Context: an optimization exercise on an open-source flow, tuned for small area. The choices shown serve that exercise and are no tape-out recipe. Function was checked by simulation only, so behaviour that the tests miss may differ from the original. The series may have gaps, and a smaller design here may also do less where the tests do not look. The clock port is modelled as an ideal driver; clocking choices that lean on that would not hold on a real chip.

==> design.v <==
module clock_div
#(parameter DIVISOR = 16)
(
input clk, reset, ce,
output reg div_clk,
output rise, fall);
reg [31:0] count;
always @(posedge clk)
begin
	if (reset)
		begin
		div_clk <= 1'b0;
		count <= 32'h0000;
		end
	else if (ce)
		begin
		count <= count + 32'd1;
		if(count>=(DIVISOR-1))
			count <= 32'h0000;
		div_clk <= (count<DIVISOR/2)?1'b1:1'b0;
		end
end
assign rise = ~reset & ce & ~div_clk & (count<DIVISOR/2);
assign fall = ~reset & ce &  div_clk & ~(count<DIVISOR/2);
endmodule
module i2s_decode
	#(parameter RESOLUTION = 24)
(
	input clk, SCLK_rise, LRCK, data_in,
	output reg[RESOLUTION-1:0] data_out_L, data_out_R
);
reg [RESOLUTION-1:0] count;
reg LR;
reg [RESOLUTION-1:0] data_L, data_R;
always @(posedge clk)
	if (SCLK_rise) begin
	count <= count + 1;
	if (LR != LRCK)
		begin
		count <= 0;
		LR <= LRCK;
		data_out_L <= data_L;
		data_out_R <= data_R;
		end
	else if (count < RESOLUTION) begin
		if (LRCK == 0)
			data_L[RESOLUTION-1-count] <= data_in;
		else
			data_R[RESOLUTION-1-count] <= data_in;
		end
	end
endmodule
module i2s_encode
	#(parameter RESOLUTION = 24)
(
	input clk, SCLK_fall, LRCK,
	input [RESOLUTION-1:0] data_in_L, data_in_R,
	output reg data_out
);
reg [31:0] count;
reg [RESOLUTION-1:0] data_buf;
reg LR;
always @(posedge clk)
	if (SCLK_fall) begin
	count <= count + 1;
	if (LR != LRCK)
		begin
		count <= 0;
		LR <= LRCK;
		if (LRCK == 0)
			data_buf <= data_in_L;
		else
			data_buf <= data_in_R;
		end
	else if (count < RESOLUTION)
		data_out <= data_buf[RESOLUTION-1-count];
	end
endmodule
module clipping
	#(parameter RESOLUTION = 24,
	SHIFT = 4)
	(
	input clk, ce, enable,
	input [RESOLUTION - 1:0]data_in,
	output reg[RESOLUTION - 1:0]data_out
);
	always @(posedge clk)
		if (ce) begin
			if (!enable)
				data_out <= data_in;
			else begin
				data_out[RESOLUTION - SHIFT - 1] <= |data_in[RESOLUTION-1:RESOLUTION - SHIFT - 1];
				data_out <= data_in << SHIFT;
			end
		end
endmodule
module echo
	#(parameter RESOLUTION = 32, DEPTH = 128)
	(
	input clk, ce, enable,
	input [RESOLUTION - 1:0] data_in,
	output reg [RESOLUTION - 1:0] data_out
	);
	reg [RESOLUTION - 1:0] buffer [DEPTH-1:0];
	integer i;
	always @(posedge clk)
		if (ce) begin
			if (!enable)
				data_out <= data_in;
			else begin
				data_out <= data_in + (buffer[DEPTH-1]<<2);
				for (i = DEPTH-1; i>0; i = i-1)
					begin
						buffer[i] <= buffer[i-1];
					end
				buffer[0] <= data_in;
			end
		end
	endmodule
module flip_flop_data
	#(parameter RESOLUTION = 24)
	(
	input clk, ce,
	input [RESOLUTION - 1:0]data_in,
	output reg[RESOLUTION - 1:0]data_out
);
reg [RESOLUTION - 1:0] data_hold;
always @(posedge clk)
	if (ce) begin
		data_out <= data_hold;
		data_hold <= data_in;
	end
endmodule
module effects
	#(parameter RESOLUTION = 24, DEPTH = 128)
	(
	input clk, data_CLK_rise,
	input [9:0] SW,
	input [RESOLUTION-1:0] data_in,
	output [RESOLUTION-1:0] data_out
	);
wire [RESOLUTION-1:0] L1;
clipping #(.RESOLUTION(RESOLUTION), .SHIFT(6)) clipL (.clk(clk), .ce(data_CLK_rise), .enable(SW[0]), .data_in(data_in), .data_out(L1));
echo #(.RESOLUTION(RESOLUTION), .DEPTH(DEPTH)) eL (.clk(clk), .ce(data_CLK_rise), .enable(SW[1]), .data_in(L1), .data_out(data_out));
endmodule
module audio_top
	#(parameter RESOLUTION = 24, ECHO_DEPTH = 128)
(
	input MCLK,
	input reset,
	input GPIO3,
	input [9:0] SW,
	output GPIO1, GPIO2, GPIO4,
	output [9:0] LEDR
	);
wire LRCK, SCLK, data_CLK;
wire SCLK_rise, SCLK_fall, data_CLK_rise, data_CLK_fall;
wire [RESOLUTION-1:0] data_L_in, data_R_in, data_L_out, data_R_out;
assign GPIO1 = LRCK;
assign GPIO2 = SCLK;
clock_div #(8) clk0 (.clk(MCLK), .reset(reset), .ce(1'b1), .div_clk(SCLK), .rise(SCLK_rise), .fall(SCLK_fall));						 
clock_div #(32) clk1 (.clk(MCLK), .reset(reset), .ce(SCLK_rise), .div_clk(data_CLK), .rise(data_CLK_rise), .fall(data_CLK_fall));	 
clock_div #(64) clk2 (.clk(MCLK), .reset(reset), .ce(SCLK_rise), .div_clk(LRCK), .rise(), .fall());									 
i2s_decode #(.RESOLUTION(RESOLUTION)) dec (.clk(MCLK), .SCLK_rise(SCLK_rise), .LRCK(LRCK), .data_in(GPIO3), .data_out_L(data_L_in), .data_out_R(data_R_in));
wire [RESOLUTION-1:0] effects_L_out, effects_R_out;
effects #(.RESOLUTION(RESOLUTION), .DEPTH(ECHO_DEPTH)) eL1 (.clk(MCLK), .data_CLK_rise(data_CLK_rise), .SW(SW), .data_in(data_R_in), .data_out(effects_L_out));
effects #(.RESOLUTION(RESOLUTION), .DEPTH(ECHO_DEPTH)) eR1 (.clk(MCLK), .data_CLK_rise(data_CLK_rise), .SW(SW), .data_in(data_L_in), .data_out(effects_R_out));
flip_flop_data #(.RESOLUTION(RESOLUTION)) bp1 (.clk(MCLK), .ce(data_CLK_fall), .data_in(effects_L_out), .data_out(data_L_out));
flip_flop_data #(.RESOLUTION(RESOLUTION)) bp2 (.clk(MCLK), .ce(data_CLK_fall), .data_in(effects_R_out), .data_out(data_R_out));
i2s_encode #(.RESOLUTION(RESOLUTION)) enc (.clk(MCLK), .SCLK_fall(SCLK_fall), .LRCK(LRCK), .data_in_L(data_L_out), .data_in_R(data_R_out), .data_out(GPIO4));
assign LEDR[9:1] = data_L_in[RESOLUTION-1:RESOLUTION-10];
assign LEDR[0] =  data_L_in[0];                                                      
endmodule
==> run.sh <==
#!/bin/bash
# synth_recipe.tcl (not shown) runs the flow's synth.tcl, then flattens the netlist and writes it again
# the make line also repeats each setting of config.mk as NAME=value (left out here)
make -C /OpenROAD-flow-scripts/flow DESIGN_CONFIG=/design/flow/config.mk WORK_HOME=/design/flow/orfs CLKGATE_MAP_FILE= SYNTH_SCRIPT=/design/flow/synth_recipe.tcl finish
==> config.mk <==
export PLATFORM = sky130hd
export DESIGN_NAME = audio_top
export DESIGN_NICKNAME = audio_top
export VERILOG_FILES = /design/flow/design.v
export SDC_FILE = /design/flow/constraint.sdc
export NUM_CORES = 8
export LEC_CHECK = 0
export CAP_MARGIN = 20
export CORE_MARGIN = 2
export CORE_UTILIZATION = 40
export SLEW_MARGIN = 20
==> constraint.sdc <==
create_clock -name core_clock -period 40.0 [get_ports {MCLK}]
set_input_delay 8.0000 -clock core_clock [delete_from_list [all_inputs] [get_ports {MCLK}]]
set_output_delay 8.0000 -clock core_clock [all_outputs]
set_load 0.01 [all_outputs]
### Track usage over the die, run 1

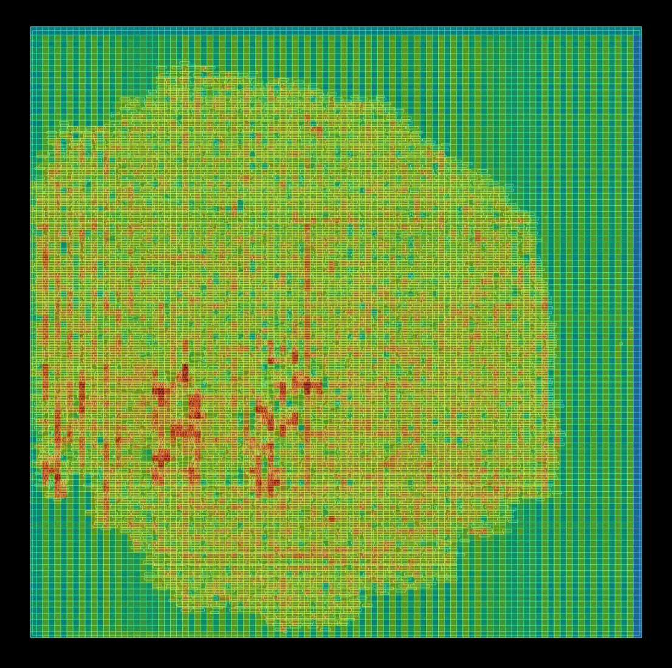
Core Util, Final: 0.4587
GR peak layer: met1
M2 GR Usage: 0.1334
grt met1 use: 0.1510

### Signal wires by layer, run 1

Two of the layers only.
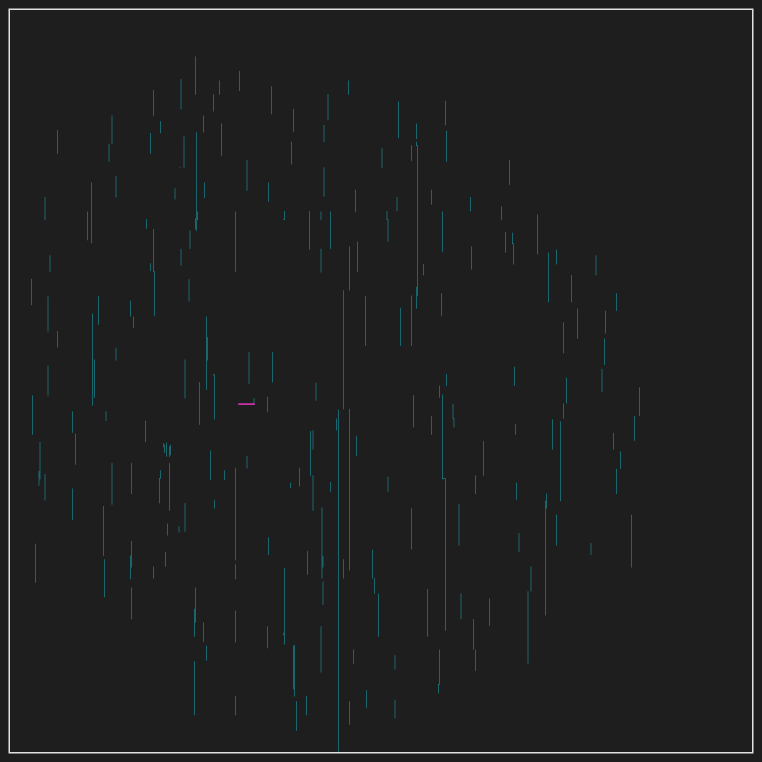
- magenta: metal 5 (wire length 13.8 microns)
- cyan: metal 4 (wire length 6,270 microns)
routed vias: 66,330
Total Routing Usage GR: 0.09630
WL/cell: 16.66 microns
drt total wl: 241,800 microns

==> key figures, run 1 <==
Outcome
  – Status: no timing/DRC/antenna violations

Setup path
  – Crit path max-delay family: buffers and inverters
  – CP cell instances: clkdlybuf4s50_1, buf_4, nor2_4, nand2_4, nor3b_4, buf_4, and2_4, buf_12, buf_12, buf_4, buf_4, buf_6, buf_4, buf_4
  – CP endpoint: eR1.eL.buffer[53][19]
  – Crit Path Category: in -> reg
  – Critical path buffers and inverters: 10
  – Top cell by count, worst path: buf_4
  – Endpoint arrival time on the critical path: 16,230 ps

Timing
  – Fin. Hold Viols: 0
  – Tcrit/Tclk final: 0.3908
  – Worst slew margin: 0.2213

Floorplan
  – Row count: 252
  – Die Wd: approximately 690 microns

Hold path
  – Hold Path Depth: 0
  – Hold EP: eL1.eL.buffer[81][11]
  – HP Class: reg -> reg
  – Min-Delay Startpoint: eL1.eL.buffer[80][11]

Clocking
  – Clock Tree Root: clkbuf_16
  – TritonCTS clock tree: yes
  – Hold-fix buffers at CTS: 0

Layout
  – Non-clock buffering overhead: 0.004158
  – Clock-cell share of area: 0.08381
  – Comb_multi_in: 1,025
  – Filler cells: 37,890
  – Ant diodes: 5
  – Fin area: 216,400 sq um
  – Register area: 182,200 sq um

GRT
  – Vias in the first global route: 65,640
  – First-pass GRT wire length: about 370,000 microns

Synthesis
  – Most numerous cell in the Yosys netlist: edfxtp_1
  – Sequential fraction of the synthesis area: 0.9610
  – Top cells by area, synth: edfxtp_1 95%, dfxtp_1 1.0%, mux2_2 0.77%
  – Syn Inst Count: between 7,000 and 8,000
  – Area fraction in compound gates after synthesis: 0.006862
  – Largest family of logic cells by synthesized area: simple AND/OR/NAND/NOR gates
  – Synth area leader: edfxtp_1
  – Multiplexer share of the synthesized area: 0.008861
  – Yosys warns: 9

Routing
  – DRT iter0 DRCs: 7,011

Place
  – Cell area after placement: 198,100 sq um
  – Half-perimeter wire length after placement: 120,400 microns
### Routing view, run 1

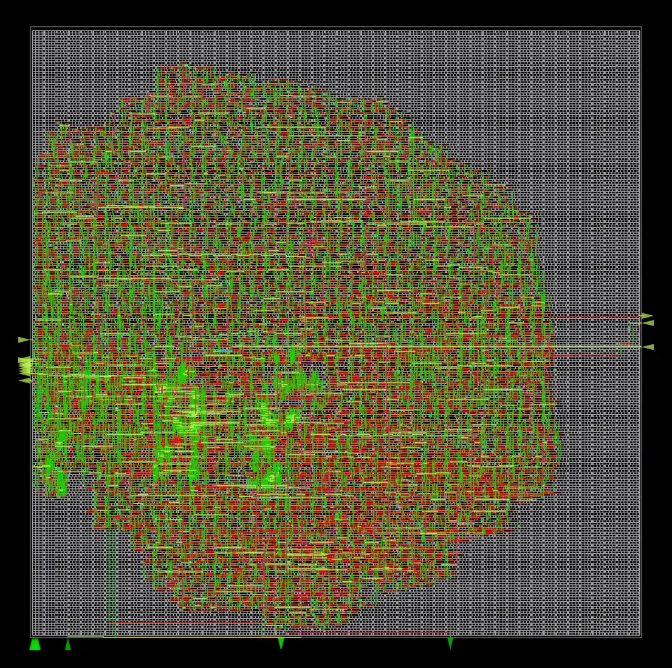
highest routed layer: met5
wire length on met1: 119,900 microns
WL met2: 103,100 microns
wire length on met3: 12,590 microns

==> run 1: flip-flops by register name, summed over array words and instances, names as in the netlist, 24 cells and up <==
register            flops
bp1.data_hold          24
bp1.data_out           24
bp2.data_hold          24
bp2.data_out           24
clk0.count             32
clk1.count             32
clk2.count             32
dec.count              24
dec.data_L             24
dec.data_R             24
dec.data_out_L         24
dec.data_out_R         24
eL1.clipL.data_out     24
eL1.eL.buffer        2816
eL1.eL.data_out        24
eR1.clipL.data_out     24
eR1.eL.buffer        2816
eR1.eL.data_out        24
enc.count              32
enc.data_buf           24
==> run 1: metrics by stage <==
step | hold WS [ps] | instances | setup WS, ps | util
4_1_cts | 378.4 | 14510 | 23540 | 0.4585
5_1_grt | 384.5 | 14520 | 23730 | 0.4587
6_report | 376.6 | 14520 | 24370 | 0.4587
2_1_floorplan | 400.3 | 7220 | -39010 | -
3_5_place_dp | 404.5 | 13470 | 22380 | 0.4200
3_3_place_gp | 400.3 | 13470 | 22710 | 0.4200
### I/O nets highlighted, run 1

Bar = 200 microns.
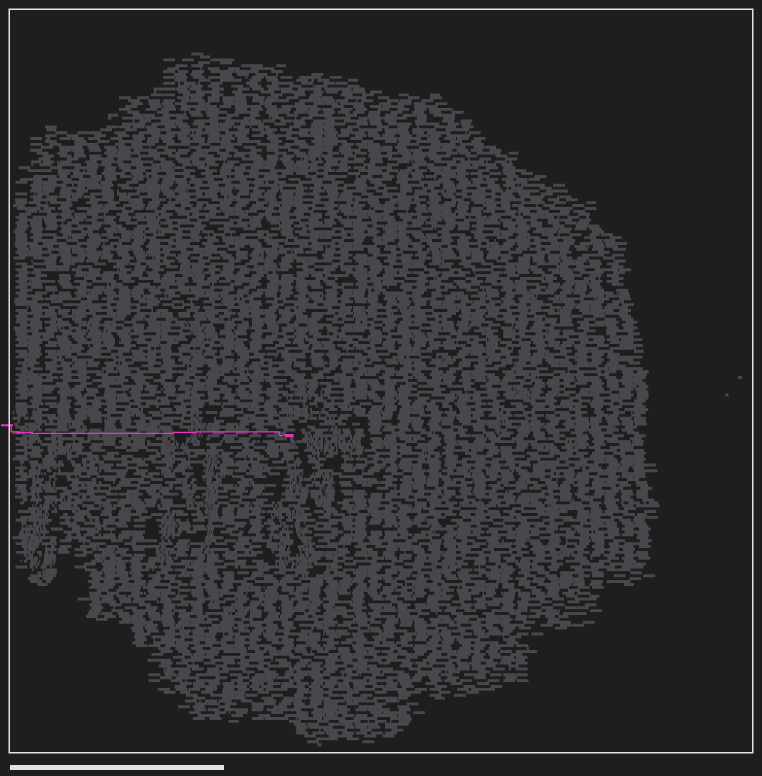

## Run 2: what changed since run 1
==> design.v (replaced) <==
module clock_div (
	input clk, reset,
	output reg [8:0] n
);
always @(posedge clk)
	if (reset)
		n <= 9'h1ff;
	else
		n <= n + 9'd1;
endmodule
module i2s_decode
	#(parameter RESOLUTION = 24)
(
	input clk,
	input [8:0] n,
	input data_in,
	output reg [RESOLUTION-1:0] data_out_L, data_out_R
);
reg [RESOLUTION-1:0] sr;
wire [4:0] q = n[7:3];
wire shift = (n[2:0] == 3'd7) && (q >= 5'd1) && (q <= 5'd24);
always @(posedge clk) begin
	if (shift)
		sr <= {sr[RESOLUTION-2:0], data_in};
	if (n == 9'd7)
		data_out_L <= sr;
	if (n == 9'd263)
		data_out_R <= sr;
end
endmodule
module i2s_encode
	#(parameter RESOLUTION = 24)
(
	input clk,
	input [8:0] n,
	input [RESOLUTION-1:0] data_in_L, data_in_R,
	output reg data_out
);
wire [4:0] q = n[7:3];
wire [4:0] idx = 5'd24 - q;
wire [RESOLUTION-1:0] w = n[8] ? data_in_L : data_in_R;
always @(posedge clk)
	if ((n[2:0] == 3'd3) && (q >= 5'd1) && (q <= 5'd24))
		data_out <= w[idx];
endmodule
module clipping
	#(parameter RESOLUTION = 24, SHIFT = 6)
(
	input enable,
	input [RESOLUTION-1:0] data_in,
	output [RESOLUTION-1:0] data_out
);
assign data_out = enable ? (data_in << SHIFT) : data_in;
endmodule
module echo
	#(parameter W = 44, DEPTH = 128)
(
	input clk, reset, step, enable,
	input [6:0] phase,
	input [W-1:0] push,
	output [W-1:0] delayed,
	output acc
);
reg [W*DEPTH-1:0] ring;
reg [6:0] ptr;
reg pending;
wire want = step ? enable : pending;
wire match = (phase == ptr);
assign acc = want & match;
assign delayed = ring[W*DEPTH-1 -: W];
always @(posedge clk) begin
	ring <= {ring[W*(DEPTH-1)-1:0], acc ? push : delayed};
	if (reset) begin
		pending <= 1'b0;
		ptr <= 7'd0;
	end else begin
		pending <= want & ~match;
		ptr <= ptr + {6'd0, acc};
	end
end
endmodule
module flip_flop_data
	#(parameter RESOLUTION = 24)
(
	input clk, ce,
	input [RESOLUTION-1:0] data_in,
	output reg [RESOLUTION-1:0] data_out
);
always @(posedge clk)
	if (ce)
		data_out <= data_in;
endmodule
module effects
	#(parameter RESOLUTION = 24, BW = 22)
(
	input clk, step, acc, sw0,
	input [RESOLUTION-1:0] data_in,
	input [BW-1:0] delayed,
	output [BW-1:0] push,
	output reg [RESOLUTION-1:0] data_out
);
reg [RESOLUTION-1:0] c;
wire [RESOLUTION-1:0] clip;
wire [RESOLUTION-1:0] a = step ? c : data_out;
clipping #(.RESOLUTION(RESOLUTION), .SHIFT(6)) clp (.enable(sw0), .data_in(data_in), .data_out(clip));
always @(posedge clk) begin
	if (step)
		c <= clip;
	data_out <= a + (acc ? {delayed, 2'b00} : {RESOLUTION{1'b0}});
end
assign push = a[BW-1:0];
endmodule
module audio_top
	#(parameter RESOLUTION = 24, ECHO_DEPTH = 128)
(
	input MCLK,
	input reset,
	input GPIO3,
	input [9:0] SW,
	output GPIO1, GPIO2, GPIO4,
	output [9:0] LEDR
	);
localparam BW = 22;	 
wire [8:0] n;
wire [RESOLUTION-1:0] data_L_in, data_R_in, effects_L_out, effects_R_out, data_L_out, data_R_out;
wire [BW-1:0] push_L, push_R, delayed_L, delayed_R;
wire acc;
clock_div clk0 (.clk(MCLK), .reset(reset), .n(n));
assign GPIO2 = ~n[2];	 
assign GPIO1 = ~n[8];	 
wire step = ~reset & (n[7:0] == 8'hff);
i2s_decode #(.RESOLUTION(RESOLUTION)) dec (.clk(MCLK), .n(n), .data_in(GPIO3), .data_out_L(data_L_in), .data_out_R(data_R_in));
effects #(.RESOLUTION(RESOLUTION), .BW(BW)) eL1 (.clk(MCLK), .step(step), .acc(acc), .sw0(SW[0]), .data_in(data_R_in), .delayed(delayed_L), .push(push_L), .data_out(effects_L_out));
effects #(.RESOLUTION(RESOLUTION), .BW(BW)) eR1 (.clk(MCLK), .step(step), .acc(acc), .sw0(SW[0]), .data_in(data_L_in), .delayed(delayed_R), .push(push_R), .data_out(effects_R_out));
echo #(.W(2*BW), .DEPTH(ECHO_DEPTH)) dl (.clk(MCLK), .reset(reset), .step(step), .enable(SW[1]), .phase(n[6:0]),
	.push({push_L, push_R}), .delayed({delayed_L, delayed_R}), .acc(acc));
flip_flop_data #(.RESOLUTION(RESOLUTION)) bp1 (.clk(MCLK), .ce(step & n[8]), .data_in(effects_L_out), .data_out(data_L_out));
flip_flop_data #(.RESOLUTION(RESOLUTION)) bp2 (.clk(MCLK), .ce(step & ~n[8]), .data_in(effects_R_out), .data_out(data_R_out));
i2s_encode #(.RESOLUTION(RESOLUTION)) enc (.clk(MCLK), .n(n), .data_in_L(data_L_out), .data_in_R(data_R_out), .data_out(GPIO4));
assign LEDR[9:1] = data_L_in[RESOLUTION-2:RESOLUTION-10];
assign LEDR[0] = data_L_in[0];
endmodule
### I/O nets highlighted, run 2

Bar = 200 microns.
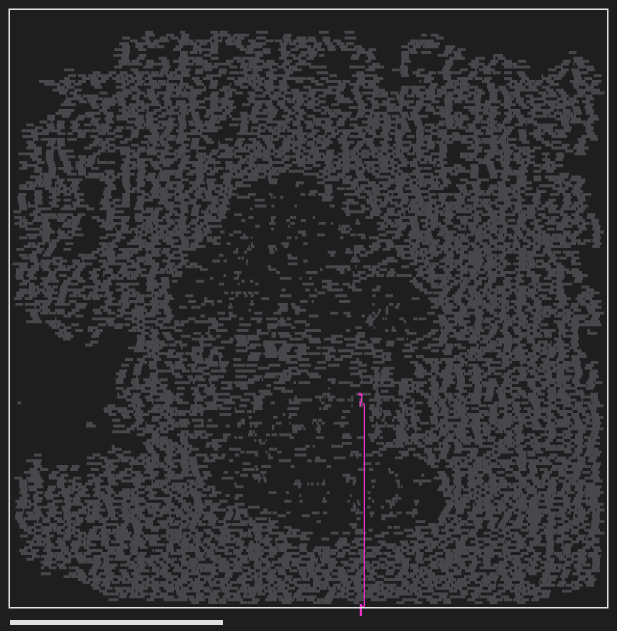
- magenta: `GPIO1` (bits 1; direction output; edge south; end cells 1; buffers 1; wire 213 microns)

### Track usage over the die, run 2

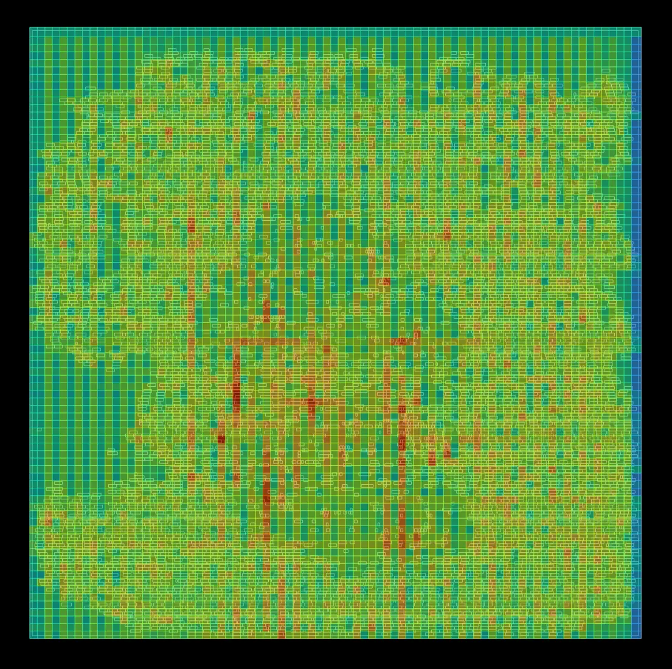
Core Util, Final: 0.4790
grt met3 use: 0.02321
M2 GR Usage: 0.1364
WL/cell: 13.27 microns
Total Routing Usage GR: 0.09788

==> run 2 against run 1 <==
  * Core utilization is 2.0 points higher
  * Critical path type unchanged
  * Via count is 35% lower
  * Synthesized cell count is 10% lower
  * Setup slack better by 2300 ps
  * First-iteration DRC count is 76% lower
  * Highest routed layer is now met4
  * Die area is 34% lower
==> key figures, run 2 <==
GRT
  – Vias in the first global route: 44,980 (was 65,640)
  – First-pass GRT wire length: 245,900 microns (was 372,500 microns)

Timing
  – Fin. Hold Viols: 0 (unchanged)
  – Hold slack final: 288.4 ps (was 376.6 ps)
  – Final setup margin: 26,650 ps (was 24,370 ps)
  – Tcrit/Tclk final: 0.3338 (was 0.3908)
  – Worst slew margin: 0.4100 (was 0.2213)

Hold path
  – Hold EP: dl.ring[2998] (was eL1.eL.buffer[81][11])
  – Min-Delay Startpoint: dl.ring[2954] (was eL1.eL.buffer[80][11])
  – HP Class: reg -> reg (unchanged)

Floorplan
  – Die Wd: 560.8 microns (was 692.5 microns)
  – Row count: 204 (was 252)

Place
  – Placed Instances: 10,560 (was 13,470)
  – Cell area after placement: 129,200 sq um (was 198,100 sq um)
  – Worst slack, placed: 25,410 ps (was 22,380 ps)

Clocking
  – Clock Tree Root: clkbuf_16 (unchanged)
  – TritonCTS clock tree: yes (unchanged)

Layout
  – Fin area: 147,800 sq um (was 216,400 sq um)
  – Fin cells: 11,540 (was 14,520)
  – Filler cells: 25,390 (was 37,890)
  – Ant diodes: 16 (was 5)
  – Top reg by flops: dl.ring
  – Comb_multi_in: 532 (was 1,025)
  – Clock-cell share of area: 0.1256 (was 0.08381)

Setup path
  – Crit Path Category: in -> reg (unchanged)
  – Critical path buffers and inverters: 4 (was 10)
  – Crit path max-delay family: buffers and inverters (unchanged)
  – CP cell instances: clkdlybuf4s50_1, nor4_4, buf_12, mux2i_1, nor2_4, buf_4, and2_1, ha_1, inv_1, fa_1, nor2b_1, o31a_1, o21ai_0, a31o_2, o21ai_0, a311oi_1, xnor2_1 (was clkdlybuf4s50_1, buf_4, nor2_4, nand2_4, nor3b_4, buf_4, and2_4, buf_12, buf_12, buf_4, buf_4, buf_6, buf_4, buf_4)

Outcome
  – Status: no timing/DRC/antenna violations (unchanged)

Routing
  – DRT iter0 DRCs: 1,666 (was 7,011)

Synthesis
  – Top cells by area, synth: dfxtp_1 92%, edfxtp_1 4.1%, mux2_2 1.1% (was edfxtp_1 95%, dfxtp_1 1.0%, mux2_2 0.77%)
  – Syn Inst Count: 6,454 (was 7,193)
  – Yosys warns: 6 (was 9)
run 2: how the worst max path moves through the flow:
stage / slack (ps) / end / from
after global routing: 26080 / eL1.data_out[22] / reset
after global placement: 25310 / eL1.data_out[22] / reset
after CTS: 26500 / eL1.data_out[22] / reset
final: 26650 / eL1.data_out[22] / reset
after detailed placement: 25410 / eL1.data_out[22] / reset
after floorplan: 28350 / eL1.data_out[23] / reset
run 2: cells by family (layout without fill, tap and decap cells):
group / count (synthesis) / count (layout) / synth area share
AOI/OAI and AO/OA: 110 / 110 / 0.005912
adders and majority gates: 52 / 52 / 0.005367
buffers and inverters: 56 / 1004 / 0.002149
xor gates and xnor gates: 58 / 58 / 0.004096
other: 0 / 16 / 0
DFF: 5866 / 5866 / 0.9606
and+or+nand+nor: 168 / 168 / 0.007728
muxes: 144 / 144 / 0.01418
run 2: per-layer routing:
layer  vias to the layer above  part of all wire  GRT usage
li1                      21560                 -          -
met1                     20450              0.52     0.1426
met2                       684              0.40     0.1364
met3                       431             0.047    0.02321
met4                         0             0.035    0.04646
met5                         -                 0          0
### Where the registers sit, run 2

Bar = 200 microns. Other sequential cells in the stronger gray, the rest of the logic in the fainter gray.
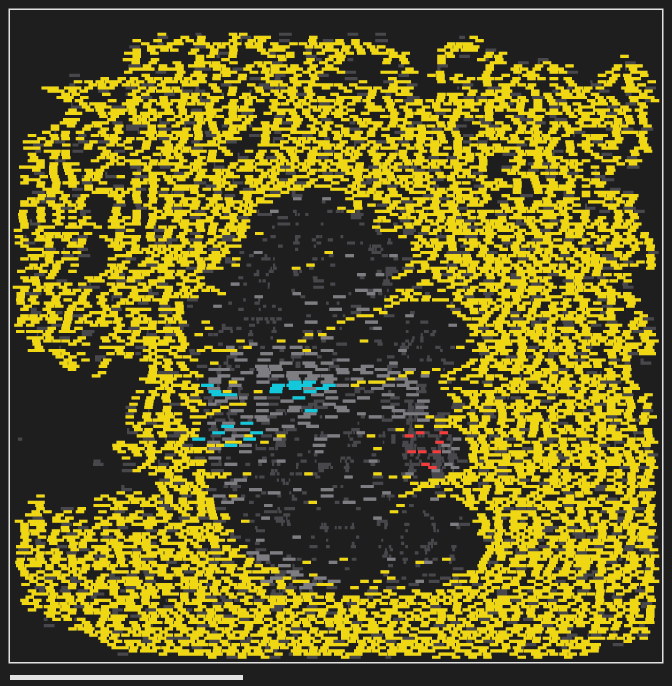

## Run 3: what changed since run 2
--- a/config.mk
+++ b/config.mk
@@ -8,4 +8,6 @@
 export CAP_MARGIN = 20
 export CORE_MARGIN = 2
 export CORE_UTILIZATION = 40
+export CTS_CLUSTER_DIAMETER = 80
+export CTS_CLUSTER_SIZE = 30
 export SLEW_MARGIN = 20
### Where the registers sit, run 3

Bar = 200 microns. Other sequential cells in the stronger gray, the rest of the logic in the fainter gray.
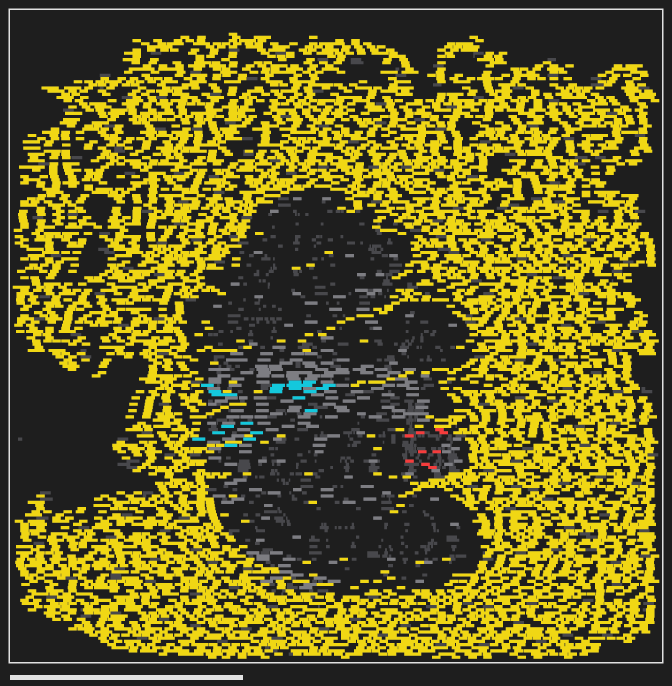
- cyan: `dec.sr` (sequential cells 24; where center)
- yellow: `dl.ring` (sequential cells 5,632; where spread over the die)
- red: `clk0.n` (sequential cells 9)

==> run 3 against run 2 <==
  * Routed wire length shrank 5.3%
  * Fmax grew 0.22%
  * First-iteration DRC count grew 9.8%
  * Largest cell class unchanged
  * Still clean on timing, DRC and antenna
  * Critical path depth is the same
  * Highest routed layer unchanged
  * Clock-buffer cell count shrank 525
==> key figures, run 3 <==
Floorplan
  – Row count: 204 (unchanged)
  – Ports: 26 (unchanged)
  – Initial Utilization: 0.4019 (unchanged)
  – Die Wd: 560.8 microns (unchanged)

Layout
  – Filler cells: 26,380 (was 25,390)
  – Comb_multi_in: 532 (unchanged)
  – Clock-cell share of area: 0.05120 (was 0.1256)
  – Register area: 119,100 sq um (unchanged)
  – Top reg by flops: dl.ring (unchanged)
  – Ant diodes: 9 (was 16)
  – Non-clock buffering overhead: 0.001690 (was 0.001557)
  – Max reg flops: 5,632 (unchanged)

Timing
  – Worst slew margin: 0.3916 (was 0.4100)
  – # setup viols final: 0 (unchanged)
  – Hold slack final: 290.6 ps (was 288.4 ps)
  – Fin. Hold Viols: 0 (unchanged)

Hold path
  – Min-Delay Startpoint: dl.ring[195] (was dl.ring[2954])
  – Hold EP: dl.ring[239] (was dl.ring[2998])
  – Hold Path Depth: 0 (unchanged)
  – HP Class: reg -> reg (unchanged)

Clocking
  – TritonCTS clock tree: yes (unchanged)
  – Clock Tree Root: clkbuf_16 (unchanged)
  – Hold-fix buffers at CTS: 0 (unchanged)

Routing
  – Drt total wl: 145,000 microns (was 153,100 microns)
  – Wire length on met1: 78,170 microns (was 79,410 microns)
  – DRT iter0 DRCs: 1,830 (was 1,666)
  – Wire length on met3: 5871 microns (was 7124 microns)
  – WL/cell: 13.35 microns (was 13.27 microns)

Setup path
  – Critical Path Start: reset (unchanged)
  – CP cell instances: clkdlybuf4s50_1, nor4_4, buf_12, mux2i_1, nor2_4, buf_4, and2_1, ha_1, inv_1, fa_1, nor2b_1, o31a_1, o21ai_0, a31o_2, o21ai_0, a311oi_1, xnor2_1 (unchanged)
  – Top cell by count, worst path: o21ai_0 (unchanged)
  – CP endpoint: eL1.data_out[22] (unchanged)
  – Required time of the critical path: 40,800 ps (was 40,850 ps)
  – Crit Path Category: in -> reg (unchanged)
  – Critical path buffers and inverters: 4 (unchanged)
  – Crit-path slowest cell: clkdlybuf4s50_1 (unchanged)
  – Crit path max-delay family: buffers and inverters (unchanged)
  – Levels on crit path: 17 (unchanged)

Synthesis
  – Syn Inst Count: 6,454 (unchanged)
  – Most numerous cell in the Yosys netlist: dfxtp_1 (unchanged)
  – Top cells by area, synth: dfxtp_1 92%, edfxtp_1 4.1%, mux2_2 1.1% (unchanged)
  – Yosys warns: 6 (unchanged)
  – Sequential fraction of the synthesis area: 0.9606 (unchanged)
  – Synth area leader: dfxtp_1 (unchanged)

Outcome
  – Status: no timing/DRC/antenna violations (unchanged)

GRT
  – First-pass GRT wire length: 229,800 microns (was 245,900 microns)
  – Total Routing Usage GR: 0.09186 (was 0.09788)

Place
  – Half-perimeter wire length after placement: 81,430 microns (unchanged)
### Routing view, run 3

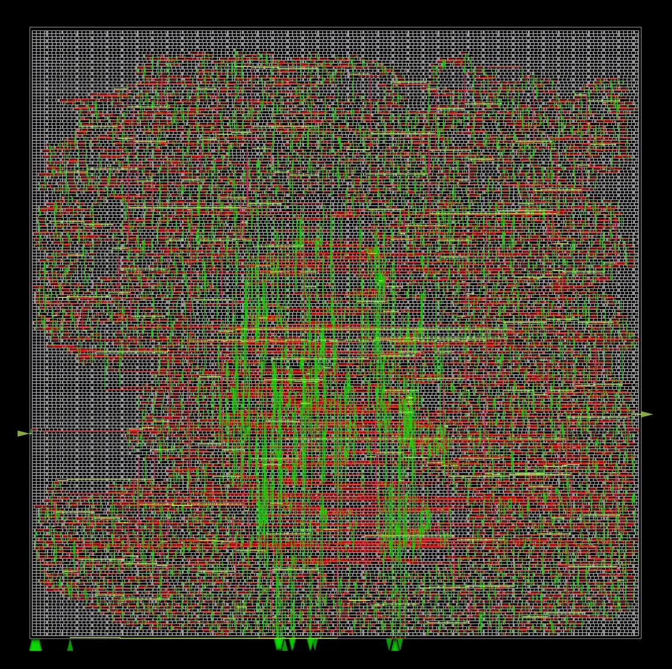
routed vias: 40,640
WL met2: 56,620 microns
highest routed layer: met4

==> run 3: cell counts after synthesis <==
No cell type changed its count.
==> run 3: per-stage QoR <==
step | setup WS (ps) | area (sq um) | util | cells
floorplan | 28350 | 124000 | - | 6454
global placement | 25310 | 129200 | 0.4187 | 10560
detailed placement | 25410 | 129200 | 0.4187 | 10560
CTS | 26420 | 136200 | 0.4413 | 10860
global route | 26010 | 136200 | 0.4413 | 10860
finish | 26680 | 136200 | 0.4414 | 10860
==> run 3: routing by layer <==
layer,up-vias,track usage
met5,-,0
met1,19470,0.1410
li1,20520,-
met3,282,0.01731
met2,363,0.1282
met4,0,0.03239
==> run 3: logic make-up (layout without fill, tap and decap cells) <==
group           after synthesis  in the layout  synth area share
simple gates                168            168          0.007728
flops                      5866           5866            0.9606
other cells                   0              9                 0
buf+inv                      56            337          0.002149
xor+xnor                     58             58          0.004096
fa+ha+maj                    52             52          0.005367
compound gates              110            110          0.005912
mux                         144            144           0.01418
### Met2 routing, run 3

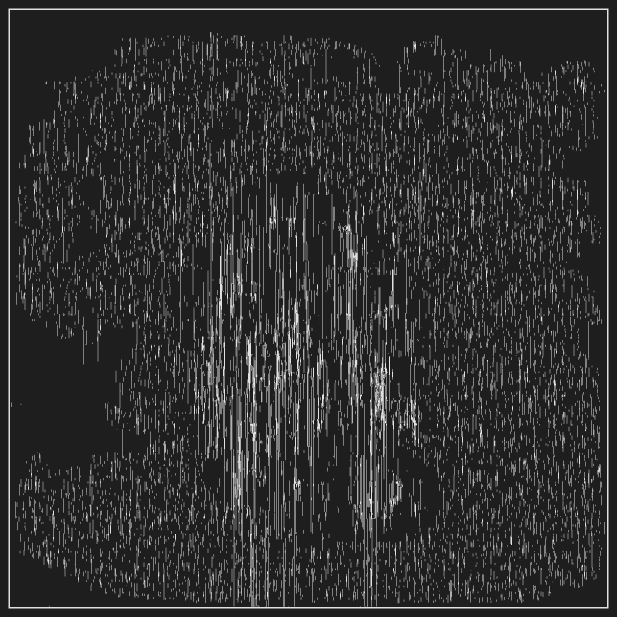

## Run 4: what changed since run 3
--- a/config.mk
+++ b/config.mk
@@ -7,7 +7,8 @@
 export LEC_CHECK = 0
 export CAP_MARGIN = 20
 export CORE_MARGIN = 2
-export CORE_UTILIZATION = 40
+export CORE_UTILIZATION = 65
 export CTS_CLUSTER_DIAMETER = 80
 export CTS_CLUSTER_SIZE = 30
+export PLACE_DENSITY = 0.75
 export SLEW_MARGIN = 20
### Met2 routing, run 4

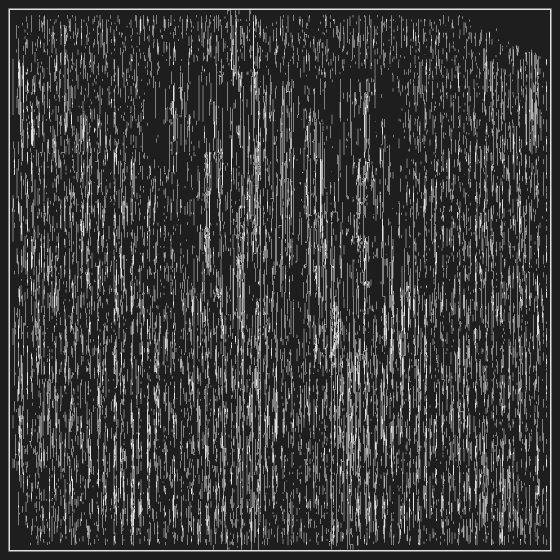
- nets with wire on the layer: 6,143
- share of all routed wire: 46%
- longest straight run: 260 microns
M2 GR Usage: 0.2686
routed vias: 40,550
drt total wl: 160,700 microns

==> run 4 against run 3 <==
  * Hold slack gained 6.4 ps
  * Global-route usage grew 7.6 points
  * Sequential cell count is the same
  * Final cell count shrank 15%
  * Fmax grew 6.2%
  * Synthesized cell count is the same
  * Routed wire length grew 11%
  * Critical path type unchanged
  * Area after synthesis is the same
==> key figures, run 4 <==
GRT
  – Total Routing Usage GR: 0.1680 (was 0.09186)
  – Grt met3 use: 0.02836 (was 0.01731)
  – GR peak layer: met2 (was met1)
  – Grt met1 use: 0.2403 (was 0.1410)
  – First-pass GRT wire length: 249,100 microns (was 229,800 microns)

Layout
  – Filler cells: 11,110 (was 26,380)
  – Fin area: 133,500 sq um (was 136,200 sq um)
  – Max reg flops: 5,632 (unchanged)
  – Core Util, Final: 0.7036 (was 0.4414)
  – Fin cells: 9,229 (was 10,860)
  – Top reg by flops: dl.ring (unchanged)

Setup path
  – Top cell by count, worst path: buf_4 (was o21ai_0)
  – Crit-path slowest cell: clkdlybuf4s50_1 (unchanged)
  – CP cell instances: clkdlybuf4s50_1, nor4_4, buf_4, buf_4, mux2_2, ha_1, inv_1, fa_1, nor2b_1, o31a_1, o41ai_1, o21a_1, a21oi_1, a21boi_0, xnor2_1 (was clkdlybuf4s50_1, nor4_4, buf_12, mux2i_1, nor2_4, buf_4, and2_1, ha_1, inv_1, fa_1, nor2b_1, o31a_1, o21ai_0, a31o_2, o21ai_0, a311oi_1, xnor2_1)
  – Endpoint arrival time on the critical path: 13,360 ps (was 14,120 ps)
  – Required time of the critical path: 40,810 ps (was 40,800 ps)
  – Crit Path Category: in -> reg (unchanged)
  – Crit path max-delay family: buffers and inverters (unchanged)

Synthesis
  – Synth area leader: dfxtp_1 (unchanged)
  – Post-Synth Adder-Cell Area: 0.005367 (unchanged)
  – Simple-Gate Fraction of Synth Area: 0.007728 (unchanged)
  – Multiplexer share of the synthesized area: 0.01418 (unchanged)
  – Area fraction in compound gates after synthesis: 0.005912 (unchanged)
  – Most numerous cell in the Yosys netlist: dfxtp_1 (unchanged)
  – Yosys warns: 6 (unchanged)
  – Top cells by area, synth: dfxtp_1 92%, edfxtp_1 4.1%, mux2_2 1.1% (unchanged)
  – Syn Inst Count: 6,454 (unchanged)

Hold path
  – Hold Path Depth: 0 (unchanged)
  – Min-Delay Startpoint: dl.ring[3820] (was dl.ring[195])
  – Hold EP: dl.ring[3864] (was dl.ring[239])

Timing
  – Final setup margin: 27,460 ps (was 26,680 ps)
  – # setup viols final: 0 (unchanged)
  – Worst slew margin: 0.2968 (was 0.3916)
  – Hold slack final: 297.1 ps (was 290.6 ps)
  – Fin. Hold Viols: 0 (unchanged)

Place
  – Cell area after placement: 127,200 sq um (was 129,200 sq um)
  – Half-perimeter wire length after placement: 79,900 microns (was 81,430 microns)
  – Worst slack, placed: 26,380 ps (was 25,410 ps)
  – Placed Instances: 8,952 (was 10,560)

Floorplan
  – Die Wd: 440.8 microns (was 560.8 microns)
  – Ports: 26 (unchanged)
  – Row count: 160 (was 204)
  – Initial Utilization: 0.6535 (was 0.4019)

Clocking
  – Num CTS Buffers: 222 (was 236)
  – CTS Sinks: 5,866 (unchanged)
  – Hold-fix buffers at CTS: 0 (unchanged)
  – TritonCTS clock tree: yes (unchanged)
  – Clock Tree Root: clkbuf_16 (unchanged)

Outcome
  – Status: no timing/DRC/antenna violations (unchanged)

Routing
  – DRT iter0 DRCs: 2,148 (was 1,830)
### Routing view, run 4

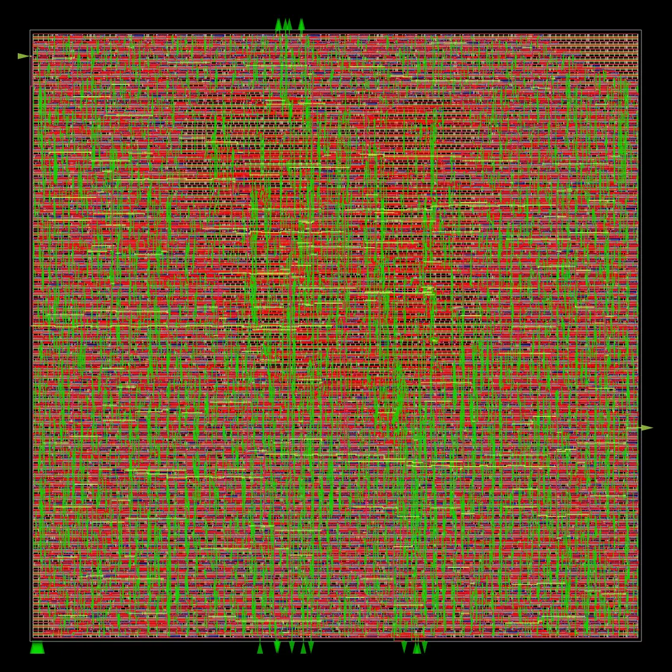
wire length on met3: 4648 microns
WL/cell: 17.41 microns

[run 4: cell counts after synthesis]
Identical to the previous run, type by type.
[run 4: layout make-up]
class	instances	area [sq um]	area share
clock inverters	31	620.6	0.004647
diodes	11	27.53	0.0002061
clock buffers	235	5688	0.04259
flip-flops and latches	5866	119100	0.8921
multi-input cells	532	4634	0.03471
repair buffers	27	240.2	0.001799
well taps	2511	3142	0.02353
inverters	16	60.06	0.0004497
[run 4: worst max-delay path by stage]
stage / start / endpoint / cells past startpoint
after global placement: reset / eR1.data_out[22] / 15
after detailed placement: reset / eR1.data_out[22] / 15
after CTS: reset / eR1.data_out[22] / 15
after global routing: reset / eR1.data_out[22] / 15
after floorplan: reset / eL1.data_out[23] / 13
final: reset / eR1.data_out[22] / 15
[run 4: per-layer routing]
| layer | vias up | part of all wire | wire (microns) |
|---|---|---|---|
| met5 | - | 0 | 0 |
| met4 | 0 | 0.021 | 3355 |
| met3 | 253 | 0.029 | 4648 |
| li1 | 20480 | - | - |
| met1 | 19430 | 0.49 | 78910 |
| met2 | 388 | 0.46 | 73750 |
### I/O nets highlighted, run 4

Bar = 100 microns.
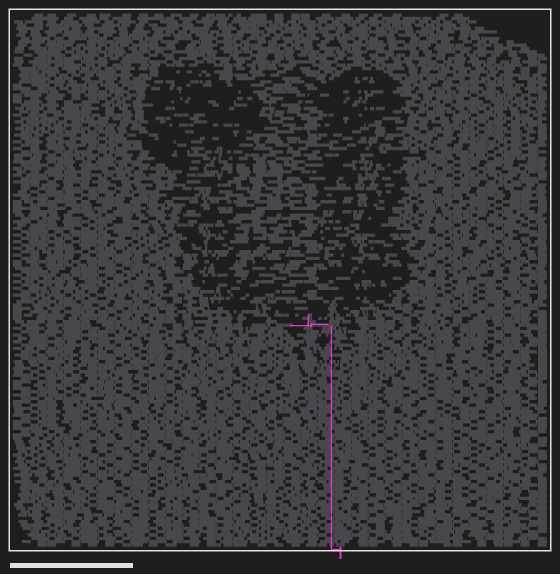

## Run 5: files that changed since run 4, shown whole
==> design.v <==
module clock_div (
	input clk, reset,
	output reg [8:0] n
);
always @(posedge clk)
	if (reset)
		n <= 9'h1ff;
	else
		n <= n + 9'd1;
endmodule
module i2s_decode
	#(parameter RESOLUTION = 24)
(
	input clk,
	input [8:0] n,
	input data_in,
	input [RESOLUTION-1:0] word_L, word_R,
	output reg [RESOLUTION-1:0] data_out_L, data_out_R,
	output top
);
reg [RESOLUTION-1:0] sr;
wire [4:0] q = n[7:3];
wire shift = (n[2:0] == 3'd7) && (q >= 5'd1) && (q <= 5'd24);
wire take = (n[7:0] == 8'd7);
always @(posedge clk) begin
	if (take)
		sr <= n[8] ? word_L : word_R;
	else if (shift)
		sr <= {sr[RESOLUTION-2:0], data_in};
	if (take & ~n[8])
		data_out_L <= sr;
	if (take & n[8])
		data_out_R <= sr;
end
assign top = sr[RESOLUTION-1];
endmodule
module i2s_encode
(
	input clk,
	input [8:0] n,
	input top,
	output reg data_out
);
wire [4:0] q = n[7:3];
always @(posedge clk)
	if ((n[2:0] == 3'd3) && (q >= 5'd1) && (q <= 5'd24))
		data_out <= top;
endmodule
module clipping
	#(parameter RESOLUTION = 24, SHIFT = 6)
(
	input enable,
	input [RESOLUTION-1:0] data_in,
	output [RESOLUTION-1:0] data_out
);
assign data_out = enable ? (data_in << SHIFT) : data_in;
endmodule
module echo
	#(parameter W = 44, DEPTH = 128)
(
	input clk, reset, step, enable,
	input [7:0] n,
	input [W-1:0] push,
	output [W-1:0] delayed,
	output acc
);
reg [W*DEPTH-1:0] ring;
reg [6:0] ptr;
reg pending;
wire window = n[7] ^ (n[6:3] != 4'd0);	 
assign acc = pending & window & (n[6:0] == ptr);
assign delayed = ring[W*DEPTH-1 -: W];
always @(posedge clk) begin
	ring <= {ring[W*(DEPTH-1)-1:0], acc ? push : delayed};
	if (reset) begin
		pending <= 1'b0;
		ptr <= 7'd0;
	end else begin
		if (step)
			pending <= enable;
		else if (acc)
			pending <= 1'b0;
		ptr <= ptr + {6'd0, acc};
	end
end
endmodule
module effects
	#(parameter RESOLUTION = 24, BW = 22)
(
	input clk, ce_step, ce_flag, ce_load, own, acc, sw0,
	input [RESOLUTION-1:0] data_in,
	input [BW-1:0] delayed,
	output [BW-1:0] push,
	output reg [RESOLUTION-1:0] data_out
);
reg [BW-1:0] c;
reg flag;
wire [RESOLUTION-1:0] clip;
wire [RESOLUTION-1:0] base = ce_load ? clip : data_out;
clipping #(.RESOLUTION(RESOLUTION), .SHIFT(6)) clp (.enable(ce_step ? sw0 : flag), .data_in(data_in), .data_out(clip));
always @(posedge clk) begin
	if (ce_step)
		c <= clip[BW-1:0];
	if (ce_flag)
		flag <= sw0;
	data_out <= base + ((acc & own) ? {delayed, 2'b00} : {RESOLUTION{1'b0}});
end
assign push = own ? data_out[BW-1:0] : c;
endmodule
module audio_top
	#(parameter RESOLUTION = 24, ECHO_DEPTH = 128)
(
	input MCLK,
	input reset,
	input GPIO3,
	input [9:0] SW,
	output GPIO1, GPIO2, GPIO4,
	output [9:0] LEDR
	);
localparam BW = 22;	 
wire [8:0] n;
wire [RESOLUTION-1:0] data_L_in, data_R_in, effects_L_out, effects_R_out;
wire [BW-1:0] push_L, push_R, delayed_L, delayed_R;
wire acc, top;
clock_div clk0 (.clk(MCLK), .reset(reset), .n(n));
assign GPIO2 = ~n[2];	 
assign GPIO1 = ~n[8];	 
wire step = n[7:0] == 8'hff;
wire s0 = step & n[8];
wire s32 = step & ~n[8];
wire p1 = n == 9'd7;
wire p33 = n == 9'd263;
i2s_decode #(.RESOLUTION(RESOLUTION)) dec (.clk(MCLK), .n(n), .data_in(GPIO3),
	.word_L(effects_L_out), .word_R(effects_R_out),
	.data_out_L(data_L_in), .data_out_R(data_R_in), .top(top));
effects #(.RESOLUTION(RESOLUTION), .BW(BW)) eL1 (.clk(MCLK), .ce_step(s32), .ce_flag(s0), .ce_load(p33), .own(n[8]),
	.acc(acc), .sw0(SW[0]), .data_in(data_R_in), .delayed(delayed_L), .push(push_L), .data_out(effects_L_out));
effects #(.RESOLUTION(RESOLUTION), .BW(BW)) eR1 (.clk(MCLK), .ce_step(s0), .ce_flag(s32), .ce_load(p1), .own(~n[8]),
	.acc(acc), .sw0(SW[0]), .data_in(data_L_in), .delayed(delayed_R), .push(push_R), .data_out(effects_R_out));
echo #(.W(2*BW), .DEPTH(ECHO_DEPTH)) dl (.clk(MCLK), .reset(reset), .step(step), .enable(SW[1]), .n(n[7:0]),
	.push({push_L, push_R}), .delayed({delayed_L, delayed_R}), .acc(acc));
i2s_encode enc (.clk(MCLK), .n(n), .top(top), .data_out(GPIO4));
assign LEDR[9:1] = data_L_in[RESOLUTION-2:RESOLUTION-10];
assign LEDR[0] = data_L_in[0];
endmodule
==> config.mk <==
export PLATFORM = sky130hd
export DESIGN_NAME = audio_top
export DESIGN_NICKNAME = audio_top
export VERILOG_FILES = /design/flow/design.v
export SDC_FILE = /design/flow/constraint.sdc
export NUM_CORES = 8
export LEC_CHECK = 0
export CAP_MARGIN = 20
export CORE_MARGIN = 2
export CORE_UTILIZATION = 40
export CTS_CLUSTER_DIAMETER = 80
export CTS_CLUSTER_SIZE = 30
export SLEW_MARGIN = 20
### I/O nets highlighted, run 5

Bar = 200 microns.
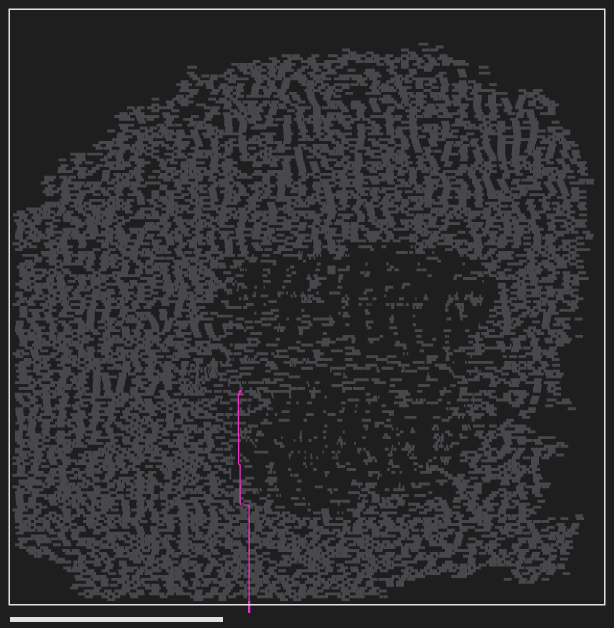
Ports: 26
port bufs: 17

==> run 5 against run 4 <==
  * Still clean on timing, DRC and antenna
  * Clock-buffer cell count rose by 13
  * First-iteration DRC count down 4.8%
  * Clock skew rose by 47 ps
  * Sequential cell count down 50
  * Design area up 0.86%
  * Setup slack better by 1100 ps
  * Hold slack got worse by 22 ps
  * Core utilization down 26 points
  * Area after synthesis shrank 0.85%
  * Routed wire length is 11% lower
  * Synthesized cell count rose by 2.4%
  * Critical endpoint is now eR1.data_out[23]
==> key figures, run 5 <==
Setup path
  – Required time of the critical path: 40,760 ps (was 40,810 ps)
  – Crit Path Category: in -> reg (unchanged)
  – Critical path buffers and inverters: 2 (was 4)
  – Top cell by count, worst path: o21ai_0 (was buf_4)
  – CP cell instances: clkdlybuf4s50_1, mux2i_2, buf_4, mux2_2, mux2_1, ha_1, a211oi_1, nand2_1, o21ai_0, a21oi_1, a221oi_1, o21ai_0, xnor2_1 (was clkdlybuf4s50_1, nor4_4, buf_4, buf_4, mux2_2, ha_1, inv_1, fa_1, nor2b_1, o31a_1, o41ai_1, o21a_1, a21oi_1, a21boi_0, xnor2_1)
  – Endpoint arrival time on the critical path: 12,200 ps (was 13,360 ps)
  – Crit path max-delay family: compound AO/OA/AOI/OAI gates (was buffers and inverters)
  – Crit-path slowest cell: a221oi_1 (was clkdlybuf4s50_1)

Routing
  – WL/cell: 13.02 microns (was 17.41 microns)
  – DRT iter0 DRCs: 2,045 (was 2,148)
  – Routed vias: 41,270 (was 40,550)
  – Drt total wl: 142,900 microns (was 160,700 microns)

Synthesis
  – Syn Inst Count: 6,609 (was 6,454)
  – Largest family of logic cells by synthesized area: compound AO/OA/AOI/OAI gates (was multiplexers)
  – Yosys top cell area share: 0.9269 (was 0.9196)
  – Area fraction in compound gates after synthesis: 0.01115 (was 0.005912)
  – Sequential fraction of the synthesis area: 0.9570 (was 0.9606)
  – Top cells by area, synth: dfxtp_1 93%, edfxtp_1 3.0%, ha_1 0.50% (was dfxtp_1 92%, edfxtp_1 4.1%, mux2_2 1.1%)
  – Post-Synth Adder-Cell Area: 0.005312 (was 0.005367)
  – Simple-Gate Fraction of Synth Area: 0.01086 (was 0.007728)
  – Xor-xnor portion of the synthesized cell area: 0.003704 (was 0.004096)
  – Synth area leader: dfxtp_1 (unchanged)

Clocking
  – Hold-fix buffers at CTS: 0 (unchanged)
  – # resized after CTS: 0 (unchanged)
  – CTS Sinks: 5,816 (was 5,866)
  – Clock Tree Root: clkbuf_16 (unchanged)
  – TritonCTS clock tree: yes (unchanged)
  – Num CTS Buffers: 232 (was 222)

Timing
  – Fin. Hold Viols: 0 (unchanged)
  – Hold slack final: 274.6 ps (was 297.1 ps)
  – # setup viols final: 0 (unchanged)
  – Final setup margin: 28,550 ps (was 27,460 ps)
  – Tcrit/Tclk final: 0.2862 (was 0.3136)

Floorplan
  – Die Wd: 558.4 microns (was 440.8 microns)
  – # Taps: 4,100 (was 2,511)
  – Initial Utilization: 0.4021 (was 0.6535)

Hold path
  – Min-Delay Startpoint: dl.ring[3391] (was dl.ring[3820])
  – Hold Path Depth: 0 (unchanged)
  – HP Class: reg -> reg (unchanged)

Layout
  – Multi-input gate area: 4925 sq um (was 4634 sq um)
  – Filler cells: 26,340 (was 11,110)
  – Seq Cell Count: 5,816 (was 5,866)
  – Inverter count: 24 (was 16)
  – Max reg flops: 5,632 (unchanged)
  – Fin cells: 10,980 (was 9,229)
  – Max-area cell class: registers (unchanged)
  – # clk buffers: 248 (was 235)
  – Comb_multi_in: 709 (was 532)
  – Non-clock buffering overhead: 0.002155 (was 0.001799)
  – Clock-cell share of area: 0.04882 (was 0.04724)
  – Buffers outside the clock class: 33 (was 27)
  – Fin area: 134,700 sq um (was 133,500 sq um)

Place
  – Cell area after placement: 128,100 sq um (was 127,200 sq um)
  – Half-perimeter wire length after placement: 77,230 microns (was 79,900 microns)
  – Placed Instances: 10,680 (was 8,952)

GRT
  – Total Routing Usage GR: 0.09202 (was 0.1680)
  – First-pass GRT wire length: 231,600 microns (was 249,100 microns)
  – Vias in the first global route: 41,680 (was 43,240)

Outcome
  – Status: no timing/DRC/antenna violations (unchanged)
### Where the registers sit, run 5

Bar = 200 microns. Other sequential cells in the stronger gray, the rest of the logic in the fainter gray.
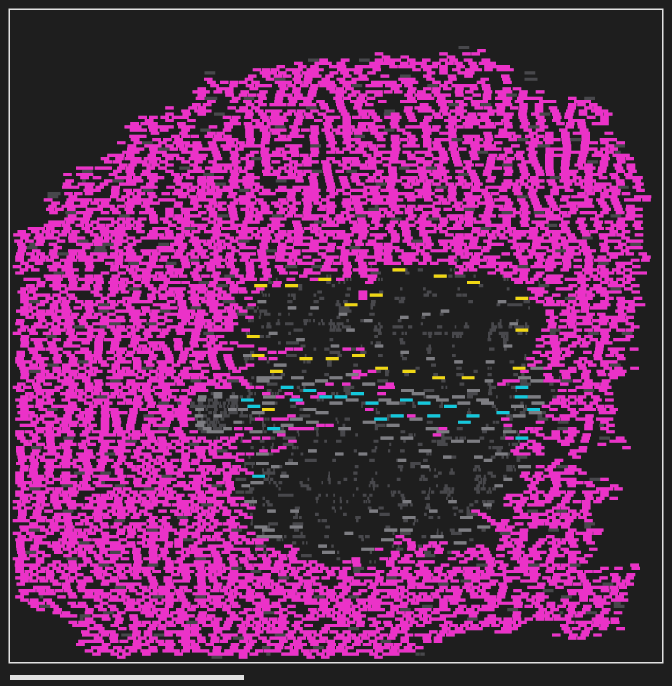
- magenta: `dl.ring` (sequential cells 5,632; where spread over the die)
- cyan: `dec.sr` (sequential cells 24)
- yellow: `eL1.c` (sequential cells 22)
- not colored: 138
Seq/total area: 0.8736
register area: 117,700 sq um
Core Util, Final: 0.4404

-- run 5: changes by cell type after synthesis, moves of 32 or more --
cell	delta
and3_1	+38
edfxtp_1	-46
a21oi_1	+70
nand2_1	+52
and2_1	-32
mux2_2	-70
nor2_1	+38
o21ai_0	+51
-- run 5: metal layers --
metal  vias to the layer above  track usage  share of wire
met3                       271      0.01697          0.037
met2                       348       0.1293           0.39
met5                         -            0        0.00014
met4                         4      0.03075          0.028
met1                     19640       0.1413           0.54
li1                      21000            -              -
-- run 5: worst max-delay path by stage --
stage / cells after the start / to / from / slack, ps
6_report: 13 / eR1.data_out[23] / SW[0] / 28550
2_1_floorplan: 12 / eR1.data_out[23] / SW[0] / 28780
5_1_grt: 13 / eR1.data_out[23] / SW[0] / 28340
3_5_place_dp: 13 / eR1.data_out[23] / SW[0] / 27660
4_1_cts: 13 / eR1.data_out[23] / SW[0] / 28620
3_3_place_gp: 13 / eR1.data_out[23] / SW[0] / 27610
### Track usage over the die, run 5

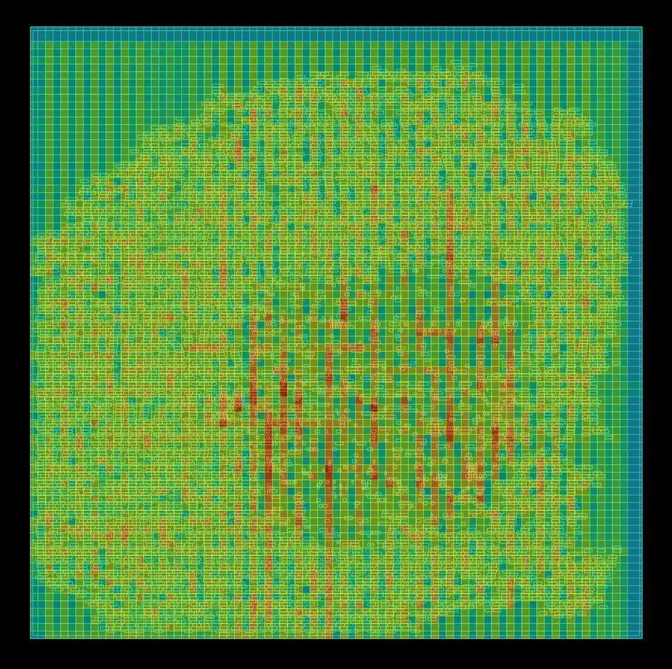

## Run 6: what changed since run 5
==> flow/run.sh (new file) <==
#!/bin/bash
# The standard layout, with the clock tree built without dummy loads
# (TritonCTS's skew-balancing load cells) and with larger sink clusters.
set -euo pipefail
export CTS_ARGS="-sink_clustering_enable -repair_clock_nets -dont_use_dummy_load -sink_clustering_size 30 -sink_clustering_max_diameter 80"
bash standard.sh > standard.log 2>&1
==> standard.sh (new file) <==
#!/bin/bash
# synth_recipe.tcl (not shown) runs the flow's synth.tcl, then flattens the netlist and writes it again
# the make line also repeats each setting of config.mk as NAME=value (left out here)
make -C /OpenROAD-flow-scripts/flow DESIGN_CONFIG=/design/flow/config.mk WORK_HOME=/design/flow/orfs CLKGATE_MAP_FILE= SYNTH_SCRIPT=/design/flow/synth_recipe.tcl "${@:-finish}"
removed: run.sh
### Track usage over the die, run 6

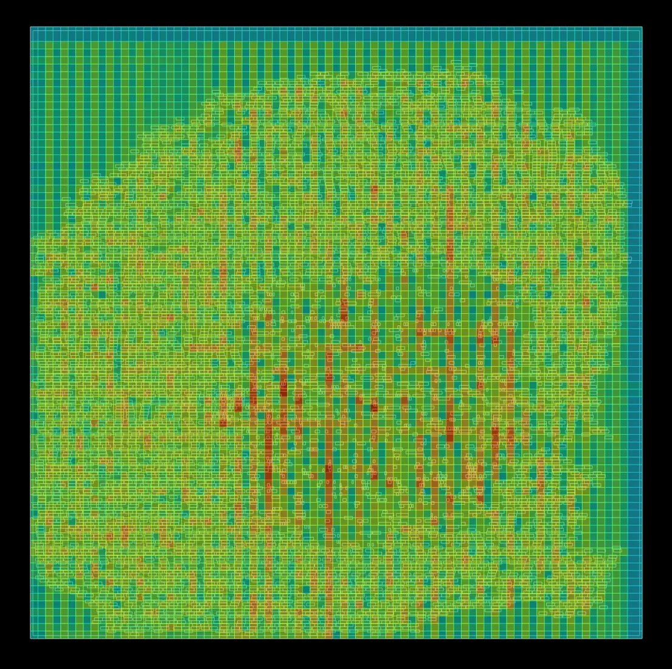
grt met1 use: 0.1413
WL/cell: 13.05 microns
grt met3 use: 0.01682
Core Util, Final: 0.4379
Total Routing Usage GR: 0.09189

### Where the registers sit, run 6

Bar = 200 microns. Other sequential cells in the stronger gray, the rest of the logic in the fainter gray.
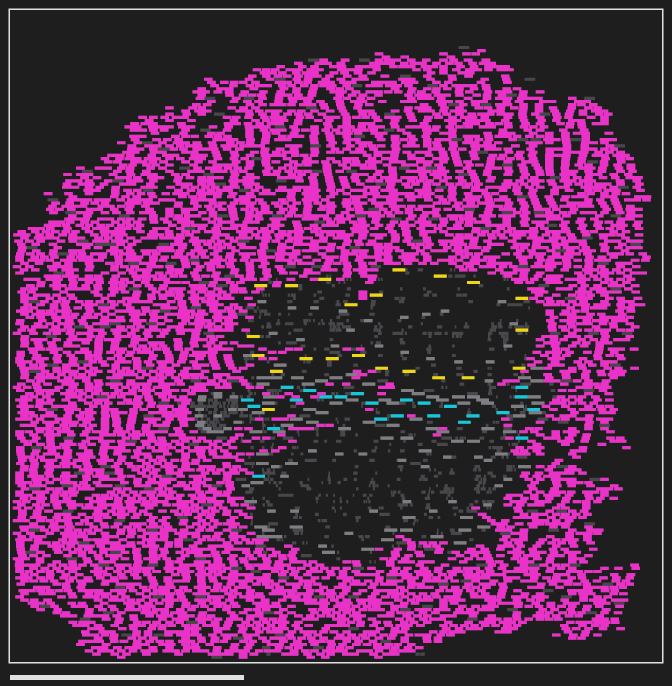
- magenta: `dl.ring` (sequential cells 5,632; where spread over the die)
- yellow: `eL1.c` (sequential cells 22)
- cyan: `dec.sr` (sequential cells 24)
Seq/total area: 0.8786

==> run 6 against run 5 <==
  * Design area fell by 0.57%
  * Critical path depth stayed put
  * Clock-buffer cell count down 16
  * Synthesized cell count unchanged
  * Register-to-register slack improved by 20 ps
  * Non-clock buffer count is the same
  * Global-route usage about the same
  * Sequential cell count did not move
  * Critical endpoint unchanged
==> key figures, run 6 <==
Outcome
  – Status: no timing/DRC/antenna violations (unchanged)

Synthesis
  – Yosys top cell area share: 0.9269 (unchanged)
  – Most numerous cell in the Yosys netlist: dfxtp_1 (unchanged)
  – Syn Inst Count: 6,609 (unchanged)
  – Sequential fraction of the synthesis area: 0.9570 (unchanged)
  – Top cells by area, synth: dfxtp_1 93%, edfxtp_1 3.0%, ha_1 0.50% (unchanged)

Timing
  – Hold slack final: 224.4 ps (was 274.6 ps)
  – Worst slew margin: 0.2653 (was 0.2972)
  – # setup viols final: 0 (unchanged)
  – Final setup margin: 28,490 ps (was 28,550 ps)
  – Tcrit/Tclk final: 0.2878 (was 0.2862)

Setup path
  – Top cell by count, worst path: o21ai_0 (unchanged)
  – CP cell instances: clkdlybuf4s50_1, mux2i_2, buf_4, mux2_2, mux2_1, ha_1, a211oi_1, nand2_1, o21ai_0, a21oi_1, a221oi_1, o21ai_0, xnor2_1 (unchanged)
  – Critical path buffers and inverters: 2 (unchanged)
  – Crit-path slowest cell: a221oi_1 (unchanged)
  – Required time of the critical path: 40,730 ps (was 40,760 ps)
  – Endpoint arrival time on the critical path: 12,240 ps (was 12,200 ps)
  – Critical Path Start: SW[0] (unchanged)
  – Crit path max-delay family: compound AO/OA/AOI/OAI gates (unchanged)

Place
  – Worst slack, placed: 27,660 ps (unchanged)
  – Port bufs: 17 (unchanged)

Layout
  – Top reg by flops: dl.ring (unchanged)
  – Fin cells: 10,920 (was 10,980)
  – Max reg flops: 5,632 (unchanged)
  – Filler cells: 26,390 (was 26,340)
  – Fin area: 133,900 sq um (was 134,700 sq um)

Floorplan
  – Initial Utilization: 0.4021 (unchanged)
  – Ports: 26 (unchanged)
  – Die Wd: 558.4 microns (unchanged)
  – Row count: 203 (unchanged)

GRT
  – M2 GR Usage: 0.1290 (was 0.1293)

Routing
  – Drt total wl: 142,600 microns (was 142,900 microns)
  – Routed vias: 41,130 (was 41,270)
  – DRT iter0 DRCs: 2,080 (was 2,045)

Clocking
  – Hold-fix buffers at CTS: 0 (unchanged)
  – Clock Tree Root: clkbuf_16 (unchanged)

Hold path
  – Min-Delay Startpoint: dl.ring[62] (was dl.ring[3391])
  – HP Class: reg -> reg (unchanged)
==> run 6: cell type report <==
type	instances	area, sq um	area share
tap	4100	5130	0.03831
inverter	24	90.09	0.0006727
multi-input combinational	709	4925	0.03677
clock buffer	232	5806	0.04335
sequential	5816	117700	0.8786
antenna	6	15.01	0.0001121
timing repair buffer	33	290.3	0.002168
==> run 6: layer usage <==
layer | wire length (microns) | vias up
li1 | - | 20950
met1 | 77930 | 19590
met2 | 55630 | 310
met3 | 4916 | 279
met4 | 4053 | 4
met5 | 23 | -
==> run 6: logic make-up (layout without fill, tap and decap cells) <==
group | Yosys count | after routing | synth area share
flip-flops | 5816 | 5816 | 0.9570
AND/OR/NAND/NOR | 266 | 266 | 0.01086
AO/OA/AOI/OAI | 239 | 239 | 0.01115
multiplexers | 101 | 101 | 0.008935
buffers and inverters | 84 | 289 | 0.003083
XOR/XNOR | 52 | 52 | 0.003704
adder cells (fa/ha/maj) | 51 | 51 | 0.005312
other | 0 | 6 | 0
==> run 6: path summary, 6_finish.rpt <==
check                endpoint  depth (start not counted)
max          eR1.data_out[23]                         13
min              dl.ring[106]                          0
max reg2reg  eL1.data_out[20]                         16
min reg2reg      dl.ring[106]                          0
### Routing view, run 6

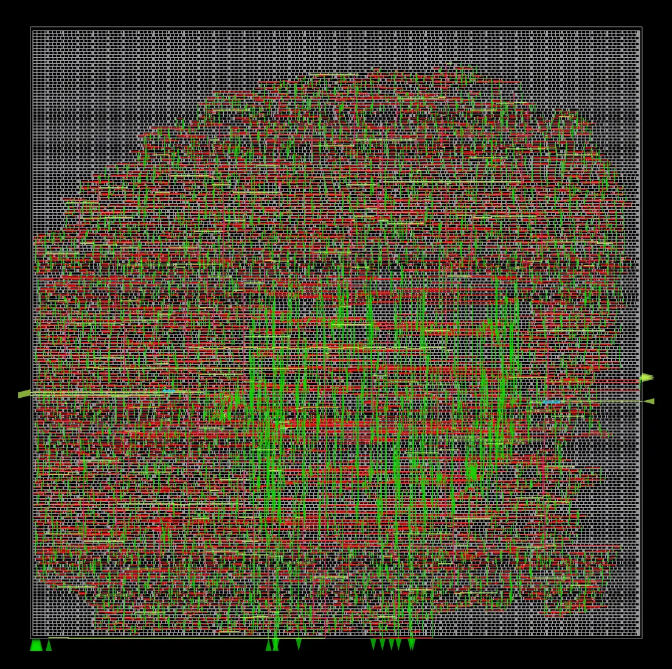

## Run 7: what changed since run 6
--- a/config.mk
+++ b/config.mk
@@ -7,7 +7,6 @@
 export LEC_CHECK = 0
 export CAP_MARGIN = 20
 export CORE_MARGIN = 2
-export CORE_UTILIZATION = 40
-export CTS_CLUSTER_DIAMETER = 80
-export CTS_CLUSTER_SIZE = 30
+export CORE_UTILIZATION = 60
+export PLACE_DENSITY = 0.7
 export SLEW_MARGIN = 20
### Routing view, run 7

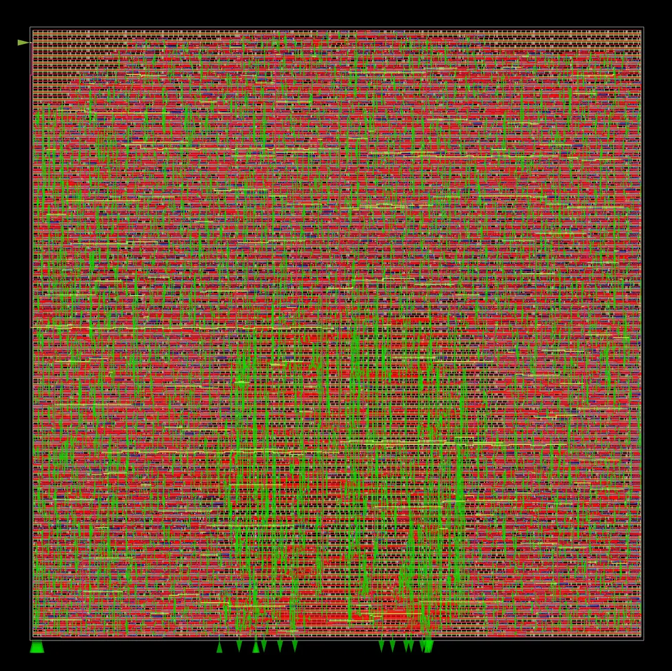
wire length on met3: 4168 microns
drt total wl: 146,600 microns
Total Routing Usage GR: 0.1420
WL met2: 63,080 microns

==> run 7 against run 6 <==
  * Still clean
  * Clock skew fell by 39 ps
  * Setup slack got worse by 310 ps
  * Synthesized cell count did not move
  * Design area fell by 1.5%
  * Sequential cell count did not move
  * Die area fell by 33%
  * Global-route usage rose by 5.0 points
  * Register-to-register slack got worse by 710 ps
  * Critical path type unchanged
  * Largest cell class unchanged
  * Highest routed layer is now met4
==> key figures, run 7 <==
Hold path
  – HP Class: reg -> reg (unchanged)
  – Min-Delay Startpoint: dl.ring[4237] (was dl.ring[62])
  – Hold EP: dl.ring[4281] (was dl.ring[106])

Layout
  – Max reg flops: 5,632 (unchanged)
  – Fin area: 132,000 sq um (was 133,900 sq um)
  – Top reg by flops: dl.ring (unchanged)
  – Fin cells: 9,495 (was 10,920)

Clocking
  – # resized after CTS: 0 (unchanged)
  – CTS Sinks: 5,816 (unchanged)
  – TritonCTS clock tree: yes (unchanged)
  – Hold-fix buffers at CTS: 0 (unchanged)
  – Num CTS Buffers: 225 (was 232)

Outcome
  – Status: no timing/DRC/antenna violations (unchanged)

Setup path
  – R2R Path End: eR1.data_out[23] (was eL1.data_out[20])
  – Critical Path Start: SW[0] (unchanged)
  – Crit-path slowest cell: mux2i_2 (was a221oi_1)
  – Crit path max-delay family: compound AO/OA/AOI/OAI gates (unchanged)
  – Top cell by count, worst path: o21ai_0 (unchanged)
  – CP cell instances: clkdlybuf4s50_1, mux2i_2, buf_4, mux2_2, mux2_1, ha_1, a211oi_1, nor2_1, o21ai_0, a21oi_1, a221oi_1, o21ai_0, xnor2_1 (was clkdlybuf4s50_1, mux2i_2, buf_4, mux2_2, mux2_1, ha_1, a211oi_1, nand2_1, o21ai_0, a21oi_1, a221oi_1, o21ai_0, xnor2_1)
  – Critical path buffers and inverters: 2 (unchanged)
  – CP endpoint: eR1.data_out[23] (unchanged)

Timing
  – Final setup margin: 28,180 ps (was 28,490 ps)
  – Fin. Hold Viols: 0 (unchanged)
  – Worst slew margin: 0.2753 (was 0.2653)
  – Tcrit/Tclk final: 0.2955 (was 0.2878)

Floorplan
  – Row count: 166 (was 203)
  – Initial Utilization: 0.6022 (was 0.4021)
  – Die Wd: 456.7 microns (was 558.4 microns)
  – Ports: 26 (unchanged)

Routing
  – WL/cell: 15.44 microns (was 13.05 microns)
  – DRT iter0 DRCs: 2,003 (was 2,080)

Synthesis
  – Top cells by area, synth: dfxtp_1 93%, edfxtp_1 3.0%, ha_1 0.50% (unchanged)
  – Synth area leader: dfxtp_1 (unchanged)
  – Yosys warns: 5 (unchanged)
  – Sequential fraction of the synthesis area: 0.9570 (unchanged)
  – Syn Inst Count: 6,609 (unchanged)
  – Yosys top cell area share: 0.9269 (unchanged)
  – Most numerous cell in the Yosys netlist: dfxtp_1 (unchanged)

Place
  – Cell area after placement: 126,300 sq um (was 128,100 sq um)
  – Worst slack, placed: 27,250 ps (was 27,660 ps)
  – Half-perimeter wire length after placement: 76,660 microns (was 77,230 microns)
  – Placed Instances: 9,267 (was 10,680)
  – Port bufs: 17 (unchanged)

GRT
  – Vias in the first global route: 41,920 (was 41,560)
### Met2 routing, run 7

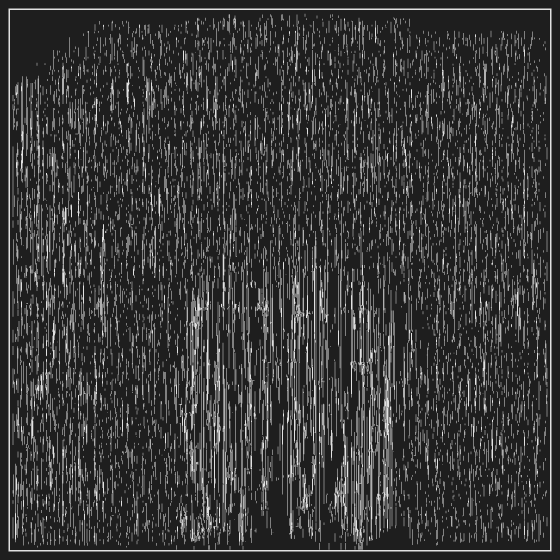
M2 GR Usage: 0.2154
routed vias: 40,690

## run 7: area by class of cell
class | instances | area [sq um]
flip-flops and latches | 5816 | 117700
fillers | 13580 | 72220
clock buffers | 225 | 5630
multi-input cells | 709 | 4925
well taps | 2688 | 3363
repair buffers | 30 | 267.8
inverters | 24 | 92.59
diodes | 3 | 7.507
## run 7: per-layer routing
metal	track usage	vias up	part of all wire
li1	-	20910	-
met1	0.2111	19240	0.52
met2	0.2154	301	0.43
met3	0.02561	236	0.028
met4	0.04012	0	0.022
met5	0	-	0
## run 7: cells by family (layout without fill, tap and decap cells)
kind of cell               count (synthesis)  in the layout  share of synthesized area
buffers and inverters                     84            279                   0.003083
other                                      0              3                          0
xor gates and xnor gates                  52             52                   0.003704
and+or+nand+nor                          266            266                    0.01086
adders and majority gates                 51             51                   0.005312
AOI/OAI and AO/OA                        239            239                    0.01115
DFF                                     5816           5816                     0.9570
muxes                                    101            101                   0.008935
### Where the registers sit, run 7

Bar = 100 microns. Other sequential cells in the stronger gray, the rest of the logic in the fainter gray.
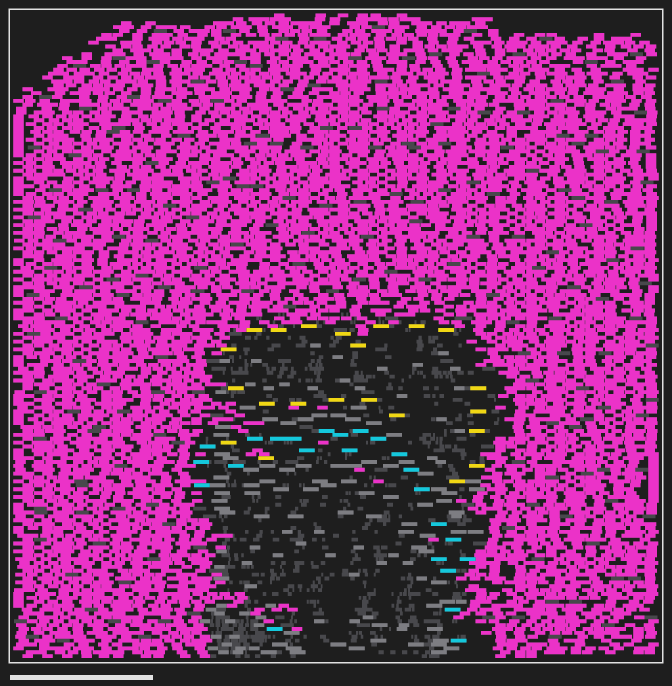

## Run 8: what changed since run 7
==> flow/run.sh (replaced) <==
#!/bin/bash
# The standard layout, with the clock tree built without dummy loads
# (TritonCTS's skew-balancing load cells) and with larger sink clusters.
set -euo pipefail
export CTS_ARGS="-sink_clustering_enable -repair_clock_nets -dont_use_dummy_load -sink_clustering_size 35 -sink_clustering_max_diameter 80"
bash standard.sh > standard.log 2>&1
--- a/config.mk
+++ b/config.mk
@@ -7,6 +7,5 @@
 export LEC_CHECK = 0
 export CAP_MARGIN = 20
 export CORE_MARGIN = 2
-export CORE_UTILIZATION = 60
-export PLACE_DENSITY = 0.7
+export CORE_UTILIZATION = 40
 export SLEW_MARGIN = 20
### Where the registers sit, run 8

Bar = 200 microns. Other sequential cells in the stronger gray, the rest of the logic in the fainter gray.
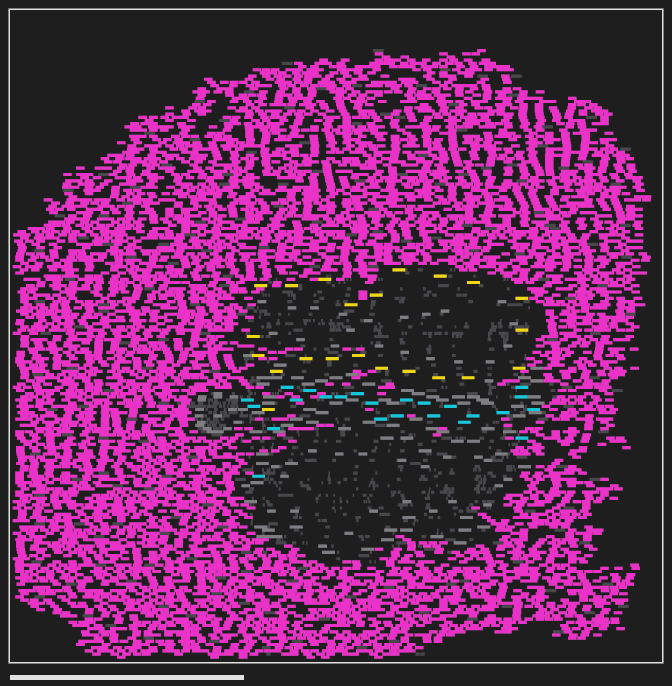
- magenta: `dl.ring` (sequential cells 5,632; where spread over the die)
- yellow: `eL1.c` (sequential cells 22)
- cyan: `dec.sr` (sequential cells 24)
- not colored: 138
Core Util, Final: 0.4359
Seq/total area: 0.8826

==> run 8 against run 7 <==
  * Fmax increased by 2.7%
  * Routed wire length decreased by 3.1%
  * Sequential share of layout area decreased by 0.91 points
  * Still clean
  * First-iteration DRC count about the same
  * Die area increased by 50%
  * Area after synthesis unchanged
  * Synthesized cell count unchanged
  * Global-route usage decreased by 5.1 points
  * Setup slack improved by 310 ps
  * Hold slack got worse by 41 ps
==> key figures, run 8 <==
Synthesis
  – Sequential fraction of the synthesis area: 0.9570 (unchanged)
  – Syn Inst Count: 6,609 (unchanged)
  – Yosys warns: 5 (unchanged)
  – Top cells by area, synth: dfxtp_1 93%, edfxtp_1 3.0%, ha_1 0.50% (unchanged)
  – Synth area leader: dfxtp_1 (unchanged)
  – Most numerous cell in the Yosys netlist: dfxtp_1 (unchanged)
  – Yosys top cell area share: 0.9269 (unchanged)

Floorplan
  – Ports: 26 (unchanged)
  – Die Wd: 558.4 microns (was 456.7 microns)
  – Initial Utilization: 0.4021 (was 0.6022)

Clocking
  – CTS Sinks: 5,816 (unchanged)
  – Num CTS Buffers: 207 (was 225)
  – Hold-fix buffers at CTS: 0 (unchanged)
  – # resized after CTS: 0 (unchanged)
  – Clock Tree Root: clkbuf_16 (unchanged)
  – TritonCTS clock tree: yes (unchanged)

Place
  – Half-perimeter wire length after placement: 77,230 microns (was 76,660 microns)

Setup path
  – Levels on crit path: 13 (unchanged)
  – Crit path max-delay family: compound AO/OA/AOI/OAI gates (unchanged)
  – Worst R2R Path Depth: 16 (was 18)
  – Crit-path slowest cell: a221oi_1 (was mux2i_2)
  – Crit Path Category: in -> reg (unchanged)
  – Required time of the critical path: 40,730 ps (was 40,740 ps)
  – CP endpoint: eR1.data_out[23] (unchanged)
  – Critical path buffers and inverters: 2 (unchanged)
  – Critical Path Start: SW[0] (unchanged)
  – Endpoint arrival time on the critical path: 12,250 ps (was 12,560 ps)
  – Top cell by count, worst path: o21ai_0 (unchanged)
  – R2R Path End: eL1.data_out[20] (was eR1.data_out[23])

Timing
  – # setup viols final: 0 (unchanged)
  – Worst slew margin: 0.2825 (was 0.2753)
  – Fin. Hold Viols: 0 (unchanged)

GRT
  – Vias in the first global route: 41,100 (was 41,920)
  – M2 GR Usage: 0.1282 (was 0.2154)
  – Grt met1 use: 0.1408 (was 0.2111)
  – Grt met3 use: 0.01659 (was 0.02561)
  – First-pass GRT wire length: 229,800 microns (was 234,200 microns)

Outcome
  – Status: no timing/DRC/antenna violations (unchanged)

Hold path
  – Min-Delay Startpoint: dl.ring[62] (was dl.ring[4237])
  – Hold EP: dl.ring[106] (was dl.ring[4281])

Routing
  – WL/cell: 13.04 microns (was 15.44 microns)
  – Wire length on met1: 77,670 microns (was 76,120 microns)
  – Routed vias: 40,910 (was 40,690)
  – WL met2: 55,280 microns (was 63,080 microns)
  – Drt total wl: 142,100 microns (was 146,600 microns)
  – DRT iter0 DRCs: 2,001 (was 2,003)
  – Wire length on met3: 5188 microns (was 4168 microns)

Layout
  – Max reg flops: 5,632 (unchanged)
### Met2 routing, run 8

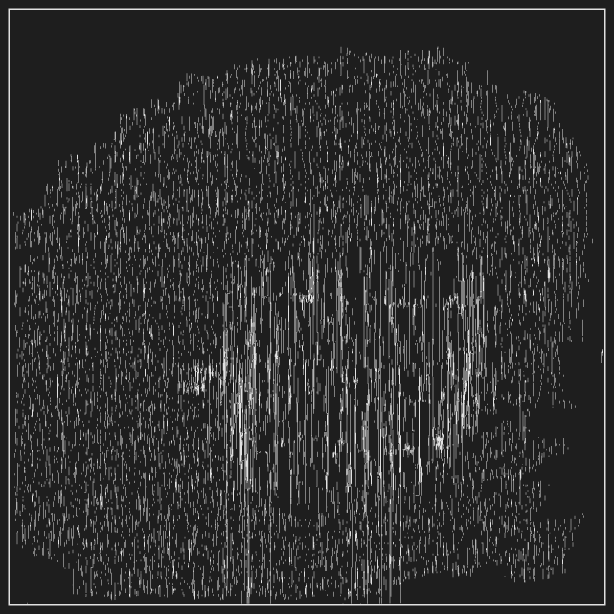
- main direction: vertical
- share of all routed wire: 39%
- wire length on this layer: 55.3 mm

==> run 8: cells by family after synthesis <==
family                   synth area share
AO/OA/AOI/OAI                     0.01115
XOR/XNOR                         0.003704
adder cells (fa/ha/maj)          0.005312
buffers and inverters            0.003083
flip-flops                         0.9570
multiplexers                     0.008935
AND/OR/NAND/NOR                   0.01086
==> run 8: final cells by class <==
class,count,area (sq um)
fill,26420,172500
sequential,5816,117700
clock buffer,207,5180
tap,4100,5130
multi-input combinational,709,4925
timing repair buffer,33,290.3
inverter,24,90.09
antenna,12,30.03
==> run 8: metrics by stage <==
| stage | area, sq um | hold WS (ps) | util | setup WS [ps] |
|---|---|---|---|---|
| after floorplan | 123000 | 309.6 | - | 28780 |
| after global placement | 128100 | 309.6 | 0.4189 | 27610 |
| after detailed placement | 128100 | 312.1 | 0.4189 | 27660 |
| after CTS | 133300 | 196.0 | 0.4358 | 28610 |
| after global routing | 133300 | 199.2 | 0.4358 | 28320 |
| final | 133300 | 202.7 | 0.4359 | 28490 |
### Track usage over the die, run 8

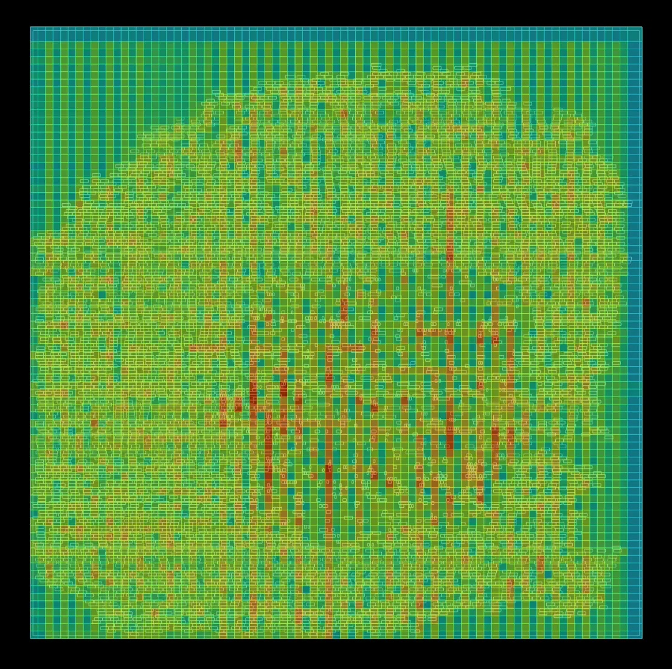

## Run 9: what changed since run 8
==> flow/run.sh (replaced) <==
#!/bin/bash
# The standard layout, except for the clock tree: TritonCTS builds it without
# dummy loads and with the sink clusters below, then flow/leafsize.tcl gives
# each leaf clock buffer the smallest size that keeps the slew at its
# flip-flop clock pins at or below LEAF_SLEW_TARGET.
set -euo pipefail
export CTS_ARGS="-sink_clustering_enable -repair_clock_nets -dont_use_dummy_load -buf_list sky130_fd_sc_hd__clkbuf_8 -sink_clustering_size 20 -sink_clustering_max_diameter 60"
export POST_CTS_TCL="$(pwd)/flow/leafsize.tcl"
export LEAF_SLEW_TARGET=0.12
bash standard.sh > standard.log 2>&1
==> flow/leafsize.tcl (new file) <==
# Resize each leaf clock buffer (one that drives flip-flop clock pins) to the
# smallest clkbuf that keeps the slew at its flip-flop clock pins at or below
# LEAF_SLEW_TARGET (ns), then legalise the placement again.
proc leaf_worst_slew {pins} {
  set w 0.0
  foreach p $pins {
    foreach a {min max} { foreach e {rise fall} {
      set s [get_property $p slew_${a}_$e]
      if {$s > $w} { set w $s }
    }}
  }
  return $w
}
set target $::env(LEAF_SLEW_TARGET)
set sizes {sky130_fd_sc_hd__clkbuf_2 sky130_fd_sc_hd__clkbuf_4 sky130_fd_sc_hd__clkbuf_8 sky130_fd_sc_hd__clkbuf_16}
estimate_parasitics -placement
set nleaf 0
set changed 0
foreach inst [[ord::get_db_block] getInsts] {
  set m [[$inst getMaster] getName]
  if {![string match sky130_fd_sc_hd__clkbuf_* $m]} continue
  set onet [[$inst findITerm X] getNet]
  if {$onet eq "NULL"} continue
  set pins {}
  set leaf 1
  foreach it [$onet getITerms] {
    if {![$it isInputSignal] && ![$it isClocked]} { if {[$it getInst] eq $inst} continue }
    if {[$it getInst] eq $inst} continue
    set mt [$it getMTerm]
    if {[$mt getName] ne "CLK"} { set leaf 0; break }
    lappend pins [get_pins [[$it getInst] getName]/CLK]
  }
  if {!$leaf || [llength $pins] == 0} continue
  incr nleaf
  set name [$inst getName]
  set chosen $m
  foreach sz $sizes {
    replace_cell [get_cells $name] $sz
    if {[leaf_worst_slew $pins] <= $target} { set chosen $sz; break }
    set chosen $sz
  }
  if {$chosen ne $m} { incr changed }
}
puts "leafsize: $nleaf leaf buffers, $changed resized"
detailed_placement
check_placement -verbose
### Track usage over the die, run 9

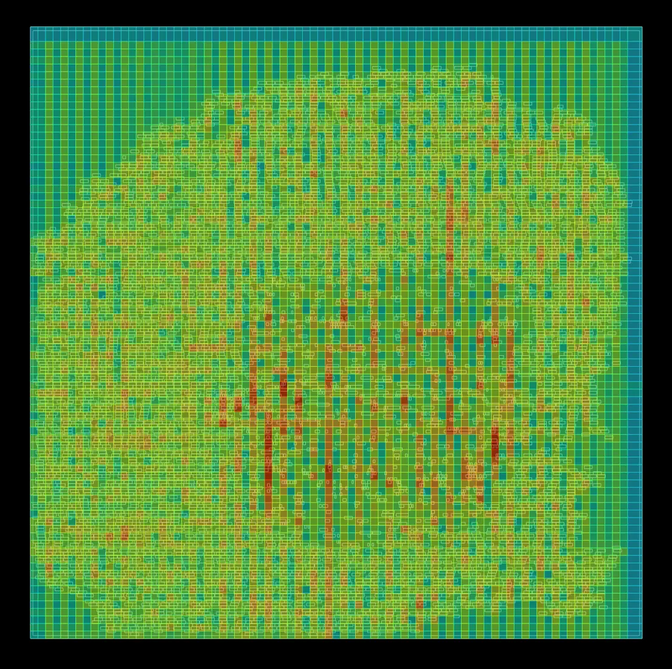
grt met1 use: 0.1410
grt met3 use: 0.01876
Core Util, Final: 0.4342

==> run 9 against run 8 <==
  * Setup slack improved by 77 ps
  * Still clean
  * Final cell count increased by 1.3%
  * Non-clock buffer count is the same
  * Fmax up 0.67%
  * Design area shrank 0.39%
  * Core utilization is 0.17 points lower
  * First-iteration DRC count shrank 9.0%
==> key figures, run 9 <==
Setup path
  – Crit path max-delay family: compound AO/OA/AOI/OAI gates (unchanged)
  – Endpoint arrival time on the critical path: 12,260 ps (was 12,250 ps)
  – Required time of the critical path: 40,820 ps (was 40,730 ps)
  – CP endpoint: eR1.data_out[23] (unchanged)
  – R2R Path End: eL1.data_out[20] (unchanged)
  – Crit Path Category: in -> reg (unchanged)

Hold path
  – Hold Path Depth: 0 (unchanged)
  – HP Class: reg -> reg (unchanged)
  – Min-Delay Startpoint: dl.ring[3783] (was dl.ring[62])

Routing
  – Wire length on met3: 5768 microns (was 5188 microns)
  – Drt total wl: 144,400 microns (was 142,100 microns)
  – WL met2: 55,980 microns (was 55,280 microns)
  – DRT iter0 DRCs: 1,820 (was 2,001)

Floorplan
  – Row count: 203 (unchanged)

Place
  – Port bufs: 17 (unchanged)

Timing
  – # setup viols final: 0 (unchanged)
  – Hold slack final: 224.1 ps (was 202.7 ps)
  – Final setup margin: 28,560 ps (was 28,490 ps)

Layout
  – Fin cells: 11,040 (was 10,900)
  – Filler cells: 26,570 (was 26,420)

GRT
  – Total Routing Usage GR: 0.09336 (was 0.09141)
  – Vias in the first global route: 42,690 (was 41,100)
  – First-pass GRT wire length: 234,700 microns (was 229,800 microns)

Outcome
  – Status: no timing/DRC/antenna violations (unchanged)

Clocking
  – TritonCTS clock tree: yes (unchanged)

Synthesis
  – Yosys warns: 5 (unchanged)
  – Sequential fraction of the synthesis area: 0.9570 (unchanged)
### Met2 routing, run 9

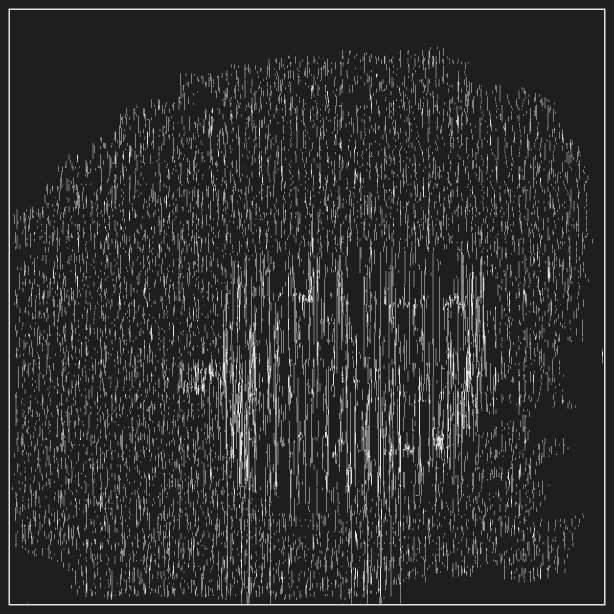
- wire length on this layer: 56.0 mm
- share of all routed wire: 39%
- main direction: vertical
- longest straight run: 157 microns
- nets with wire on the layer: 6,265
M2 GR Usage: 0.1292
routed vias: 41,870

run 9: cell counts after synthesis:
No cell type changed its count.
run 9: layout make-up:
cell class / instances / area [sq um] / area share
flip-flops and latches: 5816 / 117700 / 0.8861
diodes: 8 / 20.02 / 0.0001508
repair buffers: 33 / 290.3 / 0.002186
inverters: 24 / 90.09 / 0.0006784
well taps: 4100 / 5130 / 0.03863
multi-input cells: 709 / 4925 / 0.03709
clock buffers: 352 / 4667 / 0.03515
run 9: layer usage:
metal,vias to the layer above,GRT usage
met5,-,0
met4,6,0.03870
met3,371,0.01876
met1,19900,0.1410
met2,454,0.1292
li1,21140,-
run 9: kinds of logic (layout without fill, tap and decap cells):
logic type / after synthesis / count (layout) / synth area share
simple gates: 266 / 266 / 0.01086
xor+xnor: 52 / 52 / 0.003704
flops: 5816 / 5816 / 0.9570
mux: 101 / 101 / 0.008935
compound gates: 239 / 239 / 0.01115
other cells: 0 / 8 / 0
fa+ha+maj: 51 / 51 / 0.005312
buf+inv: 84 / 409 / 0.003083
### Routing view, run 9

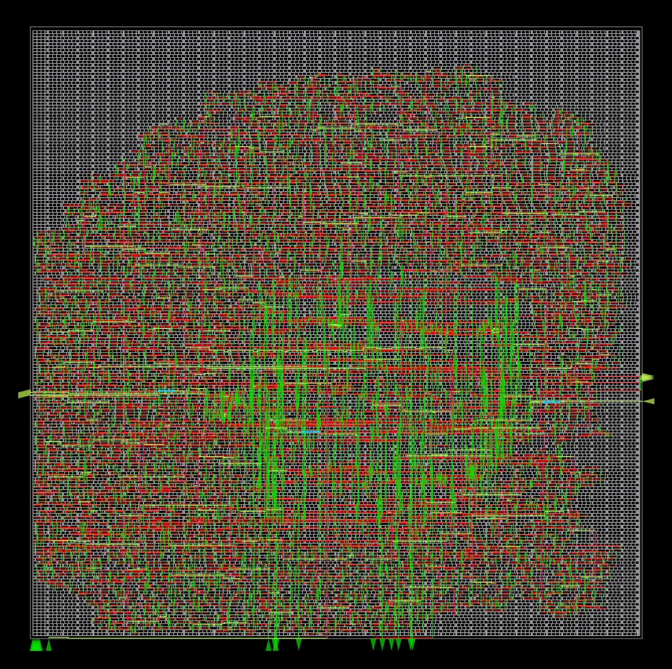

## Run 10: what changed since run 9
==> flow/run.sh (replaced) <==
#!/bin/bash
# The standard layout, except for the clock tree: TritonCTS builds it without
# dummy loads and with the sink clusters below, then flow/leafsize.tcl gives
# each leaf clock buffer the smallest size that keeps the slew at its
# flip-flop clock pins at or below LEAF_SLEW_TARGET.
set -euo pipefail
export CTS_ARGS="-sink_clustering_enable -repair_clock_nets -dont_use_dummy_load -buf_list sky130_fd_sc_hd__clkbuf_4 -sink_clustering_size 12 -sink_clustering_max_diameter 40"
export POST_CTS_TCL="$(pwd)/flow/leafsize.tcl"
export LEAF_SLEW_TARGET=0.12
export BUFFER_PORTS_ARGS="-buffer_cell sky130_fd_sc_hd__buf_1"
bash standard.sh > standard.log 2>&1
--- a/config.mk
+++ b/config.mk
@@ -8,4 +8,5 @@
 export CAP_MARGIN = 20
 export CORE_MARGIN = 2
 export CORE_UTILIZATION = 40
+export PLACE_DENSITY = 0.8
 export SLEW_MARGIN = 20
### Routing view, run 10

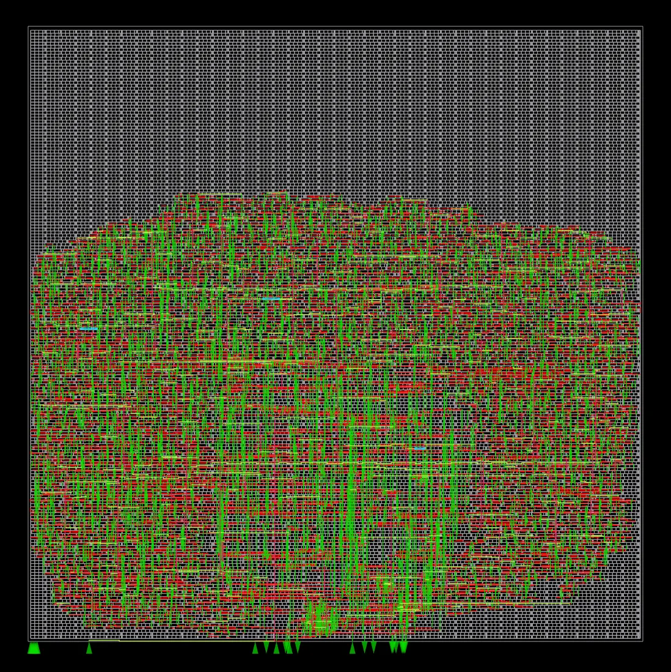
routed vias: 42,590
WL met2: 70,090 microns
WL/cell: 14.11 microns
highest routed layer: met5
drt total wl: 159,200 microns

==> run 10 against run 9 <==
  * Non-clock buffer count stayed put
  * Routed wire length up 10%
  * Core utilization is 0.12 points lower
  * Clock skew is 27 ps higher
  * Final cell count up 2.2%
  * Global-route usage up 0.87 points
  * First-iteration DRC count fell by 3.7%
  * Design area is 0.28% lower
  * Still clean
  * Largest cell class unchanged
==> key figures, run 10 <==
Layout
  – # clk buffers: 586 (was 352)
  – Seq/total area: 0.8886 (was 0.8861)
  – Seq Cell Count: 5,816 (unchanged)
  – Comb_multi_in: 709 (unchanged)
  – Multi-input logic portion of the cell area: 0.03723 (was 0.03709)
  – Buffers outside the clock class: 33 (unchanged)
  – Fin cells: 11,280 (was 11,040)
  – Clock-cell share of area: 0.03310 (was 0.03515)
  – Max-area cell class: registers (unchanged)
  – Register area: 117,700 sq um (unchanged)
  – Fin area: 132,400 sq um (was 132,800 sq um)

Floorplan
  – # Taps: 4,100 (unchanged)
  – Initial Utilization: 0.4021 (unchanged)

GRT
  – Total Routing Usage GR: 0.1021 (was 0.09336)
  – First-pass GRT wire length: 252,900 microns (was 234,700 microns)
  – Grt met3 use: 0.02591 (was 0.01876)
  – GR peak layer: met2 (was met1)
  – Grt met1 use: 0.1397 (was 0.1410)
  – Vias in the first global route: 45,870 (was 42,690)

Setup path
  – Required time of the critical path: 41,210 ps (was 40,820 ps)
  – Endpoint arrival time on the critical path: 12,160 ps (was 12,260 ps)
  – Crit Path Category: in -> reg (unchanged)

Synthesis
  – Syn Inst Count: 6,609 (unchanged)
  – Top cells by area, synth: dfxtp_1 93%, edfxtp_1 3.0%, ha_1 0.50% (unchanged)
  – Yosys warns: 5 (unchanged)
  – Synth area leader: dfxtp_1 (unchanged)
  – Sequential fraction of the synthesis area: 0.9570 (unchanged)
  – Yosys top cell area share: 0.9269 (unchanged)

Timing
  – Hold slack final: 220.9 ps (was 224.1 ps)
  – # setup viols final: 0 (unchanged)
  – Tcrit/Tclk final: 0.2739 (was 0.2859)
  – Fin. max-slew vios: 0 (unchanged)
  – Fin. Hold Viols: 0 (unchanged)

Hold path
  – HP Class: reg -> reg (unchanged)
  – Min-Delay Startpoint: dl.ring[3542] (was dl.ring[3783])

Routing
  – Wire length on met3: 6768 microns (was 5768 microns)
  – Wire length on met1: 78,290 microns (was 77,420 microns)

Place
  – Placed Instances: 10,680 (unchanged)
  – Cell area after placement: 128,000 sq um (was 128,100 sq um)
  – Half-perimeter wire length after placement: 89,060 microns (was 77,230 microns)

Outcome
  – Status: no timing/DRC/antenna violations (unchanged)

Clocking
  – CTS Sinks: 5,816 (unchanged)
### Met2 routing, run 10

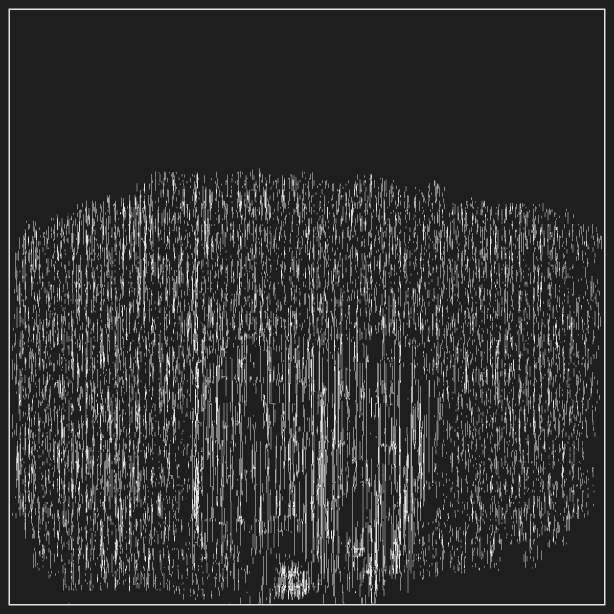
- main direction: vertical
- longest straight run: 204 microns
M2 GR Usage: 0.1567

-- run 10: stage by stage --
step | utilization | setup slack (ps)
finish | 0.4330 | 29050
global route | 0.4330 | 28930
detailed placement | 0.4186 | 27580
global placement | 0.4186 | 27510
floorplan | - | 28780
-- run 10: critical path, cell delays in order --
cell	delay, ps
buf_1	130
mux2i_2	560
buf_4	450
mux2_2	390
mux2_1	320
ha_1	380
a211oi_1	390
nand2_1	100
o21ai_0	200
a21oi_1	150
a221oi_1	600
o21ai_0	290
xnor2_1	190
-- run 10: final timing paths --
| path | to | slack [ps] | depth (start not counted) |
|---|---|---|---|
| max | eR1.data_out[23] | 29050 | 13 |
| min | dl.ring[3586] | 220 | 0 |
| max reg2reg | eR1.data_out[23] | 33570 | 17 |
| min reg2reg | dl.ring[3586] | 220 | 0 |
-- run 10: kinds of logic after synthesis --
kind of cell,Yosys count,synth area share
AND/OR/NAND/NOR,266,0.01086
flip-flops,5816,0.9570
XOR/XNOR,52,0.003704
adder cells (fa/ha/maj),51,0.005312
buffers and inverters,84,0.003083
AO/OA/AOI/OAI,239,0.01115
multiplexers,101,0.008935
### I/O nets highlighted, run 10

Bar = 200 microns.
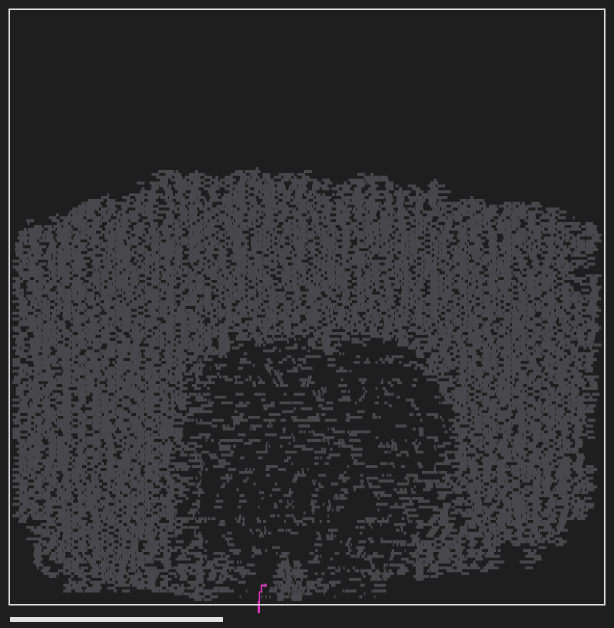

## Run 11: what changed since run 10
--- a/config.mk
+++ b/config.mk
@@ -8,5 +8,4 @@
 export CAP_MARGIN = 20
 export CORE_MARGIN = 2
 export CORE_UTILIZATION = 40
-export PLACE_DENSITY = 0.8
 export SLEW_MARGIN = 20
### I/O nets highlighted, run 11

Bar = 200 microns.
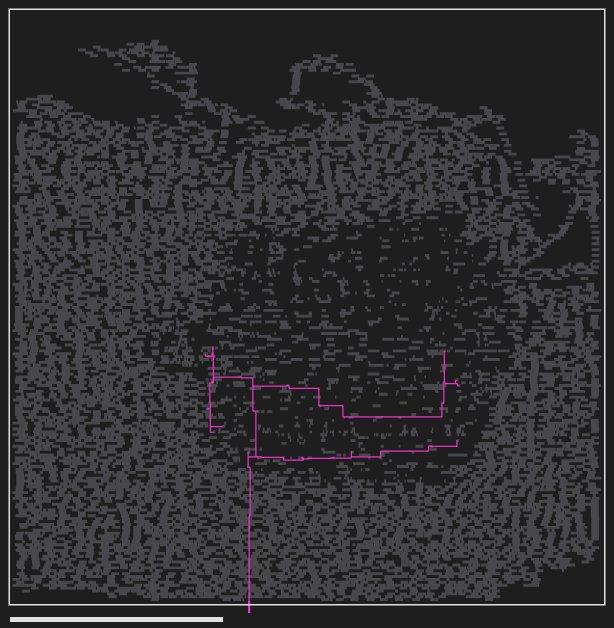
- magenta: `GPIO1` (bits 1; direction output; edge south; end cells 1; buffers 2; wire 895 microns)

### Signal wires by layer, run 11

Two of the layers only.
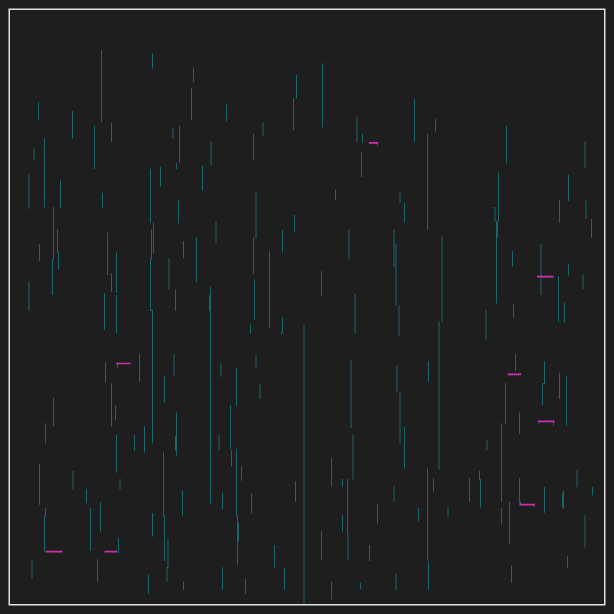
- magenta: metal 5 (wire length 94.8 microns)
- cyan: metal 4 (wire length 5,640 microns)

==> run 11 against run 10 <==
  * Still clean
  * Hold slack better by 5.4 ps
  * Setup slack gained 200 ps
  * Design area is 0.12% higher
  * Largest cell class unchanged
  * Highest routed layer unchanged
==> key figures, run 11 <==
Setup path
  – Critical path buffers and inverters: 2 (unchanged)
  – Worst R2R Path Depth: 17 (unchanged)
  – Worst reg2reg setup slack: 34,090 ps (was 33,570 ps)
  – Crit Path Category: in -> reg (unchanged)
  – Crit-path slowest cell: a221oi_1 (unchanged)
  – Levels on crit path: 13 (unchanged)
  – CP cell instances: buf_1, mux2i_2, buf_4, mux2_2, mux2_1, ha_1, nand4_1, nor4_1, nor2_1, a21oi_1, a221oi_1, o21ai_0, xnor2_1 (was buf_1, mux2i_2, buf_4, mux2_2, mux2_1, ha_1, a211oi_1, nand2_1, o21ai_0, a21oi_1, a221oi_1, o21ai_0, xnor2_1)
  – R2R Path End: eL1.data_out[20] (was eR1.data_out[23])
  – Crit path max-delay family: compound AO/OA/AOI/OAI gates (unchanged)
  – CP endpoint: eR1.data_out[23] (unchanged)
  – Required time of the critical path: 41,240 ps (was 41,210 ps)

Routing
  – DRT iter0 DRCs: 1,477 (was 1,752)
  – Wire length on met3: 7544 microns (was 6768 microns)
  – Routed vias: 43,540 (was 42,590)
  – WL met2: 63,410 microns (was 70,090 microns)
  – Highest routed layer: met5 (unchanged)
  – Wire length on met1: 77,700 microns (was 78,290 microns)
  – WL/cell: 13.65 microns (was 14.11 microns)

GRT
  – First-pass GRT wire length: 250,100 microns (was 252,900 microns)
  – Grt met1 use: 0.1423 (was 0.1397)
  – M2 GR Usage: 0.1451 (was 0.1567)
  – Grt met3 use: 0.02585 (was 0.02591)
  – Total Routing Usage GR: 0.1009 (was 0.1021)

Synthesis
  – Synth area leader: dfxtp_1 (unchanged)
  – Yosys top cell area share: 0.9269 (unchanged)
  – Syn Inst Count: 6,609 (unchanged)
  – Sequential fraction of the synthesis area: 0.9570 (unchanged)
  – Yosys warns: 5 (unchanged)
  – Top cells by area, synth: dfxtp_1 93%, edfxtp_1 3.0%, ha_1 0.50% (unchanged)
  – Most numerous cell in the Yosys netlist: dfxtp_1 (unchanged)

Floorplan
  – Die Wd: 558.4 microns (unchanged)
  – Row count: 203 (unchanged)
  – Initial Utilization: 0.4021 (unchanged)

Timing
  – Worst slew margin: 0.3079 (was 0.2128)
  – # setup viols final: 0 (unchanged)
  – Hold slack final: 226.3 ps (was 220.9 ps)
  – Final setup margin: 29,240 ps (was 29,050 ps)
  – Fin. max-slew vios: 0 (unchanged)
  – Tcrit/Tclk final: 0.2689 (was 0.2739)
  – Fin. Hold Viols: 0 (unchanged)

Layout
  – Top reg by flops: dl.ring (unchanged)
  – Max reg flops: 5,632 (unchanged)
  – Fin cells: 11,310 (was 11,280)

Clocking
  – TritonCTS clock tree: yes (unchanged)
  – CTS Sinks: 5,816 (unchanged)

Place
  – Half-perimeter wire length after placement: 85,310 microns (was 89,060 microns)
  – Port bufs: 17 (unchanged)
  – Placed Instances: 10,680 (about the same)
  – Worst slack, placed: 27,850 ps (was 27,580 ps)

Outcome
  – Status: no timing/DRC/antenna violations (unchanged)
==> run 11: logic make-up after synthesis <==
logic type               synth area share
AO/OA/AOI/OAI                     0.01115
flip-flops                         0.9570
AND/OR/NAND/NOR                   0.01086
XOR/XNOR                         0.003704
buffers and inverters            0.003083
multiplexers                     0.008935
adder cells (fa/ha/maj)          0.005312
==> run 11: area by class of cell <==
class,count,area (sq um)
antenna,9,22.52
timing repair buffer,34,191.4
sequential,5816,117700
inverter,24,90.09
fill,26840,173200
tap,4100,5130
multi-input combinational,709,4925
clock buffer,619,4548
==> run 11: worst min path at each step <==
stage / start / end / slack [ps] / depth (start not counted)
floorplan: dl.ring[956] / dl.ring[1000] / 310 / 0
global placement: dl.ring[3946] / dl.ring[3990] / 310 / 0
detailed placement: dl.ring[1048] / dl.ring[1092] / 310 / 0
global route: dl.ring[3333] / dl.ring[3377] / 200 / 0
finish: dl.ring[303] / dl.ring[347] / 230 / 0
==> run 11: stage by stage <==
step                  util  instance area [sq um]
global route        0.4335                 132600
detailed placement  0.4186                 128000
finish              0.4335                 132600
floorplan                -                 123000
global placement    0.4186                 128000
### Routing view, run 11

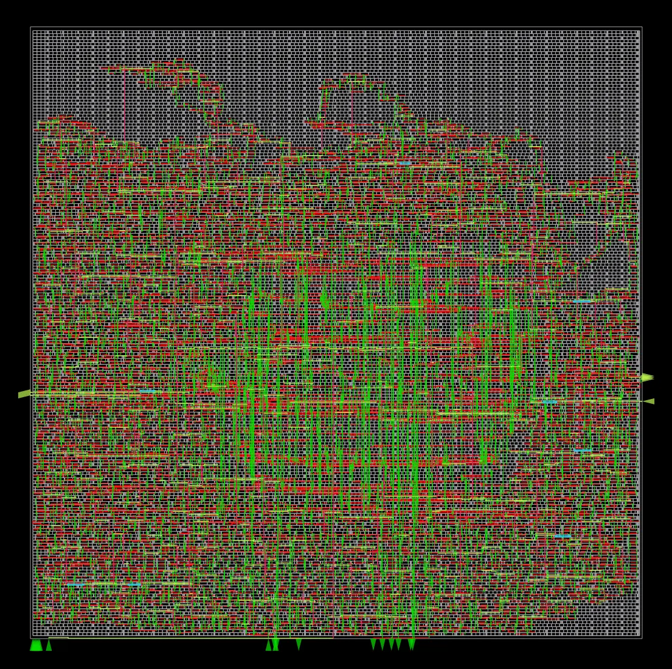

## Run 12: what changed since run 11
--- a/flow/run.sh
+++ b/flow/run.sh
@@ -6,6 +6,6 @@
 set -euo pipefail
 export CTS_ARGS="-sink_clustering_enable -repair_clock_nets -dont_use_dummy_load -buf_list sky130_fd_sc_hd__clkbuf_4 -sink_clustering_size 12 -sink_clustering_max_diameter 40"
 export POST_CTS_TCL="$(pwd)/flow/leafsize.tcl"
-export LEAF_SLEW_TARGET=0.12
+export LEAF_SLEW_TARGET=0.115
 export BUFFER_PORTS_ARGS="-buffer_cell sky130_fd_sc_hd__buf_1"
 bash standard.sh > standard.log 2>&1
--- a/config.mk
+++ b/config.mk
@@ -8,4 +8,5 @@
 export CAP_MARGIN = 20
 export CORE_MARGIN = 2
 export CORE_UTILIZATION = 40
+export PLACE_DENSITY = 0.8
 export SLEW_MARGIN = 20
### Routing view, run 12

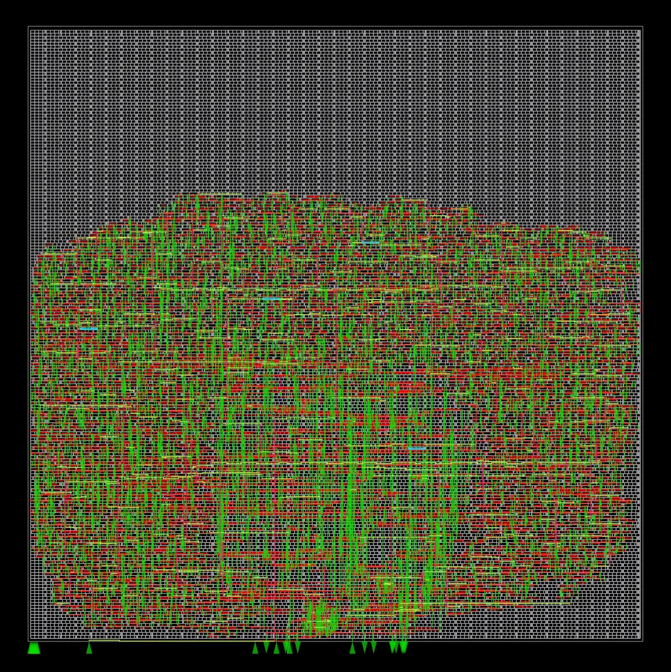
WL/cell: 14.18 microns
routed vias: 42,540
drt total wl: 160,000 microns
wire length on met3: 6703 microns

### Signal wires by layer, run 12

Two of the layers only.
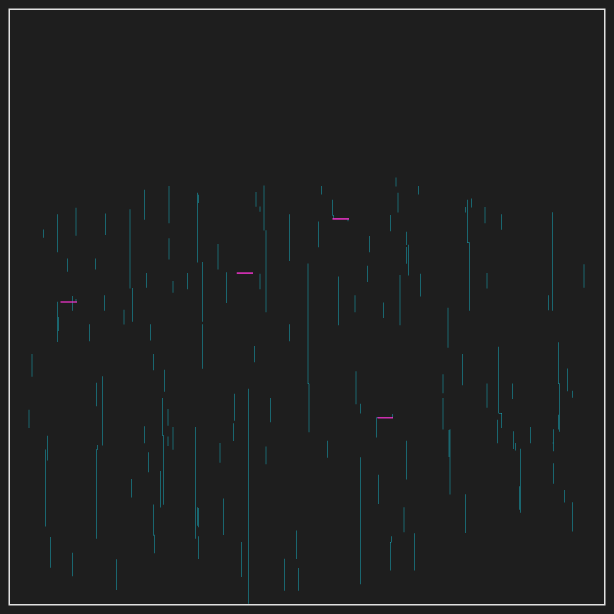
- magenta: metal 5 (wire length 54.3 microns)
- cyan: metal 4 (wire length 4,050 microns)

==> run 12 against run 11 <==
  * Clock skew down 38 ps
  * First-iteration DRC count increased by 22%
  * Core utilization is 0.054 points higher
  * Routed wire length up 3.6%
  * Setup slack got worse by 200 ps
  * Clock-buffer cell count decreased by 33
  * Final cell count fell by 0.27%
  * Sequential cell count did not move
  * Sequential share of layout area is 0.11 points lower
  * Largest cell class unchanged
  * Highest routed layer unchanged
==> key figures, run 12 <==
Floorplan
  – Die Wd: 558.4 microns (unchanged)

Place
  – Half-perimeter wire length after placement: 89,060 microns (was 85,310 microns)
  – Worst slack, placed: 27,580 ps (was 27,850 ps)
  – Port bufs: 17 (unchanged)

Synthesis
  – Post-Synth Adder-Cell Area: 0.005312 (unchanged)
  – Multiplexer share of the synthesized area: 0.008935 (unchanged)
  – Simple-Gate Fraction of Synth Area: 0.01086 (unchanged)
  – Syn Inst Count: 6,609 (unchanged)

Setup path
  – Worst R2R Path Depth: 17 (unchanged)
  – Worst reg2reg setup slack: 33,590 ps (was 34,090 ps)
  – Required time of the critical path: 41,180 ps (was 41,240 ps)
  – Crit-path slowest cell: a221oi_1 (unchanged)
  – Crit Path Category: in -> reg (unchanged)

Timing
  – Hold slack final: 207.6 ps (was 226.3 ps)
  – Fin. max-slew vios: 0 (unchanged)
  – # setup viols final: 0 (unchanged)
  – Final setup margin: 29,040 ps (was 29,240 ps)
  – Fin. Hold Viols: 0 (unchanged)

Outcome
  – Status: no timing/DRC/antenna violations (unchanged)

Routing
  – DRT iter0 DRCs: 1,805 (was 1,477)

Hold path
  – Hold Path Depth: 0 (unchanged)
  – Min-Delay Startpoint: dl.ring[3542] (was dl.ring[303])

Layout
  – Multi-input gate area: 4930 sq um (was 4925 sq um)
  – Max reg flops: 5,632 (unchanged)

Clocking
  – CTS Sinks: 5,816 (unchanged)
-- run 12: per-layer routing --
metal  track usage  part of all wire  vias up
li1              -                 -    21800
met1        0.1401              0.49    19760
met3       0.02612             0.042      334
met2        0.1580              0.44      638
met5             0           0.00034        -
met4       0.03604             0.025        8
-- run 12: worst max-delay path by stage --
stage                     start               end  slack (ps)  cells after the start
after floorplan           SW[0]  eR1.data_out[23]       28780                     12
after global placement    SW[0]  eR1.data_out[23]       27510                     13
after detailed placement  SW[0]  eR1.data_out[23]       27580                     13
after global routing      SW[0]  eR1.data_out[23]       28880                     13
final                     SW[0]  eR1.data_out[23]       29040                     13
-- run 12: cell type report --
| type | instances | area share |
|---|---|---|
| inverters | 24 | 0.0006787 |
| multi-input cells | 709 | 0.03714 |
| well taps | 4100 | 0.03865 |
| diodes | 12 | 0.0002262 |
| flip-flops and latches | 5816 | 0.8864 |
| clock buffers | 586 | 0.03548 |
| repair buffers | 33 | 0.001386 |

## Gallery

I/O nets highlighted.
Plate I
Bar = 200 microns.
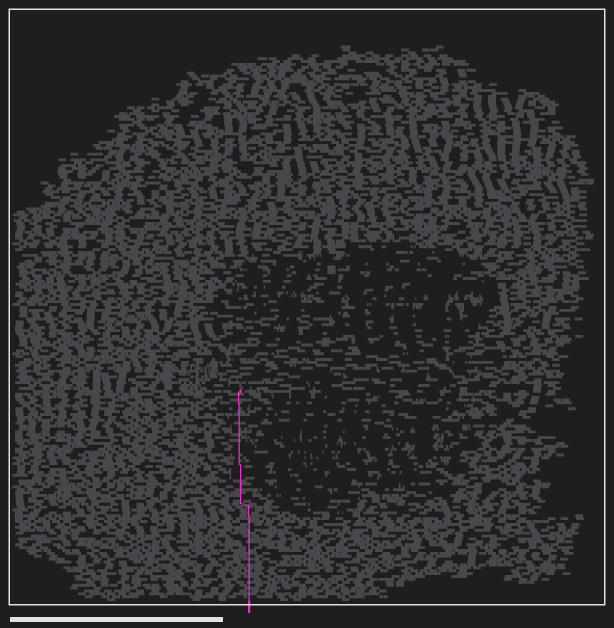
Plate II
Bar = 200 microns.
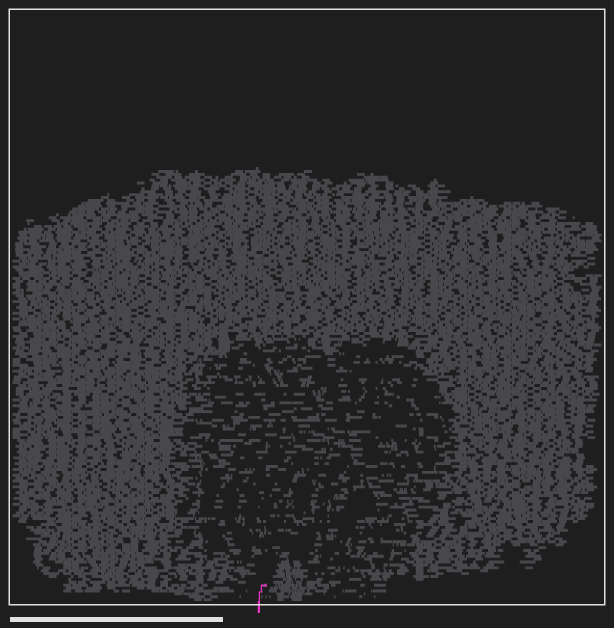
Plate III
Bar = 200 microns.
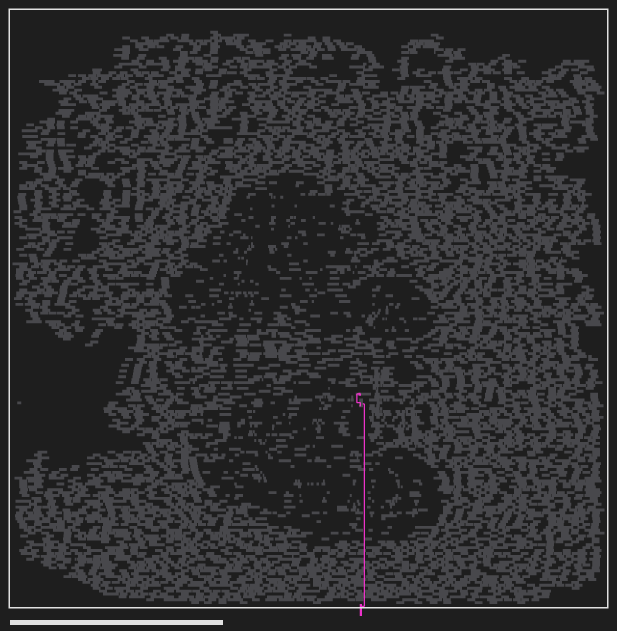
Plate IV
Bar = 100 microns.
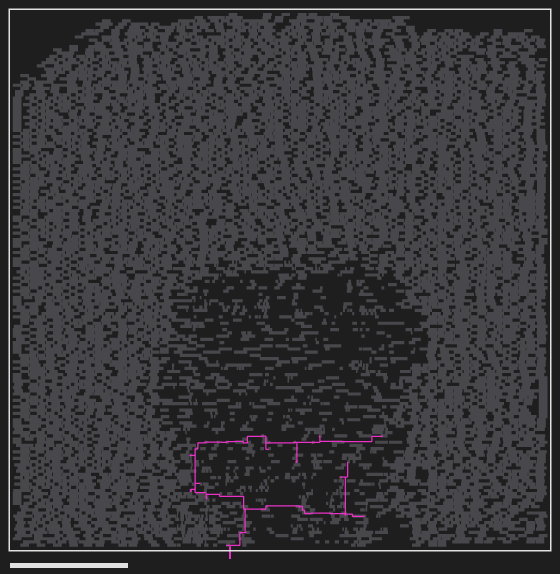
run 7: Plate IV
run 8: Plate I
run 3: Plate III
run 12: Plate II


==> notes/layouts.md <==
Pictures saved along the way, in no particular order.

Signal wires by layer.
Two of the layers only.
panel A
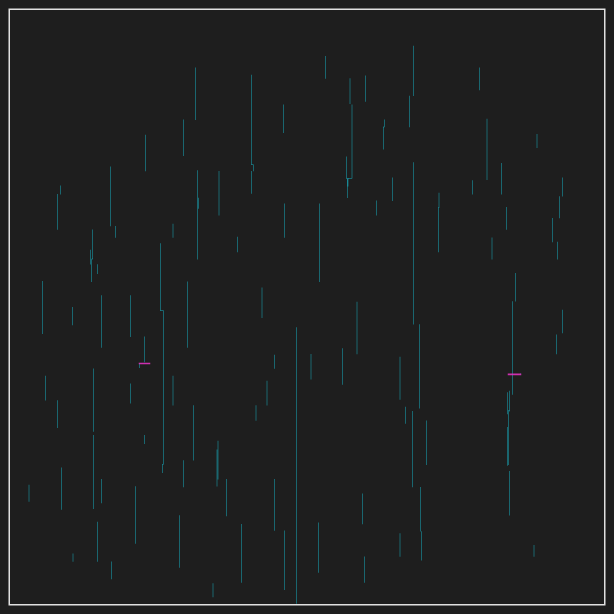
panel B
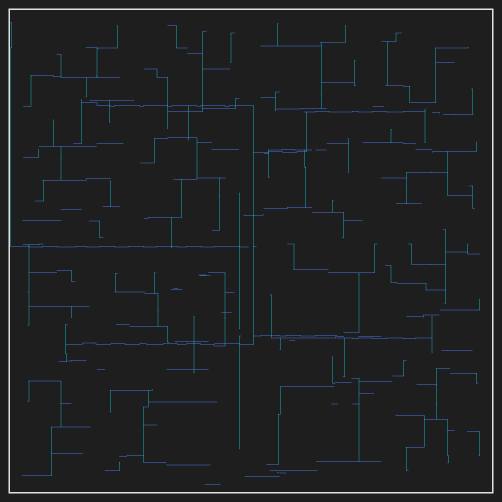
panel C
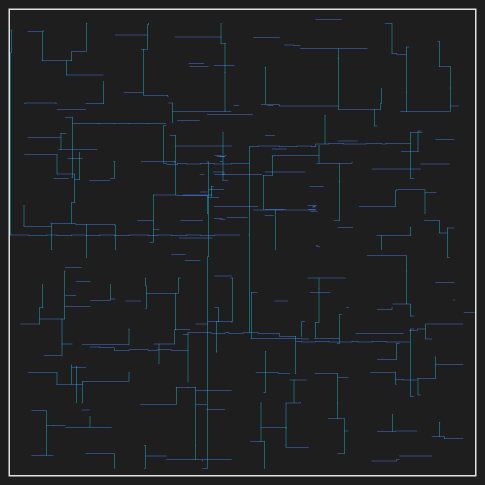
panel D
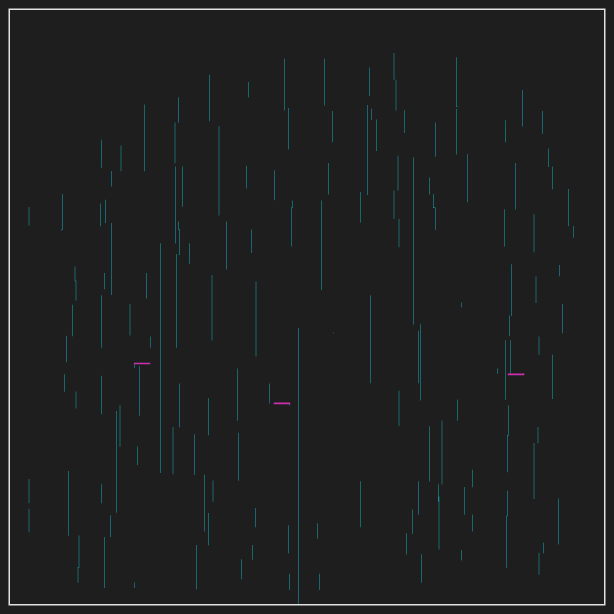
panel E
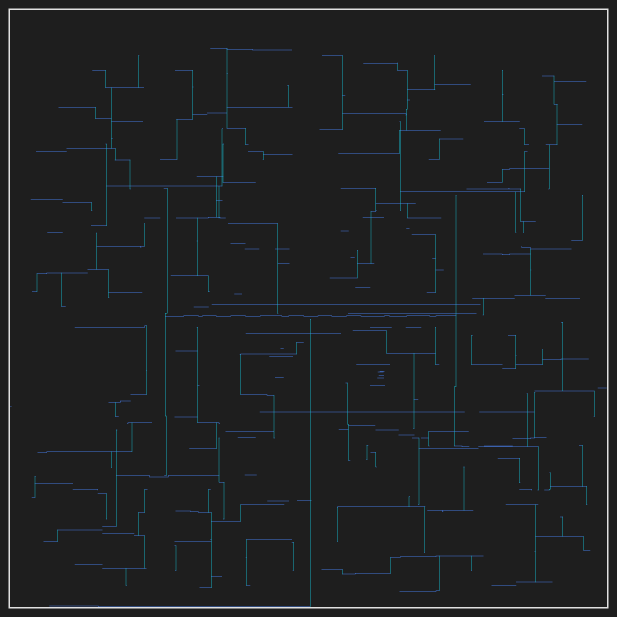
panel F
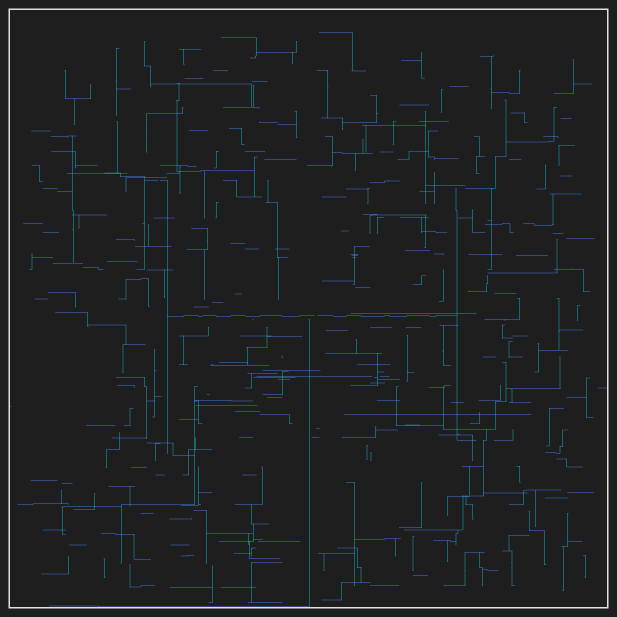
| picture | from |
|---|---|
| panel B | run 7 |
| panel F | run 2 |
| panel C | run 4 |
| panel A | run 5 |
| panel D | run 9 |
| panel E | run 3 |

-- static timing again, ports no longer ideal --
The results above use ideal ports. As a check the final layouts listed here were re-extracted and re-timed, cells and wires unchanged.
Step 1 assumes that a clkbuf_16 drives the clock port and a buf_2 every other input.
Step 2 also shifts input and output timing later by t, the mid clock arrival at the registers, as if the neighbouring blocks saw the same clock.
a / b / c = ideal / step 1 / step 2; a / b = the first two.
| run | t, ns | setup slack, ns | hold WS [ns] | worst setup path after step 2 | worst data-port slew with drivers (ns) |
|---|---|---|---|---|---|
| run 1 | 1.083 | 24.369 / 24.446 / 23.363 | 0.377 / 0.377 / 0.377 | input to register | 0.36 |
| run 2 | 1.035 | 26.650 / 26.665 / 25.630 | 0.288 / 0.288 / 0.288 | input to register | 0.13 |
| run 3 | 0.983 | 26.680 / 26.695 / 25.712 | 0.291 / 0.291 / 0.291 | input to register | 0.12 |
| run 4 | 0.944 | 27.457 / 27.449 / 26.506 | 0.297 / 0.297 / 0.297 | input to register | 0.12 |
| run 5 | 0.952 | 28.553 / 28.576 / 27.624 | 0.275 / 0.275 / 0.275 | input to register | 0.13 |
| run 6 | 0.926 | 28.487 / 28.510 / 27.584 | 0.224 / 0.224 / 0.224 | input to register | 0.13 |
| run 7 | 0.893 | 28.180 / 28.241 / 27.348 | 0.244 / 0.244 / 0.244 | input to register | 0.03 |
| run 8 | 0.926 | 28.486 / 28.507 / 27.581 | 0.203 / 0.203 / 0.203 | input to register | 0.12 |
| run 9 | 1.051 | 28.563 / 28.578 / 27.526 | 0.224 / 0.224 / 0.224 | input to register | 0.13 |
| run 10 | 1.291 | 29.046 / 29.096 / 27.805 | 0.221 / 0.221 / 0.221 | input to register | 0.05 |
| run 11 | 1.413 | 29.245 / 29.257 / 27.845 | 0.226 / 0.226 / 0.226 | input to register | 0.10 |
| run 12 | 1.298 | 29.041 / 29.090 / 27.792 | 0.208 / 0.208 / 0.208 | input to register | 0.05 |
After both steps setup and hold are still met in every run listed. The setup slack of run 11, which loses most, moves by +0.012 ns with the drivers and by -1.400 ns with both steps.
